Background: an optimization exercise with open tools, aiming at small area. Do not read the settings as production practice.
Where RTL was checked, it was by simulation tests only, not by an equivalence proof against the original.
The series may have gaps, and a smaller design here may also do less where the tests do not look.
The RTL of run 9 was laid out without a check of its function.
In runs 4 to 8 the design's own scripts or RTL, not TritonCTS, make the clock network.
The clock port is modelled as an ideal driver, which makes a skipped or thinned clock tree look cheaper than it is; a real chip needs a root buffer or a tree.

**run.sh**
```bash
#!/bin/bash
# synth_recipe.tcl (not shown) runs the flow's synth.tcl, then flattens the netlist and writes it again
# the make line also repeats each setting of config.mk as NAME=value (left out here)
make -C /OpenROAD-flow-scripts/flow DESIGN_CONFIG=/design/flow/config.mk WORK_HOME=/design/flow/orfs CLKGATE_MAP_FILE= SYNTH_SCRIPT=/design/flow/synth_recipe.tcl finish
```
**config.mk**
```make
export PLATFORM = sky130hd
export DESIGN_NAME = read_analog
export DESIGN_NICKNAME = read_analog
export VERILOG_FILES = /design/flow/design.v
export SDC_FILE = /design/flow/constraint.sdc
export NUM_CORES = 4
export LEC_CHECK = 0
export CAP_MARGIN = 20
export CORE_MARGIN = 2
export CORE_UTILIZATION = 40
export SLEW_MARGIN = 20
```
**constraint.sdc**
```tcl
create_clock -name core_clock -period 30.0 [get_ports {clk}]
set_input_delay 6.0000 -clock core_clock [delete_from_list [all_inputs] [get_ports {clk}]]
set_output_delay 6.0000 -clock core_clock [all_outputs]
set_load 0.01 [all_outputs]
```
**design.v**
```verilog
module counter (
	input clk,
	input rst_n,
	output reg [2:0] p,
	output step,
	output rise
	);
	assign step = &p;
	assign rise = ~p[2] & p[1] & p[0];
	always @(posedge clk or negedge rst_n) begin
		if (!rst_n)
			p <= 3'd0;
		else
			p <= p + 1'b1;
	end
endmodule
module adc108s102_interface (
	input clk,
	input rst_n,
	input dout,
	output din,
	output cs_n,
	output sclk,
	output reg [12:0] data,
	output sample,
	output check
	);
wire [2:0] p;
wire step, rise;
counter timebase (
	.clk(clk),
	.rst_n(rst_n),
	.p(p),
	.step(step),
	.rise(rise)
	);
assign sclk = p[2];
reg [4:0] v;
reg [7:0] u;
reg hold;
wire v_wrap = v[4] & ~v[3];                  
wire v_last = ~v[4] & (&v[3:0]);             
wire u_wrap = (&u[7:3]) & u[0];              
wire u_near = (&u[7:5]) & (u[4] | u[3]);     
assign sample = step & u_wrap;
always @(posedge clk or negedge rst_n) begin
	if (!rst_n) begin
		v <= 5'd30;
		u <= 8'd125;
		hold <= 1'b0;
	end
	else if (step) begin
		v <= v_wrap ? 5'd0 : v + 1'b1;
		u <= u_wrap ? 8'd0 : u + 1'b1;
		if (u_wrap)
			hold <= 1'b0;
		else if (v_last & u_near)
			hold <= 1'b1;
	end
end
assign cs_n = v[4];
assign din = ~((v[4] & v[3]) | (v == 5'd2) | (v == 5'd3) | (v == 5'd4));
wire data_bit = ~v[4] & ((v[3:0] >= 4'd4) & (v[3:0] <= 4'd13));
wire data_first = (v == 5'd4);
wire frame_bit = ~v[4] & ((v[3:0] <= 4'd3) | (v[3:0] >= 4'd14));
function [3:0] adj;
	input [3:0] d;
	begin
		adj[3] = d[3] | (d[2] & (d[1] | d[0]));
		adj[2] = (d[3] & d[0]) | (d[2] & ~d[1] & ~d[0]);
		adj[1] = (d[1] & (~d[2] | d[0])) | (d[3] & ~d[0]);
		adj[0] = (~d[3] & ~d[2] & d[0]) | (d[2] & d[1] & ~d[0]) | (d[3] & ~d[0]);
	end
endfunction
wire [3:0] a_u = adj(data[3:0]);
wire [3:0] a_t = adj(data[7:4]);
wire [3:0] a_h = adj(data[11:8]);
always @(posedge clk) begin
	if (rise & data_bit & ~hold) begin
		if (data_first)
			data <= {12'd0, dout};
		else
			data <= {a_h[3], a_h[2:0], a_t[3], a_t[2:0], a_u[3], a_u[2:0], dout};
	end
end
reg [2:0] a;
always @(posedge clk or negedge rst_n) begin
	if (!rst_n)
		a <= 3'b000;
	else if (rise & frame_bit)
		a <= dout ? 3'b011 : {a[1:0], a[1] & (a[2] ^ a[0])};
end
assign check = |a;
endmodule
module seg_7_4(
    input clk,
    input rst_n,
    input sample,
    input [12:0] value,
    output [3:0] an_n,
    output reg [6:0] seg
    );
reg [12:0] data;
reg [6:0] dem;
reg [1:0] k;
always @(posedge clk) begin
	if (sample)
		data <= value;
end
wire dem_wrap = dem[6] & dem[5] & dem[2];    
always @(posedge clk or negedge rst_n) begin
	if (!rst_n) begin
		dem <= 7'd0;
		k <= 2'd0;
	end
	else if (dem_wrap) begin
		dem <= 7'd0;
		k <= k + 1'b1;
	end
	else
		dem <= dem + 1'b1;
end
assign an_n = ~(4'b0001 << k);
reg [3:0] m;
always @* begin
	case (k)
	2'd3: m = {3'b000, data[12]};
	2'd2: m = data[11:8];
	2'd1: m = data[7:4];
	default: m = data[3:0];
	endcase
	case (m)
	0: seg = 7'b0000001;
	1: seg = 7'b1001111;
	2: seg = 7'b0010010;
	3: seg = 7'b0000110;
	4: seg = 7'b1001100;
	5: seg = 7'b0100100;
	6: seg = 7'b0100000;
	7: seg = 7'b0001111;
	8: seg = 7'b0000000;
	9: seg = 7'b0000100;
	default: seg = 7'b1111111;
	endcase
end
endmodule
module read_analog (
	input clk,
	input rst_n,
	input dout,
	output cs_n,
	output sclk,
	output din,
	output check,
	output [3:0] an,
	output [6:0] seg
	);
wire [12:0] data;
wire sample;
adc108s102_interface adc108s102_interface (
	.clk(clk),
	.rst_n(rst_n),
	.dout(dout),
	.din(din),
	.cs_n(cs_n),
	.sclk(sclk),
	.data(data),
	.sample(sample),
	.check(check)
	);
seg_7_4 seg_7_4 (
	.clk(clk),
	.rst_n(rst_n),
	.sample(sample),
	.value(data),
	.an_n(an),
	.seg(seg)
	);
endmodule
```
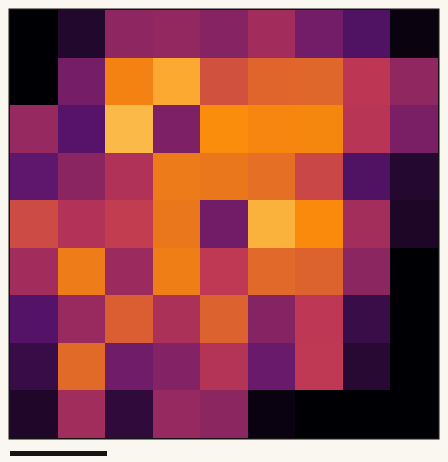
Fig. 1. Local utilization (run 1).
Bar = 20 um. The die is cut into 9 by 9 equal tiles; black is low, pale yellow is high, 0 to 100% covered.
emptiest ninth of the die	bottom right
mean over tiles	40%
fullest tile	85%
densest ninth of the die	middle
tiles over 75% full	4.9%
Initial Util: 41.7%
post-layout util: 47.5%
CORE AREA: 6830 um2

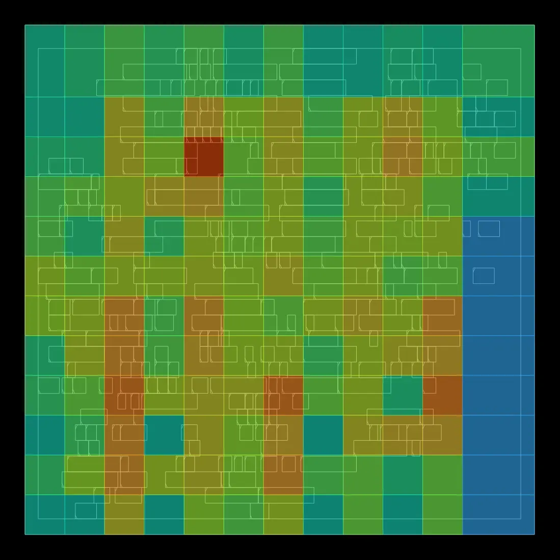
Fig. 2. Routing congestion (run 1).
GRT Total Usage: 13.7%
GR Util met2: 22.4%

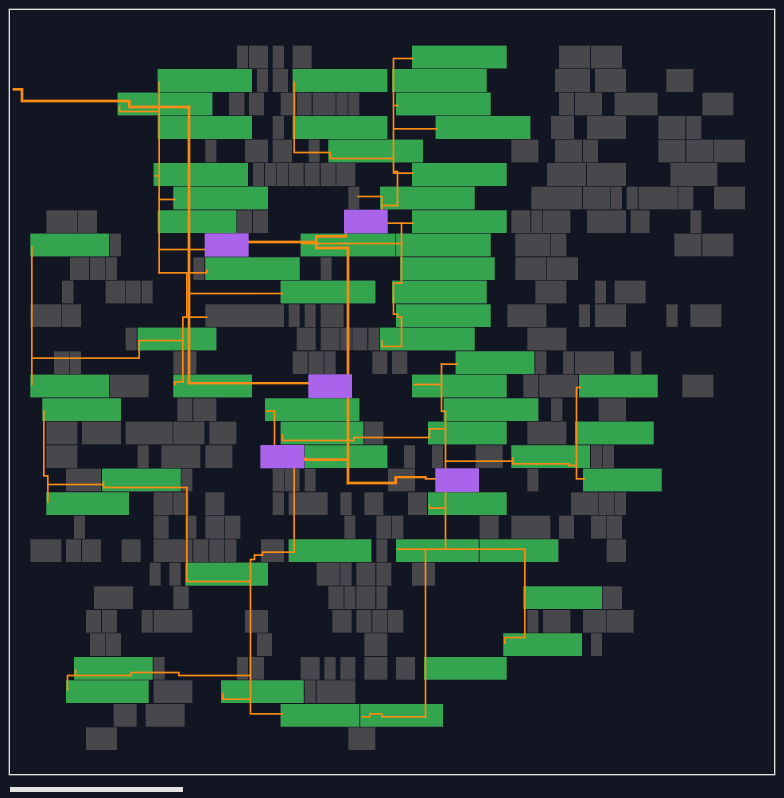
Fig. 3. Routed clock nets over the placement (run 1).
Bar = 20 um.
[green] flip-flops | count: 55
[purple] clock drivers | count: 5
[orange] clock wires | length: 596 um
routed clock nets	6

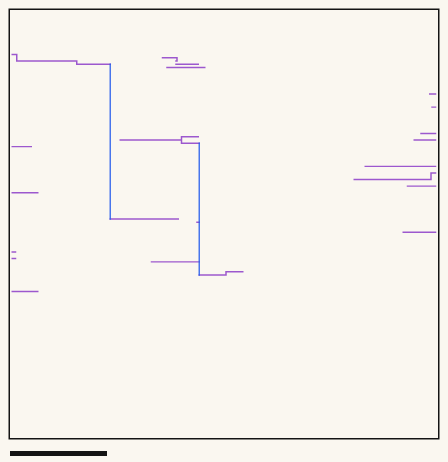
Fig. 4. Wiring by layer (run 1).
Bar = 20 um. Only two layers are drawn.
color	layer	wire length
blue	metal 4	59.2 um
purple	metal 3	164 um
final wirelength: 4850 um
via count: 1915
Routed WL per cell: 12.7 um

==> key figures, run 1 <==
Critical path
  • Critical path class: register to output port
  • R2R depth: 3
  • Worst path cell trace: inv_1 -> ha_1 -> a222oi_1 -> a21oi_1 -> inv_1 -> ha_1 -> mux2_4 -> a2bb2oi_1 -> clkdlybuf4s50_1
  • CP arrival: 2.87 ns
  • Crit-path max cell delay: 0.55 ns
  • R2R Path End: seg_7_4.data[6]
  • Setup crit start kind: register
  • Worst path top cell family by delay: buffers and inverters
  • Crit-path slowest cell: clkdlybuf4s50_1
  • Critical Path Fanout Max: 5
  • CP Buf/Inv Count: 3

Clocking
  • Root Driver: clkbuf_8
  • CTS Buf Count: 5
  • CTS tree: done
  • Number of gates resized after cts: 0
  • CTS sink cnt: 55
  • Clk Latency, worst-skew pair: 0.30 ns
  • Clock transition at path regs: 0.09 ns
  • Post-CTS setup buffer count: 0

Min path
  • Hold Crit Start: adc108s102_interface.data[12]
  • Worst Hold Endpoint: seg_7_4.data[12]
  • Hold WC Path Type: register to register
  • Worst hold path stage count: 0

Synthesis
  • Compound-cell area share of the yosys netlist: 16.4%
  • Synth area leader: edfxtp_1
  • Main synth FF type: edfxtp_1
  • Mapped Cells: 265
  • Synth Area in Adders: 8.78%
  • Yosys top cell area share: 27.4%
  • Post-synth top cells: nor2_1, edfxtp_1, inv_1, ha_1, dfrtp_1
  • Largest family of logic cells by synthesized area: compound AO/OA/AOI/OAI gates
  • Yosys cell types: 49
  • Synth Register Bits: 55
  • Synthesized cell area: 2850 um2
  • Mux share of post-synthesis cell area: 0.922%
  • Post-synth EDFFs: 26
  • Register area share after synthesis: 53.3%
  • Xor/xnor cell area share of the yosys netlist: 2.15%
  • Simple-gate share of the synthesized area: 14.4%

Layout
  • Top Registers: adc108s102_interface.data: 13 flops, seg_7_4.data: 13 flops, adc108s102_interface.u: 8 flops
  • Number of nets in the layout: 309
  • Diode count: 0
  • Syn-to-layout area delta: 13.9%
  • Commonest non-fill, non-tap cell in the layout: nor2_1
  • Layout cells sized above 1: 10.5%
  • Post-route cell area: 3240 um2
  • Commonest non-fill, non-tap cells in the layout: nor2_1, edfxtp_1, inv_1, ha_1, dfrtp_1
  • Final non-filler cell total: 383

Place
  • DP HPWL: 3460 um
  • Placed cell count: 375
  • Gp weighted congestion: 0.775
  • PortBufs: 17

Detailed routing
  • Top sig layer: met4
  • Met3 Wirelength: 163 um
  • ANT nets after route: 0
  • Detailed router's first-iteration violation count: 91
  • DRC Markers: 0
  • Wire length on met1: 2310 um
  • DR WL met2: 2320 um

STA
  • Post-layout min period: 8.87 ns
  • Setup Skew: 0.00711 ns
  • Final hold vios: 0
  • FMAX: 0.113 GHz
  • Final Cycle Share: 29.6%
  • RSZ-0062 raised after global routing: false
  • Slew headroom: 53.3%
  • Slew of the pin with the lowest slew margin: 0.700 ns
  • TNS Setup: 0 ns

Floorplan
  • IO Pins: 18
  • Die X: 88.4 um
  • Die area: 7810 um2

Run status
  • Outcome: timing/DRC/antenna clean

Global routing
  • GR Util met3: 2.99%
  • Vias in the first global route: 1799
  • Largest net degree at the start of global routing: 30
  • Grt met1 use: 18.4%
  • GRT overflow: 0
  • Gr busiest metal: met2
  • Initial antenna violation count: 0
-- run 1: metrics by stage --
stage	worst slack [ns]	util (%)	hold WS [ns]
floorplan	22.10	-	0.400
global placement	21.56	46.0	0.406
detailed placement	21.46	46.0	0.419
CTS	21.11	47.5	0.432
global route	20.90	47.5	0.441
finish	21.13	47.5	0.430
-- run 1: cell type report --
cell class                 instances  area [um2]
multi-input combinational        181        1220
fill                             657        3590
clock inverter                     1        7.51
inverter                          23        86.3
timing repair buffer              20         193
clock buffer                       7        97.6
sequential                        55        1520
tap                               96         120
-- run 1: worst max path at each step --
stage / depth (start not counted) / start / end / slack, ns
2_1_floorplan: 8 / seg_7_4.k[0] / seg[1] / 22.10
3_3_place_gp: 9 / seg_7_4.k[0] / seg[1] / 21.56
3_5_place_dp: 9 / seg_7_4.k[0] / seg[1] / 21.46
4_1_cts: 9 / seg_7_4.k[0] / seg[1] / 21.11
5_1_grt: 9 / seg_7_4.k[0] / seg[1] / 20.90
6_report: 9 / seg_7_4.k[0] / seg[1] / 21.13
==> run 2: a larger rewrite; changed files in full <==
removed: run.sh
==> design.v <==
module counter (
	input clk,
	input rst_n,
	output reg [2:0] p,
	output step,
	output rise
	);
	assign step = &p;
	assign rise = ~p[2] & p[1] & p[0];
	always @(posedge clk or negedge rst_n) begin
		if (!rst_n)
			p <= 3'd0;
		else
			p <= p + 1'b1;
	end
endmodule
module adc108s102_interface (
	input clk,
	input rst_n,
	input dout,
	output din,
	output cs_n,
	output sclk,
	output reg [11:0] data,
	output sample,
	output check
	);
wire [2:0] p;
wire step, rise;
counter timebase (
	.clk(clk),
	.rst_n(rst_n),
	.p(p),
	.step(step),
	.rise(rise)
	);
assign sclk = p[2];
reg [4:0] v;
reg [7:0] u;
reg hold;
wire v_wrap = v[4] & ~v[3];                  
wire v_last = ~v[4] & (&v[3:0]);             
wire u_wrap = &u;                            
wire u_near = (&u[7:5]) & (u[4] | (&u[3:1]));  
assign sample = step & u_wrap;
always @(posedge clk or negedge rst_n) begin
	if (!rst_n) begin
		v <= 5'd30;
		u <= 8'd131;
		hold <= 1'b0;
	end
	else if (step) begin
		v <= v_wrap ? 5'd0 : v + 1'b1;
		u <= (u + 1'b1) | {5'd0, u_wrap, u_wrap, 1'b0};
		if (u_wrap)
			hold <= 1'b0;
		else if (v_last & u_near)
			hold <= 1'b1;
	end
end
assign cs_n = v[4];
assign din = ~((v[4] & v[3]) | (v == 5'd2) | (v == 5'd3) | (v == 5'd4));
wire data_bit = ~v[4] & ((v[3:0] >= 4'd4) & (v[3:0] <= 4'd13));
wire data_first = (v == 5'd4);
wire frame_bit = ~v[4] & ((v[3:0] <= 4'd3) | (v[3:0] >= 4'd14));
function [3:0] adj;
	input [3:0] d;
	begin
		adj[3] = d[3] | (d[2] & (d[1] | d[0]));
		adj[2] = (d[3] & d[0]) | (d[2] & ~d[1] & ~d[0]);
		adj[1] = (d[1] & (~d[2] | d[0])) | (d[3] & ~d[0]);
		adj[0] = (~d[3] & ~d[2] & d[0]) | (d[2] & d[1] & ~d[0]) | (d[3] & ~d[0]);
	end
endfunction
wire [3:0] a_u = adj(data[3:0]);
wire [3:0] a_t = adj(data[7:4]);
always @(posedge clk) begin
	if (rise & data_bit & ~hold) begin
		if (data_first)
			data <= {11'd0, dout};
		else
			data <= {data[10:8], a_t[3], a_t[2:0], a_u[3], a_u[2:0], dout};
	end
end
reg [2:0] a;
always @(posedge clk or negedge rst_n) begin
	if (!rst_n)
		a <= 3'b000;
	else if (rise & frame_bit)
		a <= dout ? 3'b011 : {a[1:0], a[1] & (a[2] ^ a[0])};
end
assign check = |a;
endmodule
module seg_7_4(
    input clk,
    input rst_n,
    input sample,
    input [11:0] value,
    output [3:0] an_n,
    output reg [6:0] seg
    );
reg [11:0] data;
reg [6:0] dem;
reg [1:0] k;
always @(posedge clk) begin
	if (sample)
		data <= value;
end
wire dem_wrap = &dem[4:0];
always @(posedge clk or negedge rst_n) begin
	if (!rst_n) begin
		dem <= 7'b0111110;
		k <= 2'd0;
	end
	else begin
		dem <= {dem[5:0], dem[6] ^ dem[2] ^ dem_wrap};
		if (dem_wrap)
			k <= k + 1'b1;
	end
end
assign an_n = ~(4'b0001 << k);
reg [3:0] m;
always @* begin
	case (k)
	2'd3: m = {3'b000, data[11] & data[9]};
	2'd2: m = data[11:8];
	2'd1: m = data[7:4];
	default: m = data[3:0];
	endcase
end
always @* begin
	seg[6] = ~((m[3]) | (~m[2] & ~m[0]) | (m[2] & m[0]) | (m[1]));
	seg[5] = ~((~m[2]) | (~m[1] & ~m[0]) | (m[1] & m[0]));
	seg[4] = (~m[3] & ~m[2] & m[1] & ~m[0]);
	seg[3] = (~m[3] & ~m[2] & ~m[1] & m[0]) | (m[2] & ~m[1] & ~m[0]) | (m[2] & m[1] & m[0]);
	seg[2] = (m[2] & ~m[1]) | (m[0]);
	seg[1] = ~((m[3]) | (m[2] & ~m[1]) | (m[2] & ~m[0]) | (~m[1] & ~m[0]));
	seg[0] = (~m[3] & ~m[2] & ~m[1]) | (m[3] & m[1]) | (m[2] & m[1] & m[0]);
end
endmodule
module read_analog (
	input clk,
	input rst_n,
	input dout,
	output cs_n,
	output sclk,
	output din,
	output check,
	output [3:0] an,
	output [6:0] seg
	);
wire [11:0] data;
wire sample;
adc108s102_interface adc108s102_interface (
	.clk(clk),
	.rst_n(rst_n),
	.dout(dout),
	.din(din),
	.cs_n(cs_n),
	.sclk(sclk),
	.data(data),
	.sample(sample),
	.check(check)
	);
seg_7_4 seg_7_4 (
	.clk(clk),
	.rst_n(rst_n),
	.sample(sample),
	.value(data),
	.an_n(an),
	.seg(seg)
	);
endmodule
==> flow/run.sh <==
#!/bin/bash
# Own layout flow: the standard ORFS flow (standard.sh), with
#  - synthesis: synth_recipe.tcl unchanged, except that abc maps the logic
#    with an area-oriented script (area.script) and the adder extraction
#    (half/full adder cells) is left out, so abc maps all the logic;
#  - port buffers: every input and output port still gets its own buffer,
#    a sky130_fd_sc_hd__buf_1.
# Each tool's full output stays in orfs/logs; standard.sh's own output goes
# to standard.log in this folder.
set -euo pipefail
W=$PWD
export MY_ABC_SCRIPT=$W/flow/area.script
bash standard.sh \
  SYNTH_SCRIPT=$W/flow/synth.tcl \
  ADDER_MAP_FILE= \
  "BUFFER_PORTS_ARGS=-buffer_cell sky130_fd_sc_hd__buf_1" \
  finish > $W/standard.log 2>&1
==> flow/area.script <==
&get -n
&st
&dch
&nf -a
&put
==> flow/synth.tcl <==
# The standard flow's synthesis script (synth_recipe.tcl in the work folder), run as is,
# with abc's mapping script replaced by $MY_ABC_SCRIPT.
proc abc {args} {
  set i [lsearch -exact $args -script]
  if { $i >= 0 } {
    set args [lreplace $args [expr {$i + 1}] [expr {$i + 1}] $::env(MY_ABC_SCRIPT)]
  }
  puts "abc (area script): $args"
  yosys abc {*}$args
}
source [file join [file dirname [file dirname [file normalize [info script]]]] synth_recipe.tcl]
==> standard.sh <==
#!/bin/bash
# synth_recipe.tcl (not shown) runs the flow's synth.tcl, then flattens the netlist and writes it again
# the make line also repeats each setting of config.mk as NAME=value (left out here)
make -C /OpenROAD-flow-scripts/flow DESIGN_CONFIG=/design/flow/config.mk WORK_HOME=/design/flow/orfs CLKGATE_MAP_FILE= SYNTH_SCRIPT=/design/flow/synth_recipe.tcl "${@:-finish}"
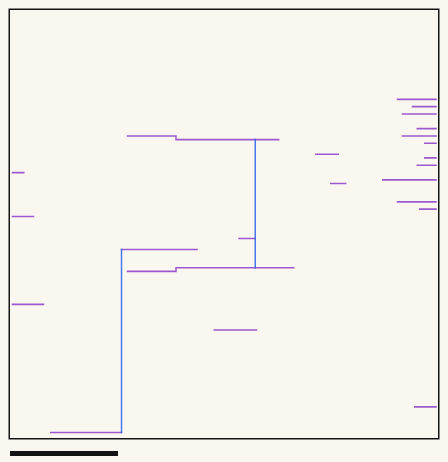
Fig. 5. Wiring by layer (run 2).
Bar = 20 um. Only two layers are drawn.
color	layer	wire length
blue	metal 4	57.8 um
purple	metal 3	175 um

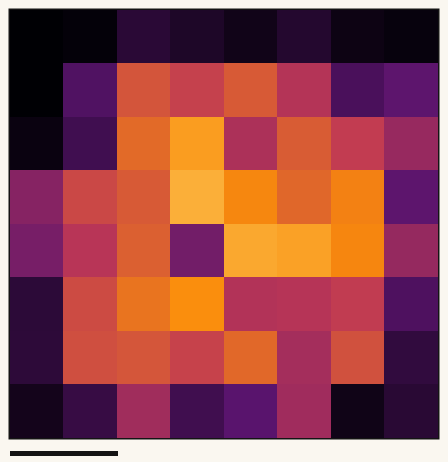
Fig. 6. Local utilization (run 2).
Bar = 20 um. The die is cut into 8 by 8 equal tiles; black is low, pale yellow is high, 0 to 100% covered.
tiles over 75% full	7.8%
emptiest ninth of the die	top left
fullest tile	83%
nearly empty tiles	4.7%
post-layout util: 46.7%
Initial Util: 41.4%
CORE AREA: 5510 um2

==> run 2 against run 1 <==
  * Still clean
  * Via count decreased by 20%
  * Flip-flop and latch count decreased by 2
  * Maximum frequency rose by 7.1%
  * Critical path type unchanged
==> key figures, run 2 <==
Global routing
  • Vias in the first global route: 1379 (-23%)
  • Initial antenna violation count: 0 (unchanged)
  • Largest net degree at the start of global routing: 30 (unchanged)

Layout
  • Diode count: 0 (unchanged)
  • Multi-input gate count: 138 (-24%)
  • Non-clk buf share: 3.65% (-2.3 points)
  • Clock buf/inv share: 3.75% (+0.51 points)
  • Syn-to-layout area delta: 12.8%
  • Layout cells sized above 1: 11.3% (+0.85 points)
  • Commonest non-fill, non-tap cells in the layout: nor2_1, edfxtp_1, a21oi_1, dfrtp_1, buf_1
  • Number of nets in the layout: 232 (-25%)
  • Top cell category: sequential cells
  • Seq area share: 56.8% (+10 points)

STA
  • TNS Setup: 0 ns (unchanged)
  • Final setup margin: 21.72 ns (+0.592 ns)
  • Post-layout min period: 8.28 ns (-0.592 ns)

Detailed routing
  • Routed WL per cell: 12.6 um (-0.35%)
  • Detailed router's first-iteration violation count: 73 (-20%)
  • ANT nets after route: 0 (unchanged)
  • Final wirelength: 3810 um (-21%)

Critical path
  • Crit-path max cell delay: 0.52 ns (-0.03 ns)
  • Crit path launch: seg_7_4.k[0]
  • R2R depth: 4 (+1)
  • Critical path class: register to output port
  • CP arrival: 2.28 ns (-0.59 ns)
  • R2R Path End: adc108s102_interface.data[7]

Clocking
  • CTS sink cnt: 53 (-3.6%)
  • CTS Buf Count: 5 (unchanged)
  • Clk Latency, worst-skew pair: 0.31 ns (about the same)
  • Clock transition at path regs: 0.10 ns (about the same)
  • Root Driver: clkbuf_8

Synthesis
  • Post-synth top cells: nor2_1, edfxtp_1, a21oi_1, dfrtp_1, nand2_1
  • Yosys top cell area share: 31.6% (+4.2 points)
  • Register area share after synthesis: 64.1% (+11 points)
  • Mapped Cells: 201 (-24%)

Run status
  • Outcome: timing/DRC/antenna clean
[run 2: cell count changes after synthesis, moves of 5 or more]
cell and delta:
inv_1 -23, ha_1 -20, buf_2 -5, o21ai_1 -7, clkinv_1 +10
[run 2: through the flow]
step	instances	hold WS, ns	cell area [um2]
floorplan	201	0.348	2280
global placement	294	0.353	2480
detailed placement	294	0.357	2480
CTS	302	0.371	2570
global route	302	0.375	2570
finish	302	0.371	2570
[run 2: per-layer routing]
layer / global-route usage (%) / wire, um / part of all wire [%] / vias up
li1: - / - / - / 784
met1: 17.5 / 1890 / 50 / 715
met2: 20.2 / 1690 / 44 / 28
met3: 4.07 / 175 / 4.6 / 5
met4: 4.66 / 57 / 1.5 / 0
met5: 0 / 0 / 0 / -
[run 2: how the worst min path moves through the flow]
stage / endpoint / slack (ns) / cells past startpoint
finish: seg_7_4.dem[2] / 0.37 / 0
CTS: seg_7_4.dem[2] / 0.37 / 0
floorplan: seg_7_4.dem[1] / 0.35 / 0
global placement: seg_7_4.dem[2] / 0.35 / 0
global route: seg_7_4.dem[4] / 0.37 / 0
detailed placement: seg_7_4.dem[2] / 0.36 / 0
## Run 3: what changed since run 2
--- a/flow/run.sh
+++ b/flow/run.sh
@@ -6,3 +6,4 @@
 #  - port buffers: every input and output port still gets its own buffer,
-#    a sky130_fd_sc_hd__buf_1.
+#    a sky130_fd_sc_hd__buf_1;
+#  - clock tree: clkbuf_8 buffers only, no dummy loads.
 # Each tool's full output stays in orfs/logs; standard.sh's own output goes
@@ -16,2 +17,3 @@
   "BUFFER_PORTS_ARGS=-buffer_cell sky130_fd_sc_hd__buf_1" \
+  "CTS_ARGS=-sink_clustering_enable -sink_clustering_size 80 -sink_clustering_max_diameter 500 -buf_list sky130_fd_sc_hd__clkbuf_8 -root_buf sky130_fd_sc_hd__clkbuf_8 -dont_use_dummy_load -repair_clock_nets" \
   finish > $W/standard.log 2>&1
==> flow/area.script (replaced) <==
&get -n
&deepsyn -T 60
&put
dch
amap
--- a/config.mk
+++ b/config.mk
@@ -10,2 +10,3 @@
 export CORE_UTILIZATION = 40
+export GPL_TIMING_DRIVEN = 0
 export SLEW_MARGIN = 20
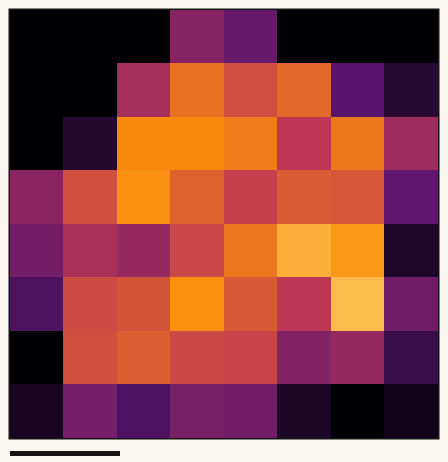
Fig. 7. Local utilization (run 3).
Bar = 20 um. The die is cut into 8 by 8 equal tiles; black is low, pale yellow is high, 0 to 100% covered.
tiles over 75% full	7.8%
nearly empty tiles	17%
fullest tile	85%
emptiest ninth of the die	top left
densest ninth of the die	middle
mean over tiles	39%

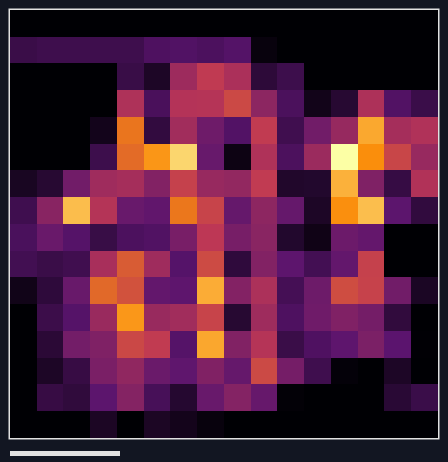
Fig. 8. Wiring heat map (run 3).
Bar = 20 um. The die is cut into 16 by 16 equal tiles; black is low, pale yellow is high, scaled to the fullest tile. Values are wire area over tile area, all layers added.
fullest tile	0.36
emptiest ninth of the die	top left
tiles over half the peak	13%
via count: 1388
final wirelength: 3250 um

==> run 3 against run 2 <==
  * Still clean
  * Maximum frequency shrank 5.3%
  * First-iteration DRC count fell by 1.4%
  * Non-clock buffer count decreased by 3
  * Core utilization shrank 0.13 points
  * Via count shrank 9.4%
  * Cell area is 6.3% lower
  * Critical endpoint unchanged
==> key figures, run 3 <==
Run status
  • Outcome: timing/DRC/antenna clean

Clocking
  • # hold bufs at CTS: 0
  • Clock transition at path regs: 0.09 ns (about the same)
  • Number of gates resized after cts: 0
  • Root Driver: clkbuf_8
  • CTS Buf Count: 5 (unchanged)
  • CTS sink cnt: 53 (unchanged)
  • Post-CTS setup buffer count: 0
  • Clk Latency, worst-skew pair: 0.29 ns (-0.02 ns)
  • Clock Path Buffers: 2
  • CTS tree: done

Floorplan
  • IO Pins: 18
  • Die X: 77.7 um
  • CORE AREA: 5170 um2 (-6.1%)
  • Die area: 6040 um2
  • # Taps: 70
  • Initial Util: 42.0% (+0.62 points)
  • Die H: 77.7 um

Detailed routing
  • Met3 Wirelength: 170 um (-2.9%)
  • Top sig layer: met4
  • Router iterations before antenna repair: 4
  • Vias per std cell: 4.80
  • Detailed router's first-iteration violation count: 72 (-1.4%)
  • DR WL met2: 1490 um (-12%)
  • Wire length on met1: 1550 um (-18%)
  • ANT nets after route: 0 (unchanged)
  • Routed WL per cell: 11.2 um (-11%)

Layout
  • Layout cells sized above 1: 9.59% (-1.7 points)
  • Commonest non-fill, non-tap cells in the layout: nor2_1, clkinv_1, edfxtp_1, dfrtp_1, buf_1
  • Top cell category: sequential cells
  • Sequential standard cell area: 1460 um2
  • Multi-input gate count: 111 (-20%)
  • Area occupied by multi-input gates: 599 um2
  • Clock buf/inv share: 2.86% (-0.89 points)
  • Signal buffers: 18
  • Non-clk buf share: 3.01% (-0.64 points)
  • Seq area share: 60.6% (+3.8 points)
  • Multi-input combinational area share: 24.9%
  • Top Registers: adc108s102_interface.data: 12 flops, seg_7_4.data: 12 flops, adc108s102_interface.u: 8 flops
  • Final-layout clock buffer total: 5
  • Number of nets in the layout: 224 (-3.4%)
  • Post-route cell area: 2410 um2 (-6.3%)
  • Diode count: 0 (unchanged)
  • Syn-to-layout area delta: 10.9%

Critical path
  • Setup crit start kind: register
  • Crit-path max cell delay: 0.42 ns (-0.10 ns)
  • CP arrival: 2.74 ns (+0.46 ns)
  • Worst path top cell family by delay: compound AO/OA/AOI/OAI gates
  • Critical path class: register to output port
  • R2R depth: 12 (+8)
  • R2R Path End: seg_7_4.data[1]
  • Worst path cell trace: clkinv_1 -> nor2_1 -> a32o_1 -> a221oi_1 -> clkinv_1 -> nor2_1 -> a21oi_1 -> nor2_1 -> clkinv_1 -> o21ai_0 -> and3_1 -> buf_1
  • CP Buf/Inv Count: 4

Place
  • Dpl cell area: 2340 um2 (-5.6%)
  • Gp weighted congestion: 0.758
  • PortBufs: 17

Synthesis
  • Synth Register Bits: 53
  • Synth area leader: edfxtp_1
  • Synth async-reset ratio: 54.7%
  • Cell with the most instances after synthesis: nor2_1
  • Synth warn: 3
  • Yosys cell types: 27
  • Post-synth top cells: nor2_1, clkinv_1, edfxtp_1, dfrtp_1, a21oi_1
  • Register area share after synthesis: 67.2% (+3.1 points)
  • Yosys top cell area share: 33.2% (+1.5 points)
  • Synthesized cell area: 2170 um2
  • Post-synth EDFFs: 24
  • Synth top area cells: edfxtp_1, dfrtp_1, dfstp_2
  • Mapped Cells: 196 (-2.5%)
  • Avg Inst Size Synth: 11.1 um2
  • Main synth FF type: edfxtp_1

Global routing
  • Initial antenna violation count: 0 (unchanged)
  • Largest net degree at the start of global routing: 30 (unchanged)
  • GR Util met2: 19.5% (-0.69 points)
  • Gr busiest metal: met2
  • GR Util met3: 3.84% (-0.24 points)
  • GRT Total Usage: 12.1%
  • Grt met1 use: 15.3% (-2.2 points)
  • GRT overflow: 0
  • Vias in the first global route: 1350 (-2.1%)

Job
  • Max_cap viols: 0

STA
  • FMAX: 0.114 GHz
  • Pins Over Slew Limit: 0
  • TNS Setup: 0 ns (unchanged)
  • Slew of the pin with the lowest slew margin: 0.691 ns
  • Final Cycle Share: 29.1%
  • Final setup margin: 21.26 ns (-0.462 ns)
  • Post-layout min period: 8.74 ns (+0.462 ns)
  • RSZ-0062 raised after global routing: false
  • Setup Skew: 0.0175 ns

Min path
  • Worst Hold Endpoint: seg_7_4.dem[2]
  • Hold Crit Start: seg_7_4.dem[1]
  • Worst hold path stage count: 0 (unchanged)
  • Hold WC Path Type: register to register
-- run 3: cell count changes in the layout (fill, tap and decap cells not counted), moves of 5 or more --
cell | previous run | this run
nand2b_1 | 6 | 1
o21ai_0 | 10 | 4
nand3_1 | 10 | 3
nand2_1 | 16 | 11
nor2_1 | 25 | 35
xnor2_1 | 5 | 0
clkinv_1 | 10 | 32
-- run 3: cell families after synthesis --
group | synth area share, %
flops | 67.2
simple gates | 14.6
compound gates | 12.7
buf+inv | 5.53
-- run 3: worst max-delay path by stage --
stage / startpoint / to / slack [ns] / cells after the start
CTS: seg_7_4.k[0] / seg[6] / 21.28 / 12
global placement: seg_7_4.k[0] / seg[6] / 21.71 / 12
global route: seg_7_4.k[0] / seg[6] / 21.14 / 12
floorplan: seg_7_4.k[0] / seg[6] / 21.89 / 11
finish: seg_7_4.k[0] / seg[6] / 21.26 / 12
detailed placement: seg_7_4.k[0] / seg[6] / 21.62 / 12
-- run 3: per-stage QoR --
stage	utilization (%)	hold WS (ns)	std cells
2_1_floorplan	-	0.348	196
3_3_place_gp	44.9	0.353	283
3_5_place_dp	45.2	0.356	284
4_1_cts	46.5	0.372	289
5_1_grt	46.6	0.378	289
6_report	46.6	0.370	289
## Run 4: what changed since run 3
--- a/flow/run.sh
+++ b/flow/run.sh
@@ -7,3 +7,5 @@
 #    a sky130_fd_sc_hd__buf_1;
-#  - clock tree: clkbuf_8 buffers only, no dummy loads.
+#  - clock tree: three clkbuf_8, fed by the clk port, each driving a third
+#    of the register clock pins (cts_hook.tcl), instead of TritonCTS's
+#    two-level tree.
 # Each tool's full output stays in orfs/logs; standard.sh's own output goes
@@ -13,2 +15,4 @@
 export MY_ABC_SCRIPT=$W/flow/area.script
+export CLOCK_BUF_CELL=sky130_fd_sc_hd__clkbuf_8
+export CLOCK_BUF_COUNT=3
 bash standard.sh \
@@ -17,3 +21,3 @@
   "BUFFER_PORTS_ARGS=-buffer_cell sky130_fd_sc_hd__buf_1" \
-  "CTS_ARGS=-sink_clustering_enable -sink_clustering_size 80 -sink_clustering_max_diameter 500 -buf_list sky130_fd_sc_hd__clkbuf_8 -root_buf sky130_fd_sc_hd__clkbuf_8 -dont_use_dummy_load -repair_clock_nets" \
+  PRE_CTS_TCL=$W/flow/cts_hook.tcl \
   finish > $W/standard.log 2>&1
==> flow/cts_hook.tcl (new file) <==
# Clock tree: CLOCK_BUF_COUNT clock buffers of type CLOCK_BUF_CELL, fed
# directly by the clk port, each driving the register clock pins of one
# group of sinks (groups split by position), each placed at the centre of
# its group. Sourced by ORFS's cts.tcl before it calls
# clock_tree_synthesis, which it replaces.
rename clock_tree_synthesis my_tritoncts
proc clock_tree_synthesis {args} {
  set block [ord::get_db_block]
  set clknet [$block findNet clk]
  set master [[ord::get_db] findMaster $::env(CLOCK_BUF_CELL)]
  set nbuf $::env(CLOCK_BUF_COUNT)
  set pts {}
  foreach it [$clknet getITerms] {
    set b [[$it getInst] getBBox]
    lappend pts [list [expr {([$b xMin] + [$b xMax]) / 2}] [expr {([$b yMin] + [$b yMax]) / 2}] $it]
  }
  # split into groups: sort along the wider side of the sink region
  set xs [lmap p $pts {lindex $p 0}]
  set ys [lmap p $pts {lindex $p 1}]
  set dx [expr {[tcl::mathfunc::max {*}$xs] - [tcl::mathfunc::min {*}$xs]}]
  set dy [expr {[tcl::mathfunc::max {*}$ys] - [tcl::mathfunc::min {*}$ys]}]
  set key [expr {$dx >= $dy ? 0 : 1}]
  set pts [lsort -integer -index $key $pts]
  set n [llength $pts]
  for {set g 0} {$g < $nbuf} {incr g} {
    set lo [expr {$g * $n / $nbuf}]
    set hi [expr {($g + 1) * $n / $nbuf - 1}]
    set grp [lrange $pts $lo $hi]
    set inst [odb::dbInst_create $block $master clkbuf_${g}_clk]
    set leaf [odb::dbNet_create $block clknet_${g}_clk]
    $leaf setSigType CLOCK
    set sx 0
    set sy 0
    foreach p $grp {
      lassign $p x y it
      set sx [expr {$sx + $x}]
      set sy [expr {$sy + $y}]
      $it disconnect
      $it connect $leaf
    }
    [$inst findITerm A] connect $clknet
    [$inst findITerm X] connect $leaf
    $inst setLocation [expr {$sx / [llength $grp]}] [expr {$sy / [llength $grp]}]
    $inst setPlacementStatus PLACED
    puts "clock buffer $::env(CLOCK_BUF_CELL) $g drives [llength $grp] clock pins"
  }
  set_propagated_clock [all_clocks]
}
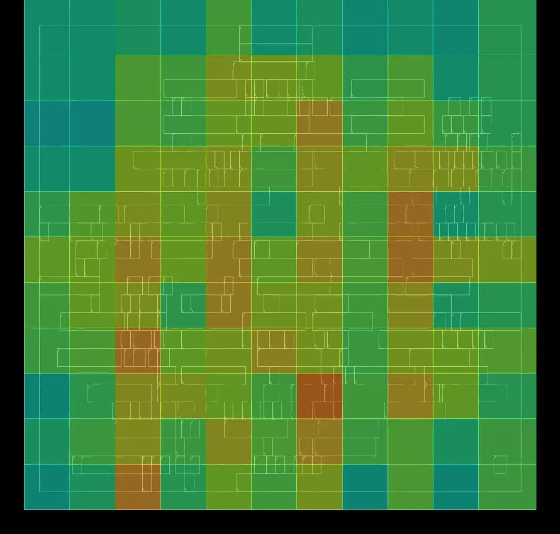
Fig. 9. Routing congestion (run 4).
grt met1 use: 16.0%
GR Util met2: 19.2%
Routed WL per cell: 11.3 um

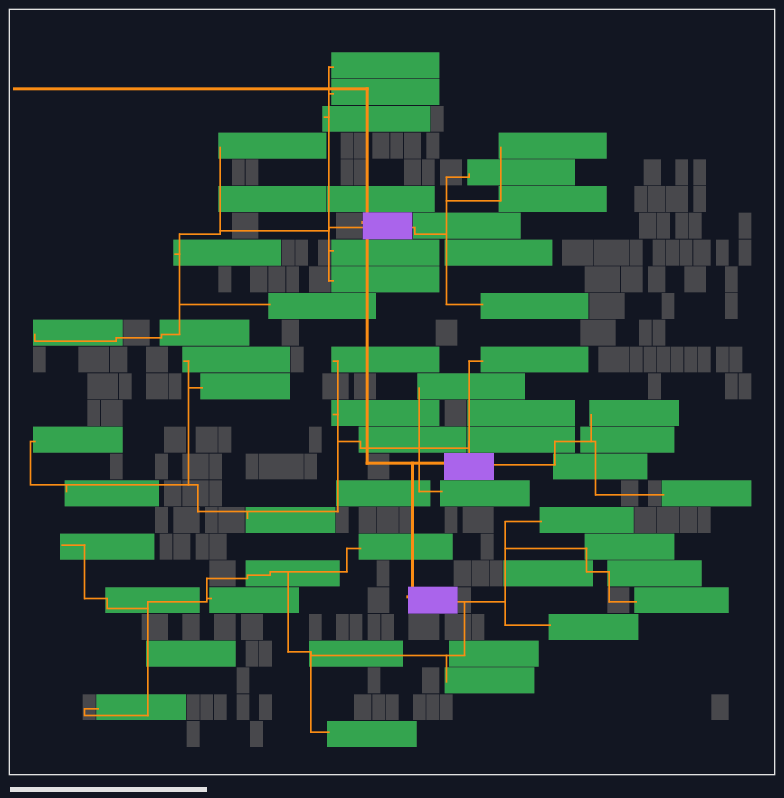
Fig. 10. Routed clock nets over the placement (run 4).
Bar = 20 um.
[green] flip-flops | count: 53
[purple] clock drivers | count: 3
[orange] clock wires | length: 515 um
routed clock nets	4
Setup Skew: 0.00555 ns
Clk Latency, worst-skew pair: 0.16 ns

==> run 4 against run 3 <==
  * Maximum frequency up 1.6%
  * Cell count down 0.69%
  * Area after synthesis unchanged
  * Worst setup slack better by 0.13 ns
  * Die area unchanged
  * Cell area down 1.1%
  * Worst hold slack better by 0.0020 ns
  * Via count down 0.79%
  * Core utilization down 0.53 points
==> key figures, run 4 <==
Run status
  • Outcome: timing/DRC/antenna clean

Floorplan
  • Die X: 77.7 um (unchanged)
  • Initial Util: 42.0% (unchanged)
  • Die area: 6040 um2 (unchanged)

Layout
  • Area occupied by multi-input gates: 599 um2 (unchanged)
  • Post-layout util: 46.1% (-0.53 points)
  • Top Registers: adc108s102_interface.data: 12 flops, seg_7_4.data: 12 flops, adc108s102_interface.u: 8 flops
  • Final non-filler cell total: 287 (-0.69%)

Detailed routing
  • Top sig layer: met4
  • Met3 Wirelength: 123 um (-28%)
  • Final wirelength: 3250 um (about the same)
  • Wire length on met1: 1600 um (+2.8%)
  • Detailed router's first-iteration violation count: 63 (-13%)

Synthesis
  • Mux share of post-synthesis cell area: 0% (unchanged)
  • Yosys cell types: 27 (unchanged)
  • Synth top area cells: edfxtp_1, dfrtp_1, dfstp_2
  • Compound-cell area share of the yosys netlist: 12.7% (unchanged)
  • Simple-gate share of the synthesized area: 14.6% (unchanged)
  • Post-synth EDFFs: 24 (unchanged)
  • Avg Inst Size Synth: 11.1 um2 (unchanged)
  • Cell with the most instances after synthesis: nor2_1

Global routing
  • GR Util met3: 0.698% (-3.1 points)
  • Vias in the first global route: 1336 (-1.0%)
  • GRT overflow: 0 (unchanged)
  • Gr busiest metal: met2
  • Initial antenna violation count: 0 (unchanged)

Critical path
  • Crit-path max cell delay: 0.43 ns (about the same)
  • R2R depth: 12 (unchanged)
  • CP Depth: 12 (unchanged)
  • CP arrival: 2.60 ns (-0.14 ns)
  • Crit path launch: seg_7_4.k[0]

STA
  • Pins Over Slew Limit: 0 (unchanged)

Min path
  • Hold WC Path Type: register to register
  • Hold Crit Start: seg_7_4.dem[1]

Clocking
  • Number of gates resized after cts: 0 (unchanged)
  • Clock transition at path regs: 0.10 ns (about the same)

Place
  • PortBufs: 17 (unchanged)
  • Gp weighted congestion: 0.758 (unchanged)
[run 4: layout make-up]
cell class,instances,area share [%]
plain buffers,3,1.73
inverters,32,5.04
multi-input cells,111,25.2
flip-flops and latches,53,61.3
well taps,70,3.68
repair buffers,18,3.05
[run 4: cells by family after synthesis]
family | Yosys count
AOI/OAI and AO/OA | 41
and+or+nand+nor | 70
DFF | 53
buffers and inverters | 32
[run 4: per-stage QoR]
step                hold WS (ns)
floorplan                  0.348
global placement           0.353
detailed placement         0.356
CTS                        0.373
global route               0.378
finish                     0.372
[run 4: worst min-delay path by stage]
stage,to,slack [ns]
2_1_floorplan,seg_7_4.dem[1],0.35
4_1_cts,seg_7_4.dem[4],0.37
6_report,seg_7_4.dem[2],0.37
3_3_place_gp,seg_7_4.dem[2],0.35
3_5_place_dp,seg_7_4.dem[1],0.36
5_1_grt,seg_7_4.dem[4],0.38
## Run 5: what changed since run 4
--- a/design.v
+++ b/design.v
@@ -78,6 +78,4 @@
 	if (rise & data_bit & ~hold) begin
-		if (data_first)
-			data <= {11'd0, dout};
-		else
-			data <= {data[10:8], a_t[3], a_t[2:0], a_u[3], a_u[2:0], dout};
+		data[11:8] <= {data[10:8], a_t[3]};
+		data[7:0] <= data_first ? {7'd0, dout} : {a_t[2:0], a_u[3], a_u[2:0], dout};
 	end
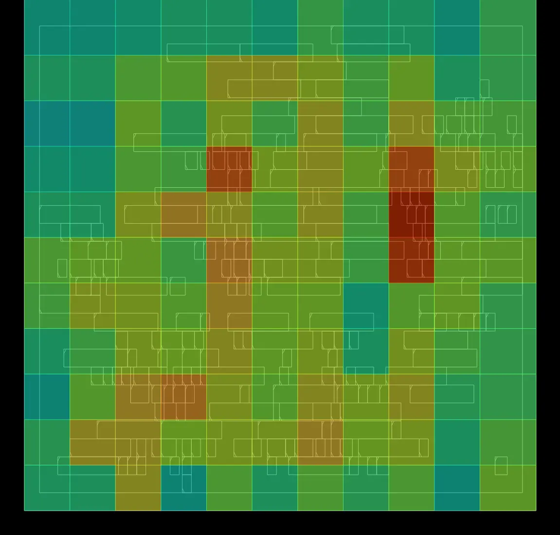
Fig. 11. Routing congestion (run 5).
Routed WL per cell: 11.0 um
GRT Total Usage: 11.8%
grt met1 use: 18.3%
GR Util met3: 0.930%

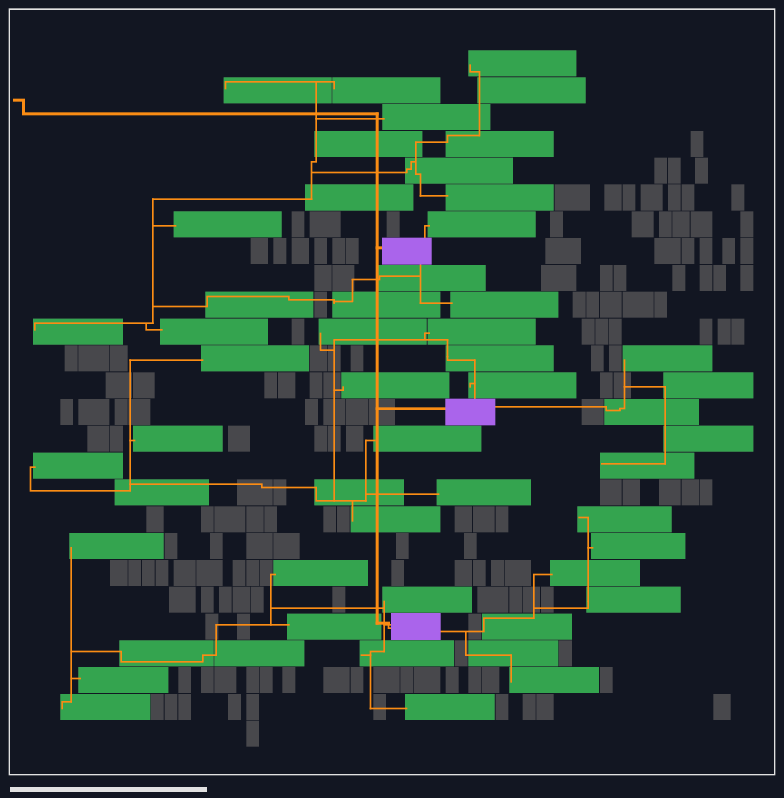
Fig. 12. Routed clock nets over the placement (run 5).
Bar = 20 um.
[orange] clock wires | length: 544 um
[purple] clock drivers | count: 3
[green] flip-flops | count: 53
routed clock nets	4

==> run 5 against run 4 <==
  * Largest cell class unchanged
  * Still clean on timing, DRC and antenna
  * Global-route usage up 0.61 points
  * Sequential share of layout area increased by 0.32 points
  * Routed wire length is 2.5% lower
  * Cell count increased by 0.70%
  * Synthesized cell count rose by 1.0%
  * First-iteration DRC count unchanged
  * Via count increased by 0.51%
  * Register-to-register slack worse by 0.54 ns
  * Worst setup slack improved by 0.43 ns
==> key figures, run 5 <==
Detailed routing
  • Detailed router's first-iteration violation count: 63 (unchanged)
  • Met3 Wirelength: 125 um (+1.6%)
  • Top sig layer: met4
  • Final wirelength: 3170 um (-2.5%)
  • Wire length on met1: 1650 um (+3.2%)

Clocking
  • Clock transition at path regs: 0.11 ns (about the same)
  • Number of gates resized after cts: 0 (unchanged)
  • Clk Latency, worst-skew pair: 0.16 ns (about the same)

STA
  • Hold slack: 0.369 ns (-0.00291 ns)
  • Pins Over Slew Limit: 0 (unchanged)
  • Slew of the pin with the lowest slew margin: 0.855 ns
  • Setup Skew: 0.00811 ns (+0.00256 ns)

Floorplan
  • CORE AREA: 5170 um2
  • Die X: 77.5 um (-0.27%)
  • Initial Util: 41.8% (-0.24 points)

Synthesis
  • Compound-cell area share of the yosys netlist: 12.4% (-0.27 points)
  • Mux share of post-synthesis cell area: 0% (unchanged)
  • Yosys cell types: 28 (+3.7%)
  • Avg Inst Size Synth: 10.9 um2 (-1.6%)
  • Synth top area cells: edfxtp_1, dfrtp_1, dfstp_2
  • Xor/xnor cell area share of the yosys netlist: 0%
  • Post-synth EDFFs: 24 (unchanged)

Global routing
  • Largest net degree at the start of global routing: 30
  • Initial antenna violation count: 0 (unchanged)
  • GRT overflow: 0 (unchanged)

Run status
  • Outcome: timing/DRC/antenna clean

Min path
  • Hold WC Path Type: register to register
  • Hold Crit Start: seg_7_4.dem[2]

Critical path
  • CP arrival: 2.18 ns (-0.42 ns)
  • Crit path launch: seg_7_4.k[0]
  • Critical path data required time: 24.00 ns

Layout
  • Post-layout util: 45.8% (-0.24 points)
  • Top Registers: adc108s102_interface.data: 12 flops, seg_7_4.data: 12 flops, adc108s102_interface.u: 8 flops
  • Final non-filler cell total: 289 (+0.70%)

Place
  • PortBufs: 17 (unchanged)
  • Gp weighted congestion: 0.810 (+6.9%)
[run 5: worst max-delay path: stages, from the launching register on]
cell	delay, ns
dfrtp_1	0.44
clkinv_1	0.09
nor2_1	0.08
a222oi_1	0.40
nor2b_1	0.24
clkinv_1	0.12
nand2_1	0.09
o21ai_0	0.12
nor2_1	0.14
nor2_1	0.06
nor2_1	0.08
buf_1	0.16
[run 5: cell type report]
cell class                      instances  area (um2)
Inverter                               36         135
Tap cell                               70        87.6
Fill cell                             471        2800
Timing Repair Buffer                   18        72.6
Buffer                                  3        41.3
Sequential cell                        53        1460
Multi-Input combinational cell        109         572
[run 5: routing by layer]
layer / vias up / track usage (%)
met5: - / 0
met4: 0 / 1.79
met3: 6 / 0.930
met2: 30 / 18.4
met1: 628 / 18.3
li1: 720 / -
[run 5: path summary, 6_finish.rpt]
path,to,cells past startpoint
worst max-delay path,seg[0],11
worst min-delay path,seg_7_4.dem[3],0
worst max register to register,adc108s102_interface.u[1],18
worst min register to register,seg_7_4.dem[3],0
max in group asynchronous,adc108s102_interface.timebase.p[0],1
min in group asynchronous,seg_7_4.dem[6],1
## Run 6: what changed since run 5
--- a/design.v
+++ b/design.v
@@ -106,6 +106,6 @@
 end
-wire dem_wrap = &dem[4:0];
+wire dem_wrap = ~|dem[5:1];
 always @(posedge clk or negedge rst_n) begin
 	if (!rst_n) begin
-		dem <= 7'b0111110;
+		dem <= 7'b0000011;
 		k <= 2'd0;
@@ -113,3 +113,3 @@
 	else begin
-		dem <= {dem[5:0], dem[6] ^ dem[2] ^ dem_wrap};
+		dem <= {dem[5:0], ~(dem[6] ^ dem[3]) ^ dem_wrap};
 		if (dem_wrap)
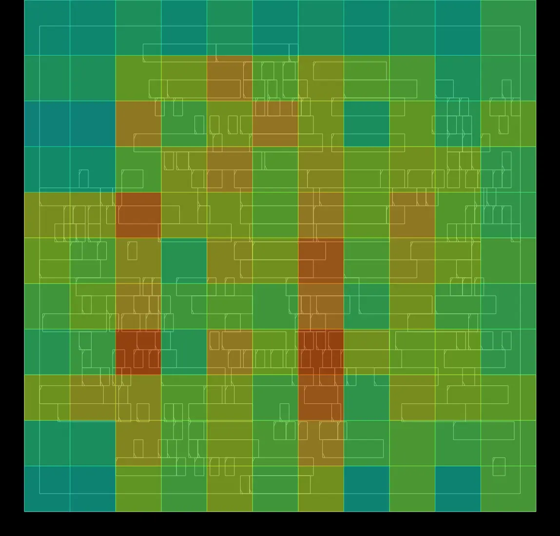
Fig. 13. Routing congestion (run 6).
GR Util met2: 20.1%
grt met1 use: 17.4%
post-layout util: 45.9%

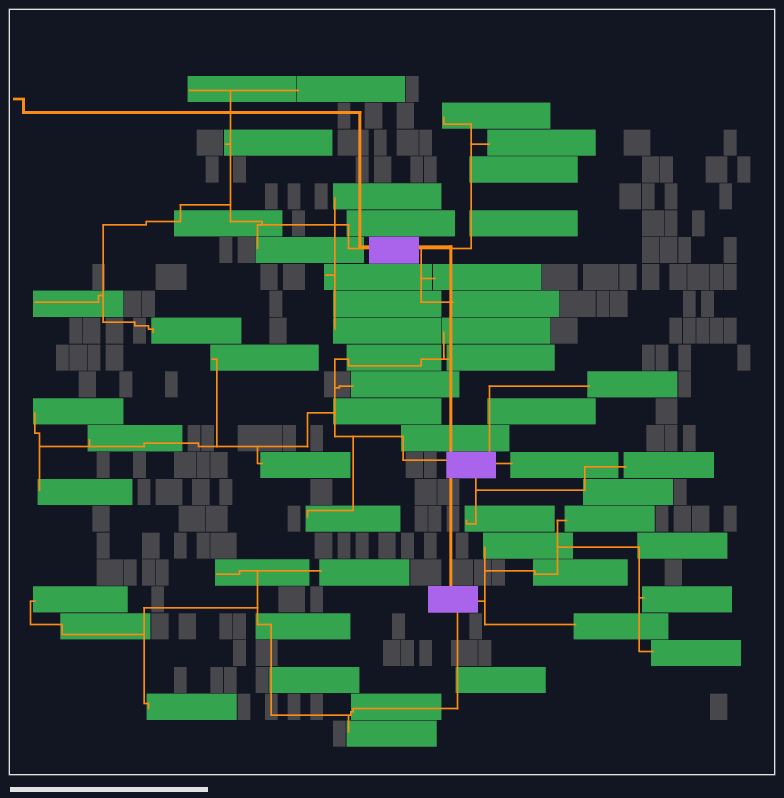
Fig. 14. Routed clock nets over the placement (run 6).
Bar = 20 um.
[green] flip-flops | count: 53
[purple] clock drivers | count: 3
[orange] clock wires | length: 541 um
flops lie	spread over the die
routed clock nets	4

==> run 6 against run 5 <==
  * Still clean
  * Worst hold slack got worse by 0.0056 ns
  * Core utilization increased by 0.12 points
  * Register-to-register slack improved by 0.29 ns
  * Clock skew decreased by 0.0013 ns
  * Synthesized cell count increased by 0.51%
  * Cell area decreased by 0.37%
  * Flip-flop and latch count unchanged
  * Sequential share of layout area increased by 0.070 points
==> key figures, run 6 <==
Critical path
  • Worst path top cell family by delay: simple AND/OR/NAND/NOR gates
  • Worst path cell trace: clkinv_1 -> nor2_1 -> a22oi_1 -> o21ai_0 -> a21oi_1 -> clkinv_1 -> nor2_1 -> a21oi_1 -> nor2b_1 -> nor3b_1 -> nor2b_1 -> buf_1
  • CP Buf/Inv Count: 3 (unchanged)
  • Critical path data required time: 24.00 ns (about the same)
  • Crit-path slowest cell: dfrtp_1
  • Crit-path max cell delay: 0.42 ns (-0.02 ns)
  • CP arrival: 2.37 ns (+0.19 ns)

Global routing
  • GRT overflow: 0 (unchanged)
  • GRT Total Usage: 11.8% (+0.040 points)
  • GR Util met3: 0.698% (-0.23 points)
  • Gr busiest metal: met2
  • Initial antenna violation count: 0 (unchanged)
  • Vias in the first global route: 1364
  • Largest net degree at the start of global routing: 30 (unchanged)

STA
  • FMAX: 0.119 GHz
  • Slew of the pin with the lowest slew margin: 0.746 ns (-0.109 ns)
  • Pins Over Slew Limit: 0 (unchanged)
  • TNS Setup: 0 ns
  • Final Cycle Share: 27.9%
  • Hold slack: 0.364 ns (-0.00556 ns)
  • Setup Skew: 0.00686 ns (-0.00125 ns)

Synthesis
  • Yosys top cell area share: 33.5%
  • Mux share of post-synthesis cell area: 0% (unchanged)
  • Xor/xnor cell area share of the yosys netlist: 0% (unchanged)
  • Largest family of logic cells by synthesized area: simple AND/OR/NAND/NOR gates
  • Yosys cell types: 24 (-14%)
  • Synth area leader: edfxtp_1
  • Synth top area cells: edfxtp_1, dfrtp_1, dfstp_2
  • Compound-cell area share of the yosys netlist: 12.6% (+0.17 points)
  • Post-synth EDFFs: 24 (unchanged)
  • Avg Inst Size Synth: 10.8 um2 (-0.91%)
  • Synth Register Bits: 53

Floorplan
  • Initial Util: 41.9% (+0.094 points)
  • Die H: 77.4 um
  • CORE AREA: 5140 um2 (-0.63%)
  • Cell row count: 26
  • Die X: 77.4 um (-0.19%)

Layout
  • Fillers: 527 (+12%)
  • Final non-filler cell total: 290 (+0.35%)

Min path
  • Hold WC Path Type: register to register

Detailed routing
  • ANT nets after route: 0
  • Detailed router's first-iteration violation count: 43 (-32%)
  • Routed WL per cell: 11.4 um (+4.2%)
  • Top sig layer: met4
  • Final wirelength: 3310 um (+4.6%)
  • Met3 Wirelength: 130 um (+4.0%)
  • Wire length on met1: 1640 um (-0.30%)

Place
  • DP HPWL: 2460 um
  • Gp weighted congestion: 0.811 (+0.16%)
  • Dpl cell area: 2320 um2
  • PortBufs: 17 (unchanged)

Run status
  • Outcome: timing/DRC/antenna clean

Clocking
  • Number of gates resized after cts: 0 (unchanged)
  • Clk Latency, worst-skew pair: 0.16 ns (about the same)
  • Clock transition at path regs: 0.11 ns (about the same)
run 6: cell types whose count changed after synthesis, moves of 2 or more:
cell      change
a21oi_1       +7
clkinv_1      -4
dfrtp_1       +3
dfstp_2       -3
o21ai_0       +3
or2_0         +3
or3_1         -3
and2_0        -2
nor3b_1       +2
o22a_1        -2
run 6: worst paths after layout:
kind	start	to	slack, ns	depth (start not counted)
min	seg_7_4.dem[0]	seg_7_4.dem[1]	0.36	0
min in group asynchronous	rst_n	seg_7_4.dem[6]	5.84	1
max	seg_7_4.k[1]	seg[4]	21.63	12
min reg2reg	seg_7_4.dem[0]	seg_7_4.dem[1]	0.36	0
max in group asynchronous	rst_n	adc108s102_interface.a[2]	23.74	1
max reg2reg	adc108s102_interface.timebase.p[0]	seg_7_4.data[4]	27.21	14
run 6: final cells by class:
| class | count | area, um2 | area share, % |
|---|---|---|---|
| Tap cell | 70 | 87.6 | 3.71 |
| Timing Repair Buffer | 18 | 72.6 | 3.07 |
| Buffer | 3 | 41.3 | 1.75 |
| Inverter | 32 | 120 | 5.09 |
| Sequential cell | 53 | 1460 | 61.7 |
| Multi-Input combinational cell | 114 | 582 | 24.6 |
## Run 7: what changed since run 6
--- a/config.mk
+++ b/config.mk
@@ -7,3 +7,3 @@
 export LEC_CHECK = 0
-export CAP_MARGIN = 20
+export CAP_MARGIN = 0
 export CORE_MARGIN = 2
@@ -11,2 +11,2 @@
 export GPL_TIMING_DRIVEN = 0
-export SLEW_MARGIN = 20
+export SLEW_MARGIN = 0
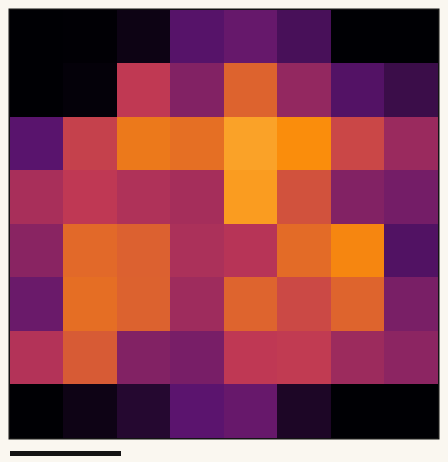
Fig. 15. Local utilization (run 7).
Bar = 20 um. The die is cut into 8 by 8 equal tiles; black is low, pale yellow is high, 0 to 100% covered.
tiles over 75% full	4.7%
mean over tiles	38%
emptiest ninth of the die	top left

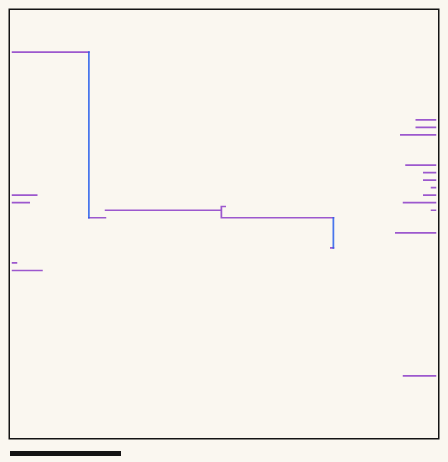
Fig. 16. Wiring by layer (run 7).
Bar = 20 um. Only two layers are drawn.
color	layer	wire length
purple	metal 3	119 um
blue	metal 4	35.4 um
Routed WL per cell: 11.4 um
GRT Total Usage: 10.8%
final wirelength: 3270 um

==> run 7 against run 6 <==
  * Still clean on timing, DRC and antenna
  * Maximum frequency rose by 1.5%
  * First-iteration DRC count is 28% higher
  * Synthesized cell count decreased by 1.5%
  * Area after synthesis down 0.12%
  * Routed wire length shrank 1.3%
  * Cell area fell by 0.53%
  * Register-to-register slack got worse by 0.30 ns
  * Flip-flop and latch count is the same
  * Largest cell class unchanged
==> key figures, run 7 <==
Run status
  • Outcome: timing/DRC/antenna clean

Critical path
  • Crit-path max cell delay: 0.51 ns (+0.09 ns)
  • CP Buf/Inv Count: 3 (unchanged)
  • R2R Path End: seg_7_4.data[5]
  • Reg2reg setup slack: 26.91 ns (-0.30 ns)
  • R2R depth: 14 (unchanged)
  • CP Capture Type: output port
  • Most frequent CP cell: clkinv_1
  • Critical Path Fanout Max: 5
  • Crit-path slowest cell: a222oi_1
  • Critical path class: register to output port
  • Worst path cell trace: clkinv_1 -> nor2_1 -> a222oi_1 -> clkinv_1 -> o21ai_0 -> a21boi_0 -> and3_1 -> buf_1
  • R2R Path Start: adc108s102_interface.timebase.p[0]
  • Worst path top cell family by delay: compound AO/OA/AOI/OAI gates
  • Critical path data required time: 24.00 ns (about the same)
  • CP arrival: 2.25 ns (-0.12 ns)

Detailed routing
  • ANT nets after route: 0 (unchanged)
  • Detailed router's first-iteration violation count: 55 (+28%)
  • Router iterations before antenna repair: 4
  • DRC Markers: 0
  • Vias per std cell: 4.85
  • Via count: 1388

Job
  • Max_cap viols: 0

Min path
  • Worst Hold Endpoint: seg_7_4.dem[1]
  • Hold Crit Start: seg_7_4.dem[0]
  • Hold WC Path Type: register to register
  • Worst hold path stage count: 0 (unchanged)

Synthesis
  • Synth area leader: edfxtp_1
  • Synth async-reset ratio: 54.7%
  • Synth top area cells: edfxtp_1, dfrtp_1, dfstp_2
  • Synth Register Bits: 53 (unchanged)
  • Post-synth top cells: clkinv_1, nor2_1, edfxtp_1, dfrtp_1, a21oi_1
  • Yosys cell types: 25 (+4.2%)
  • Synthesized cell area: 2150 um2
  • Main synth FF type: edfxtp_1
  • Mapped Cells: 196
  • Synth warn: 3
  • Register area share after synthesis: 67.8%
  • Post-synth EDFFs: 24 (unchanged)
  • Avg Inst Size Synth: 11.0 um2 (+1.4%)
  • Yosys top cell area share: 33.5% (+0.039 points)

Place
  • Placement Setup Slack: 21.93 ns
  • Placed cell count: 283
  • DP HPWL: 2410 um (-2.2%)
  • Gp weighted congestion: 0.812 (+0.12%)
  • PortBufs: 17 (unchanged)
  • Dpl cell area: 2310 um2 (-0.43%)

Floorplan
  • Die area: 5980 um2
  • CORE AREA: 5140 um2 (unchanged)
  • Cell row count: 26 (unchanged)
  • Die X: 77.3 um (about the same)
  • Initial Util: 41.8% (-0.049 points)
  • IO Pins: 18
  • Die H: 77.3 um (about the same)

Global routing
  • GRT overflow: 0 (unchanged)
  • Initial antenna violation count: 0 (unchanged)
  • First-pass GRT wire length: 5520 um
  • Grt met1 use: 14.5% (-2.8 points)
  • Gr busiest metal: met2
  • GR Util met3: 0.941% (+0.24 points)
  • Vias in the first global route: 1240 (-9.1%)
  • GR Util met2: 19.7% (-0.43 points)
  • Largest net degree at the start of global routing: 30 (unchanged)

STA
  • Slew of the pin with the lowest slew margin: 1.05 ns (+0.308 ns)
  • Hold slack: 0.362 ns (-0.00196 ns)
  • Pins Over Slew Limit: 0 (unchanged)
  • FMAX: 0.121 GHz (+1.5%)
  • Final hold vios: 0
  • Final Cycle Share: 27.5% (-0.41 points)
  • Slew headroom: 29.5%
  • TNS Setup: 0 ns (unchanged)
  • Post-layout min period: 8.25 ns
  • RSZ-0062 raised after global routing: false
  • Setup Skew: 0.00792 ns (+0.00106 ns)
  • Setup violators final: 0
  • Final setup margin: 21.75 ns

Layout
  • Commonest non-fill, non-tap cells in the layout: clkinv_1, nor2_1, edfxtp_1, dfrtp_1
  • Syn-to-layout area delta: 9.25%
  • Post-layout util: 45.7% (-0.24 points)
  • Top Registers: adc108s102_interface.data: 12 flops, seg_7_4.data: 12 flops, adc108s102_interface.u: 8 flops
  • Final non-filler cell total: 286 (-1.4%)
  • Layout cells sized above 1: 6.48%
  • Diode count: 0
  • Number of nets in the layout: 221
  • Post-route cell area: 2350 um2

Clocking
  • Clock transition at path regs: 0.10 ns (about the same)
  • # hold bufs at CTS: 0
  • Post-CTS setup buffer count: 0
  • Clk Latency, worst-skew pair: 0.16 ns (about the same)
  • Number of gates resized after cts: 0 (unchanged)
## run 7: layer usage
metal  vias to the layer above  share of wire (%)  wire [um]
met3                         4                3.6        118
met4                         0                1.1         35
met2                        20                 46       1500
met5                         -                  0          0
li1                        715                  -          -
met1                       649                 49       1620
## run 7: worst max path at each step
stage | start | to | slack, ns | cells after the start
3_3_place_gp | seg_7_4.k[0] | seg[6] | 21.97 | 10
5_1_grt | seg_7_4.k[0] | seg[6] | 21.33 | 10
2_1_floorplan | seg_7_4.k[0] | seg[6] | 21.88 | 7
4_1_cts | seg_7_4.k[0] | seg[6] | 21.73 | 8
3_5_place_dp | seg_7_4.k[0] | seg[6] | 21.93 | 8
6_report | seg_7_4.k[0] | seg[6] | 21.75 | 8
## run 7: area by class of cell
type | count | area (um2)
multi-input combinational | 109 | 569
sequential | 53 | 1460
buffer | 3 | 41.3
timing repair buffer | 17 | 65.1
inverter | 34 | 128
tap | 70 | 87.6
fill | 516 | 2790
## run 7: cells by family (layout without fill, tap and decap cells)
logic type | count (synthesis) | in the layout | synth area share (%)
AOI/OAI and AO/OA | 44 | 44 | 13.3
and+or+nand+nor | 65 | 65 | 13.0
DFF | 53 | 53 | 67.8
buffers and inverters | 34 | 54 | 5.94
## Run 8: what changed since run 7
--- a/design.v
+++ b/design.v
@@ -37,4 +37,8 @@
 assign sclk = p[2];
-reg [4:0] v;
-reg [7:0] u;
+localparam [4:0] V0 = 5'd30;
+localparam [7:0] U0 = 8'd131;
+reg [4:0] v_r;
+reg [7:0] u_r;
+wire [4:0] v = v_r ^ V0;
+wire [7:0] u = u_r ^ U0;
 reg hold;
@@ -47,4 +51,4 @@
 	if (!rst_n) begin
-		v <= 5'd30;
-		u <= 8'd131;
+		v_r <= 5'd0;
+		u_r <= 8'd0;
 		hold <= 1'b0;
@@ -52,4 +56,4 @@
 	else if (step) begin
-		v <= v_wrap ? 5'd0 : v + 1'b1;
-		u <= (u + 1'b1) | {5'd0, u_wrap, u_wrap, 1'b0};
+		v_r <= (v_wrap ? 5'd0 : v + 1'b1) ^ V0;
+		u_r <= ((u + 1'b1) | {5'd0, u_wrap, u_wrap, 1'b0}) ^ U0;
 		if (u_wrap)
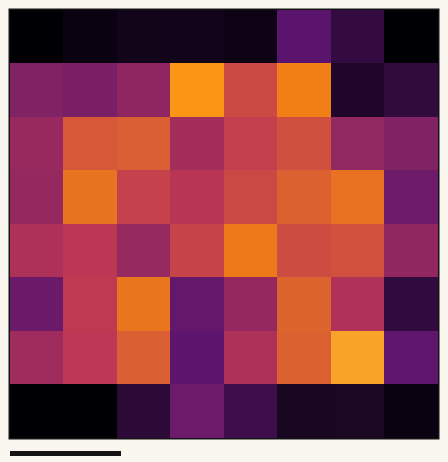
Fig. 17. Local utilization (run 8).
Bar = 20 um. The die is cut into 8 by 8 equal tiles; black is low, pale yellow is high, 0 to 100% covered.
fullest tile	80%
nearly empty tiles	6.2%
tiles over 75% full	3.1%
mean over tiles	38%
post-layout util: 45.6%
CORE AREA: 5110 um2

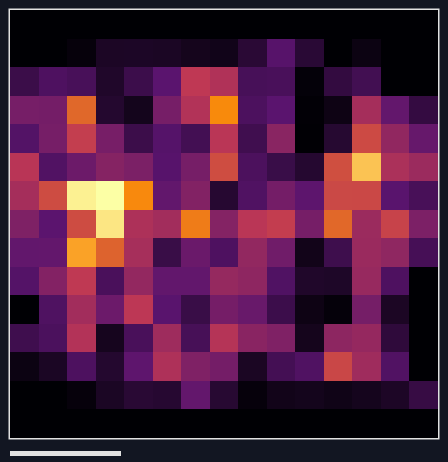
Fig. 18. Wiring heat map (run 8).
Bar = 20 um. The die is cut into 15 by 15 equal tiles; black is low, pale yellow is high, scaled to the fullest tile. Values are wire area over tile area, all layers added.
mean over tiles	0.086
nearly empty tiles	23%
emptiest ninth of the die	top right
tiles over half the peak	11%

==> run 8 against run 7 <==
  * Cell count fell by 1.0%
  * First-iteration DRC count is 31% higher
  * Flip-flop and latch count unchanged
  * Core utilization down 0.10 points
  * Register-to-register slack lost 0.14 ns
  * Clock skew barely moved
  * Maximum frequency up 0.65%
  * Sequential share of layout area is 0.16 points higher
  * Die area shrank 0.88%
==> key figures, run 8 <==
Run status
  • Outcome: timing/DRC/antenna clean

Detailed routing
  • Wire length on met1: 1540 um (-4.9%)
  • ANT nets after route: 0 (unchanged)
  • Met3 Wirelength: 138 um (+17%)
  • Routed WL per cell: 11.4 um (about the same)
  • Router iterations before antenna repair: 4 (unchanged)
  • Final wirelength: 3240 um (-1.0%)
  • DR WL met2: 1530 um (+2.2%)

Global routing
  • Initial antenna violation count: 0 (unchanged)
  • First-pass GRT wire length: 5880 um (+6.5%)
  • GR Util met3: 1.06% (+0.12 points)
  • GRT Total Usage: 11.6% (+0.79 points)
  • Largest net degree at the start of global routing: 30 (unchanged)
  • GR Util met2: 20.6% (+0.96 points)
  • GRT overflow: 0 (unchanged)

STA
  • Slew of the pin with the lowest slew margin: 1.06 ns (+0.00665 ns)
  • TNS Setup: 0 ns (unchanged)
  • Pins Over Slew Limit: 0 (unchanged)
  • Setup Skew: 0.00838 ns (+0.000460 ns)
  • Post-layout min period: 8.19 ns (-0.0534 ns)
  • Slew headroom: 29.0% (-0.45 points)
  • Hold slack: 0.369 ns (+0.00729 ns)
  • RSZ-0062 raised after global routing: false

Layout
  • Post-route cell area: 2330 um2 (-0.85%)
  • Top Registers: adc108s102_interface.data: 12 flops, seg_7_4.data: 12 flops, adc108s102_interface.u_r: 8 flops
  • Layout cells sized above 1: 3.29% (-3.2 points)
  • Final non-filler cell total: 283 (-1.0%)
  • Number of nets in the layout: 218 (-1.4%)
  • Diode count: 0 (unchanged)
  • Commonest non-fill, non-tap cells in the layout: nor2_1, clkinv_1, dfrtp_1, edfxtp_1

Critical path
  • Critical path data required time: 24.00 ns (about the same)
  • CP Buf/Inv Count: 3 (unchanged)
  • Critical path class: register to output port
  • Crit-path slowest cell: a222oi_1
  • R2R Path Start: adc108s102_interface.timebase.p[0]
  • R2R Path End: seg_7_4.data[3]
  • Worst path cell trace: clkinv_1 -> nor2_1 -> a222oi_1 -> clkinv_1 -> o21ai_0 -> o21ai_0 -> nor2_1 -> buf_1

Clocking
  • Clk Latency, worst-skew pair: 0.16 ns (about the same)
  • # hold bufs at CTS: 0 (unchanged)
  • Number of gates resized after cts: 0 (unchanged)

Min path
  • Worst Hold Endpoint: seg_7_4.dem[1]
  • Hold WC Path Type: register to register
  • Hold Crit Start: seg_7_4.dem[0]

Synthesis
  • Avg Inst Size Synth: 11.0 um2 (+0.61%)
  • Register area share after synthesis: 68.0% (+0.23 points)
  • Synth Register Bits: 53 (unchanged)
  • Post-synth top cells: nor2_1, clkinv_1, dfrtp_1, edfxtp_1, a21oi_1
  • Mapped Cells: 193 (-1.5%)
  • Synth async-reset ratio: 54.7% (unchanged)

Place
  • PortBufs: 17 (unchanged)
  • Dpl cell area: 2290 um2 (-0.87%)

Floorplan
  • Die X: 77.0 um (-0.44%)
  • Die area: 5920 um2 (-0.88%)
  • IO Pins: 18 (unchanged)
## run 8: changes by cell type after synthesis, moves of 2 or more
cell,before,now
dfrtp_1,20,27
dfstp_2,9,2
clkinv_1,34,29
nor3_1,6,9
nor2_1,34,32
o21ai_0,6,8
## run 8: logic make-up after synthesis
kind of cell,after synthesis,synth area share [%]
DFF,53,68.0
buffers and inverters,29,5.11
and+or+nand+nor,67,13.7
AOI/OAI and AO/OA,44,13.1
## run 8: final cells by class
type / instances / area (um2)
timing repair buffer: 17 / 65.1
inverter: 29 / 109
sequential: 53 / 1450
fill: 511 / 2780
multi-input combinational: 111 / 577
buffer: 3 / 41.3
tap: 70 / 87.6
## run 8: worst max-delay path by stage
stage / endpoint / slack, ns
2_1_floorplan: seg[6] / 22.09
4_1_cts: seg[6] / 21.79
6_report: seg[6] / 21.81
3_5_place_dp: seg[6] / 21.99
3_3_place_gp: seg[6] / 22.03
5_1_grt: seg[6] / 21.55
--- run 9 (changed files replaced; the others as in run 8) ---
removed: flow/run.sh
removed: flow/area.script
removed: flow/cts_hook.tcl
removed: flow/synth.tcl
removed: standard.sh
==> design.v <==
module counter 
#(	parameter heso = 4,
	parameter size = 3
	)
(
	input clk,
	input rst_n,
	output reg clk_out,
	output rise,
	output fall
	);
	reg [size - 1'b1 : 0] Q;
	wire wrap = (Q == heso - 1'b1);
	assign rise = wrap & ~clk_out;
	assign fall = wrap & clk_out;
	always @(posedge clk or negedge rst_n) begin
		if (!rst_n) begin
			clk_out <= 0;
			Q <= 0;
		end
		else if (wrap) begin
			Q <= 0;
			clk_out <= !clk_out;
		end
		else begin
			Q <= Q + 1'b1;
		end
	end
endmodule
module adc108s102_interface (
	input clk,
	input rst_n,
	input dout,
	output reg din,
	output reg cs_n,
	output sclk,
	output reg [9:0] data,
	output check
	);
localparam [2:0] add = 3'b000;	
reg [4:0] stt;
reg [15:0] temp;
wire clk_16m, sclk_rise, sclk_fall;
counter
#(
	.heso(4),
	.size(3)
	)
clock_16m(
	.clk(clk),
	.rst_n(rst_n),
	.clk_out(clk_16m),
	.rise(sclk_rise),
	.fall(sclk_fall)
	);
assign sclk = clk_16m;
always @(posedge clk or negedge rst_n) begin
	if (!rst_n) begin
		cs_n <= 1;
		stt <= 0;
		din <= 0;
	end
	else if (sclk_fall) begin
		case (stt)
			0: begin
				cs_n <= 1;
				stt <= 1;
			end
			1: begin
				cs_n <= 0;
				din <= 1'b1;
				stt <= 2;
			end
			2: begin
				din <= 1'b1;
				stt <= 3;
			end
			3: begin
				din <= add[2];
				stt <= 4;
			end
			4: begin
				din <= add[1];
				stt <= 5;
			end	
			5: begin
				din <= add[0];
				stt <= 6;
			end
			6: begin
				din <= 1'b1;
				stt <= 7;
			end
			7: begin
				din <= 1'b1;
				stt <= 8;
			end
			8: begin
				din <= 1'b1;
				stt <= 9;
			end
			9: begin
				din <= 1'b1;
				stt <= 10;
			end
			10: begin
				din <= 1'b1;
				stt <= 11;
			end
			11: begin
				din <= 1'b1;
				stt <= 12;
			end
			12: begin
				din <= 1'b1;
				stt <= 13;
			end
			13: begin
				din <= 1'b1;
				stt <= 14;
			end
			14: begin
				din <= 1'b1;
				stt <= 15;
			end
			15: begin
				din <= 1'b1;
				stt <= 16;
			end
			16: begin
				din <= 1'b1;
				stt <= 0;
			end
			default: ;
		endcase	
	end
end
always @(posedge clk) begin
	if (sclk_fall && stt == 5'd0) begin
		data <= temp[11:2];
	end
end
reg [3:0] index;
always @(posedge clk or negedge rst_n) begin
	if (!rst_n) begin
		index <= 4'd15;
	end
	else if (sclk_fall) begin
		if (cs_n || stt == 5'd0) begin
			index <= 4'd15;
		end
		else if (index == 4'd0) begin
			index <= 4'd15;
		end
		else begin
			index <= index - 1'b1;
		end
	end
end
always @(posedge clk) begin
	if (sclk_rise && ~cs_n) begin
		temp [index] <= dout;
	end
end
assign check = temp[15] | temp[14] | temp[13] | temp[12] | temp[1] | temp[0];
endmodule
`timescale 1ns / 1ps
module seg_7_4(
    input clk,
    input rst_n,
    input [9:0] value,
    output [3:0] an_n,
    output reg [6:0] seg
    );
	 reg [3:0] an;
	 reg [3:0] m;
	 wire [3:0] nghin;
	 wire [3:0] tram;
	 wire [3:0] chuc;
	 wire [3:0] donvi;
	 reg [9:0] data;
	 reg [18:0] dem;
	 wire clk_sample, sample_rise, sample_fall;
   counter
#(
	.heso(1000),
	.size(27)
	)
clock_sample(
	.clk(clk),
	.rst_n(rst_n),
	.clk_out(clk_sample),
	.rise(sample_rise),
	.fall(sample_fall)
	);
always @(posedge clk) begin
	if (sample_rise)
		data <= value;
end
	assign nghin = data/1000;
	assign tram = (data/100)%10;
	assign chuc = (data/10)%10;
	assign donvi = data%10;
always @ (posedge clk or negedge rst_n)
begin
if (~rst_n) begin
	an <= 4'b0001;
	dem <= 0;
end
else if(dem>=100)
	begin
		if(an==4'b1000) an<= 4'b0001;
		else an <= an<<1;
		dem <=0;
	end
else dem <= dem + 1'b1;	
end
always @*
begin
   case(an)
	8 : m = nghin;
	4 : m = tram;
	2 : m = chuc;
	1 : m = donvi;
	default: m = donvi;
	endcase
	case (m)
	0: seg = 7'b0000001;
	1: seg = 7'b1001111;
	2: seg = 7'b0010010;
	3: seg = 7'b0000110;
	4: seg = 7'b1001100;
	5: seg = 7'b0100100;
	6: seg = 7'b0100000;
	7: seg = 7'b0001111;
	8: seg = 7'b0000000;
	9: seg = 7'b0000100;
	default: seg = 7'b1111111;
	endcase	
end
assign an_n = {~an[3], ~an[2], ~an[1], ~an[0]};
endmodule
module read_analog (
	input clk,
	input rst_n,
	input dout,
	output cs_n,
	output sclk,
	output din,
	output check,
	output [3:0] an,
	output [6:0] seg
	);
	wire [9:0] data;
adc108s102_interface adc108s102_interface (
	.clk(clk),
	.rst_n(rst_n),
	.dout(dout),
	.din(din),
	.cs_n(cs_n),
	.sclk(sclk),
	.data(data),
	.check(check)
	);
seg_7_4 seg_7_4 (
	.clk(clk),
	.rst_n(rst_n),
	.value(data),
	.an_n(an),
	.seg(seg)
	);
endmodule
==> run.sh <==
#!/bin/bash
# synth_recipe.tcl (not shown) runs the flow's synth.tcl, then flattens the netlist and writes it again
# the make line also repeats each setting of config.mk as NAME=value (left out here)
make -C /OpenROAD-flow-scripts/flow DESIGN_CONFIG=/design/flow/config.mk WORK_HOME=/design/flow/orfs CLKGATE_MAP_FILE= SYNTH_SCRIPT=/design/flow/synth_recipe.tcl finish
==> config.mk <==
export PLATFORM = sky130hd
export DESIGN_NAME = read_analog
export DESIGN_NICKNAME = read_analog
export VERILOG_FILES = /design/flow/design.v
export SDC_FILE = /design/flow/constraint.sdc
export NUM_CORES = 4
export LEC_CHECK = 0
export CAP_MARGIN = 20
export CORE_MARGIN = 2
export CORE_UTILIZATION = 40
export SLEW_MARGIN = 20
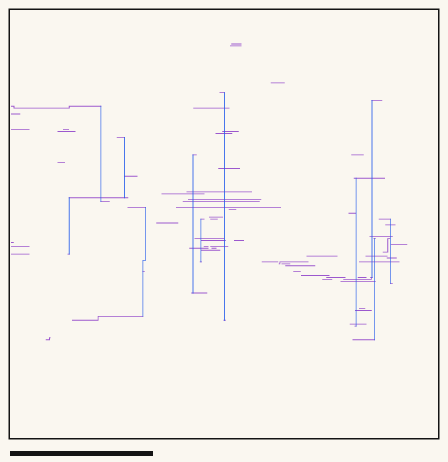
Fig. 19. Wiring by layer (run 9).
Bar = 50 um. Only two layers are drawn.
color	layer	wire length
purple	metal 3	548 um
blue	metal 4	427 um

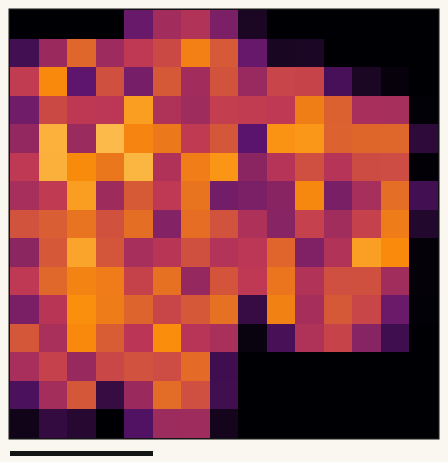
Fig. 20. Local utilization (run 9).
Bar = 50 um. The die is cut into 15 by 15 equal tiles; black is low, pale yellow is high, 0 to 100% covered.
mean over tiles	40%
nearly empty tiles	20%
tiles over 75% full	5.8%

==> run 9 against run 8 <==
  * Synthesized cell count increased to 5.0 times the previous value
  * Flip-flop and latch count increased by 49
  * Worst hold slack improved by 0.052 ns
  * Sequential share of layout area decreased by 33 points
  * Maximum frequency decreased by 66%
  * Clock skew increased by 0.00058 ns
  * Cell count increased to 4.5 times the previous value
  * Cell area increased to 4.0 times the previous value
  * Critical path depth increased by 64
  * Global-route usage increased by 5.8 points
  * Still clean
==> key figures, run 9 <==
Global routing
  • Vias in the first global route: 6617
  • First-pass GRT wire length: 32400 um (+450%)
  • Initial antenna violation count: 0 (unchanged)
  • GRT overflow: 0 (unchanged)
  • GR Util met3: 1.28% (+0.22 points)
  • Largest net degree at the start of global routing: 67 (+120%)
  • GR Util met2: 28.0% (+7.4 points)
  • GRT Total Usage: 17.4% (+5.8 points)

Detailed routing
  • ANT nets after route: 0 (unchanged)
  • Router iterations before antenna repair: 7 (+3)
  • DR WL met2: 8780 um (+470%)
  • Met3 Wirelength: 547 um (+300%)
  • Routed WL per cell: 15.1 um (+32%)
  • Final wirelength: 19100 um (+490%)
  • Wire length on met1: 9330 um (+510%)

Job
  • Max_cap viols: 0

Min path
  • Hold WC Path Type: register to register

Floorplan
  • CORE AREA: 20900 um2 (+310%)
  • Die X: 150 um (+94%)
  • Cell row count: 53
  • IO Pins: 18 (unchanged)
  • Initial Util: 40.6%
  • Die area: 22400 um2 (+280%)

STA
  • Hold slack: 0.421 ns (+0.0517 ns)
  • Slew headroom: 32.1% (+3.0 points)
  • Pins Over Slew Limit: 0 (unchanged)
  • Setup Skew: 0.00895 ns (+0.000577 ns)
  • TNS Setup: 0 ns (unchanged)
  • FMAX: 0.0415 GHz
  • RSZ-0062 raised after global routing: false
  • Post-layout min period: 24.10 ns (+15.91 ns)
  • Slew of the pin with the lowest slew margin: 1.01 ns (-0.0496 ns)
  • Final setup margin: 5.90 ns
  • Final hold vios: 0

Critical path
  • Crit-path max cell delay: 0.66 ns
  • Critical path class: register to output port
  • CP Buf/Inv Count: 3 (unchanged)
  • Worst path top cell family by delay: compound AO/OA/AOI/OAI gates
  • Crit-path slowest cell: a2111oi_2
  • Critical path data required time: 24.00 ns (about the same)
  • CP arrival: 18.10 ns

Synthesis
  • Largest family of logic cells by synthesized area: simple AND/OR/NAND/NOR gates
  • Yosys cell types: 99
  • Cell with the most instances after synthesis: nor2_1
  • Post-synth top cells: nor2_1, nand2_1, dfrtp_1, ha_1, o21ai_0
  • Synth Register Bits: 102 (+92%)
  • Compound-cell area share of the yosys netlist: 21.7% (+8.6 points)
  • Avg Inst Size Synth: 8.78 um2 (-20%)
  • Synth top area cells: dfrtp_1, edfxtp_1, ha_1
  • Synth area leader: dfrtp_1
  • Synth Area in Adders: 8.53% (+8.5 points)
  • Mapped Cells: 966 (+400%)
  • Mux share of post-synthesis cell area: 4.37% (+4.4 points)
  • Register area share after synthesis: 32.3% (-36 points)
  • Synth async-reset ratio: 64.7% (+10 points)
  • Synthesized cell area: 8480 um2
  • Xor/xnor cell area share of the yosys netlist: 6.51% (+6.5 points)
  • Post-synth EDFFs: 36
  • Yosys top cell area share: 17.7%
  • Simple-gate share of the synthesized area: 23.2% (+9.5 points)

Layout
  • Diode count: 0 (unchanged)
  • Layout cells sized above 1: 8.19% (+4.9 points)
  • Fillers: 2093 (+310%)
  • Number of nets in the layout: 1044 (+380%)
  • Commonest non-fill, non-tap cells in the layout: nor2_1, nand2_1, dfrtp_1, o21ai_0, ha_1
  • Post-route cell area: 9270 um2 (+300%)
  • Top Registers: seg_7_4.clock_sample.Q: 27 flops, seg_7_4.dem: 19 flops, adc108s102_interface.temp: 16 flops
  • Largest Register: seg_7_4.clock_sample.Q
  • Final non-filler cell total: 1264 (+350%)
  • Post-layout util: 44.4% (-1.2 points)

Clocking
  • Clock transition at path regs: 0.07 ns
  • # hold bufs at CTS: 0 (unchanged)
  • Clk Latency, worst-skew pair: 0.34 ns (+0.18 ns)
  • Number of gates resized after cts: 0 (unchanged)
  • CTS Buf Count: 9
  • CTS sink cnt: 102
  • Post-CTS setup buffer count: 0

Run status
  • Outcome: timing/DRC/antenna clean

Place
  • DP HPWL: 14600 um
  • Placement Setup Slack: 6.42 ns
  • Gp weighted congestion: 0.869
  • Dpl cell area: 8960 um2 (+290%)
  • PortBufs: 17 (unchanged)
  • Placed cell count: 1248
[run 9: cell count changes after synthesis, sizes merged, moves of 20 or more]
cell and change:
a21oi +28, clkbuf +21, clkinv -28, dfrtp +33, ha +57, inv +35
nand2 +83, nand3 +27, nor2 +70, o21ai +55, xnor2 +43, xor2 +20
[run 9: worst paths after layout]
check	from	slack, ns	end	depth (start not counted)
max	seg_7_4.an[2]	5.90	seg[2]	72
min	adc108s102_interface.data[9]	0.42	seg_7_4.data[9]	0
max reg2reg	adc108s102_interface.index[0]	27.62	adc108s102_interface.temp[8]	6
min reg2reg	adc108s102_interface.data[9]	0.42	seg_7_4.data[9]	0
max in group asynchronous	rst_n	23.64	adc108s102_interface.stt[2]	2
min in group asynchronous	rst_n	5.82	seg_7_4.clock_sample.Q[16]	2
[run 9: cell families after synthesis]
kind of cell | Yosys count
other cells | 1
fa+ha+maj | 58
buf+inv | 65
flops | 102
compound gates | 256
mux | 34
simple gates | 387
xor+xnor | 63
[run 9: cell type report]
class	instances	area, um2	share of cell area, %
multi-input cells	811	5510	59.5
flip-flops and latches	102	2740	29.6
well taps	275	344	3.71
clock buffers	10	250	2.70
repair buffers	24	218	2.35
inverters	36	148	1.59
clock inverters	6	57.6	0.621

re-timing with driven ports:
Ports are ideal in the flow. The routed layouts listed here were re-timed in OpenROAD.
Step 1: set_driving_cell puts a clkbuf_16 on clk and a buf_2 on each other input, an assumption about the parent block.
Step 2 adds t to the input delays and takes it off the output delays; t is the mean of the earliest and latest rising clock arrival at the registers after step 1. Input paths then give back, and output paths get back, about the clock's delay inside the block.
Three values: no drivers, after step 1, after step 2; two values: the first two.
run	shift t [ns]	setup slack, ns	clock arrival spread, ns	worst register clock-pin slew, ns	pins driven straight from the clock port
run 1	0.324	21.133 / 21.105 / 21.429	0.007 / 0.007	0.10 / 0.10	1
run 2	0.334	21.725 / 21.697 / 22.031	0.008 / 0.008	0.10 / 0.10	1
run 3	0.312	21.262 / 21.234 / 21.546	0.017 / 0.018	0.09 / 0.09	1
run 4	0.200	21.397 / 21.353 / 21.553	0.006 / 0.006	0.10 / 0.10	3
run 5	0.202	21.825 / 21.782 / 21.984	0.009 / 0.008	0.11 / 0.11	3
run 6	0.204	21.630 / 21.584 / 21.788	0.007 / 0.008	0.11 / 0.11	3
run 7	0.202	21.752 / 21.707 / 21.909	0.009 / 0.009	0.11 / 0.11	3
run 8	0.199	21.806 / 21.763 / 21.962	0.008 / 0.008	0.10 / 0.10	3
run 9	0.370	5.897 / 5.862 / 6.232	0.009 / 0.010	0.07 / 0.07	1
After both steps setup and hold are still met in every run listed.
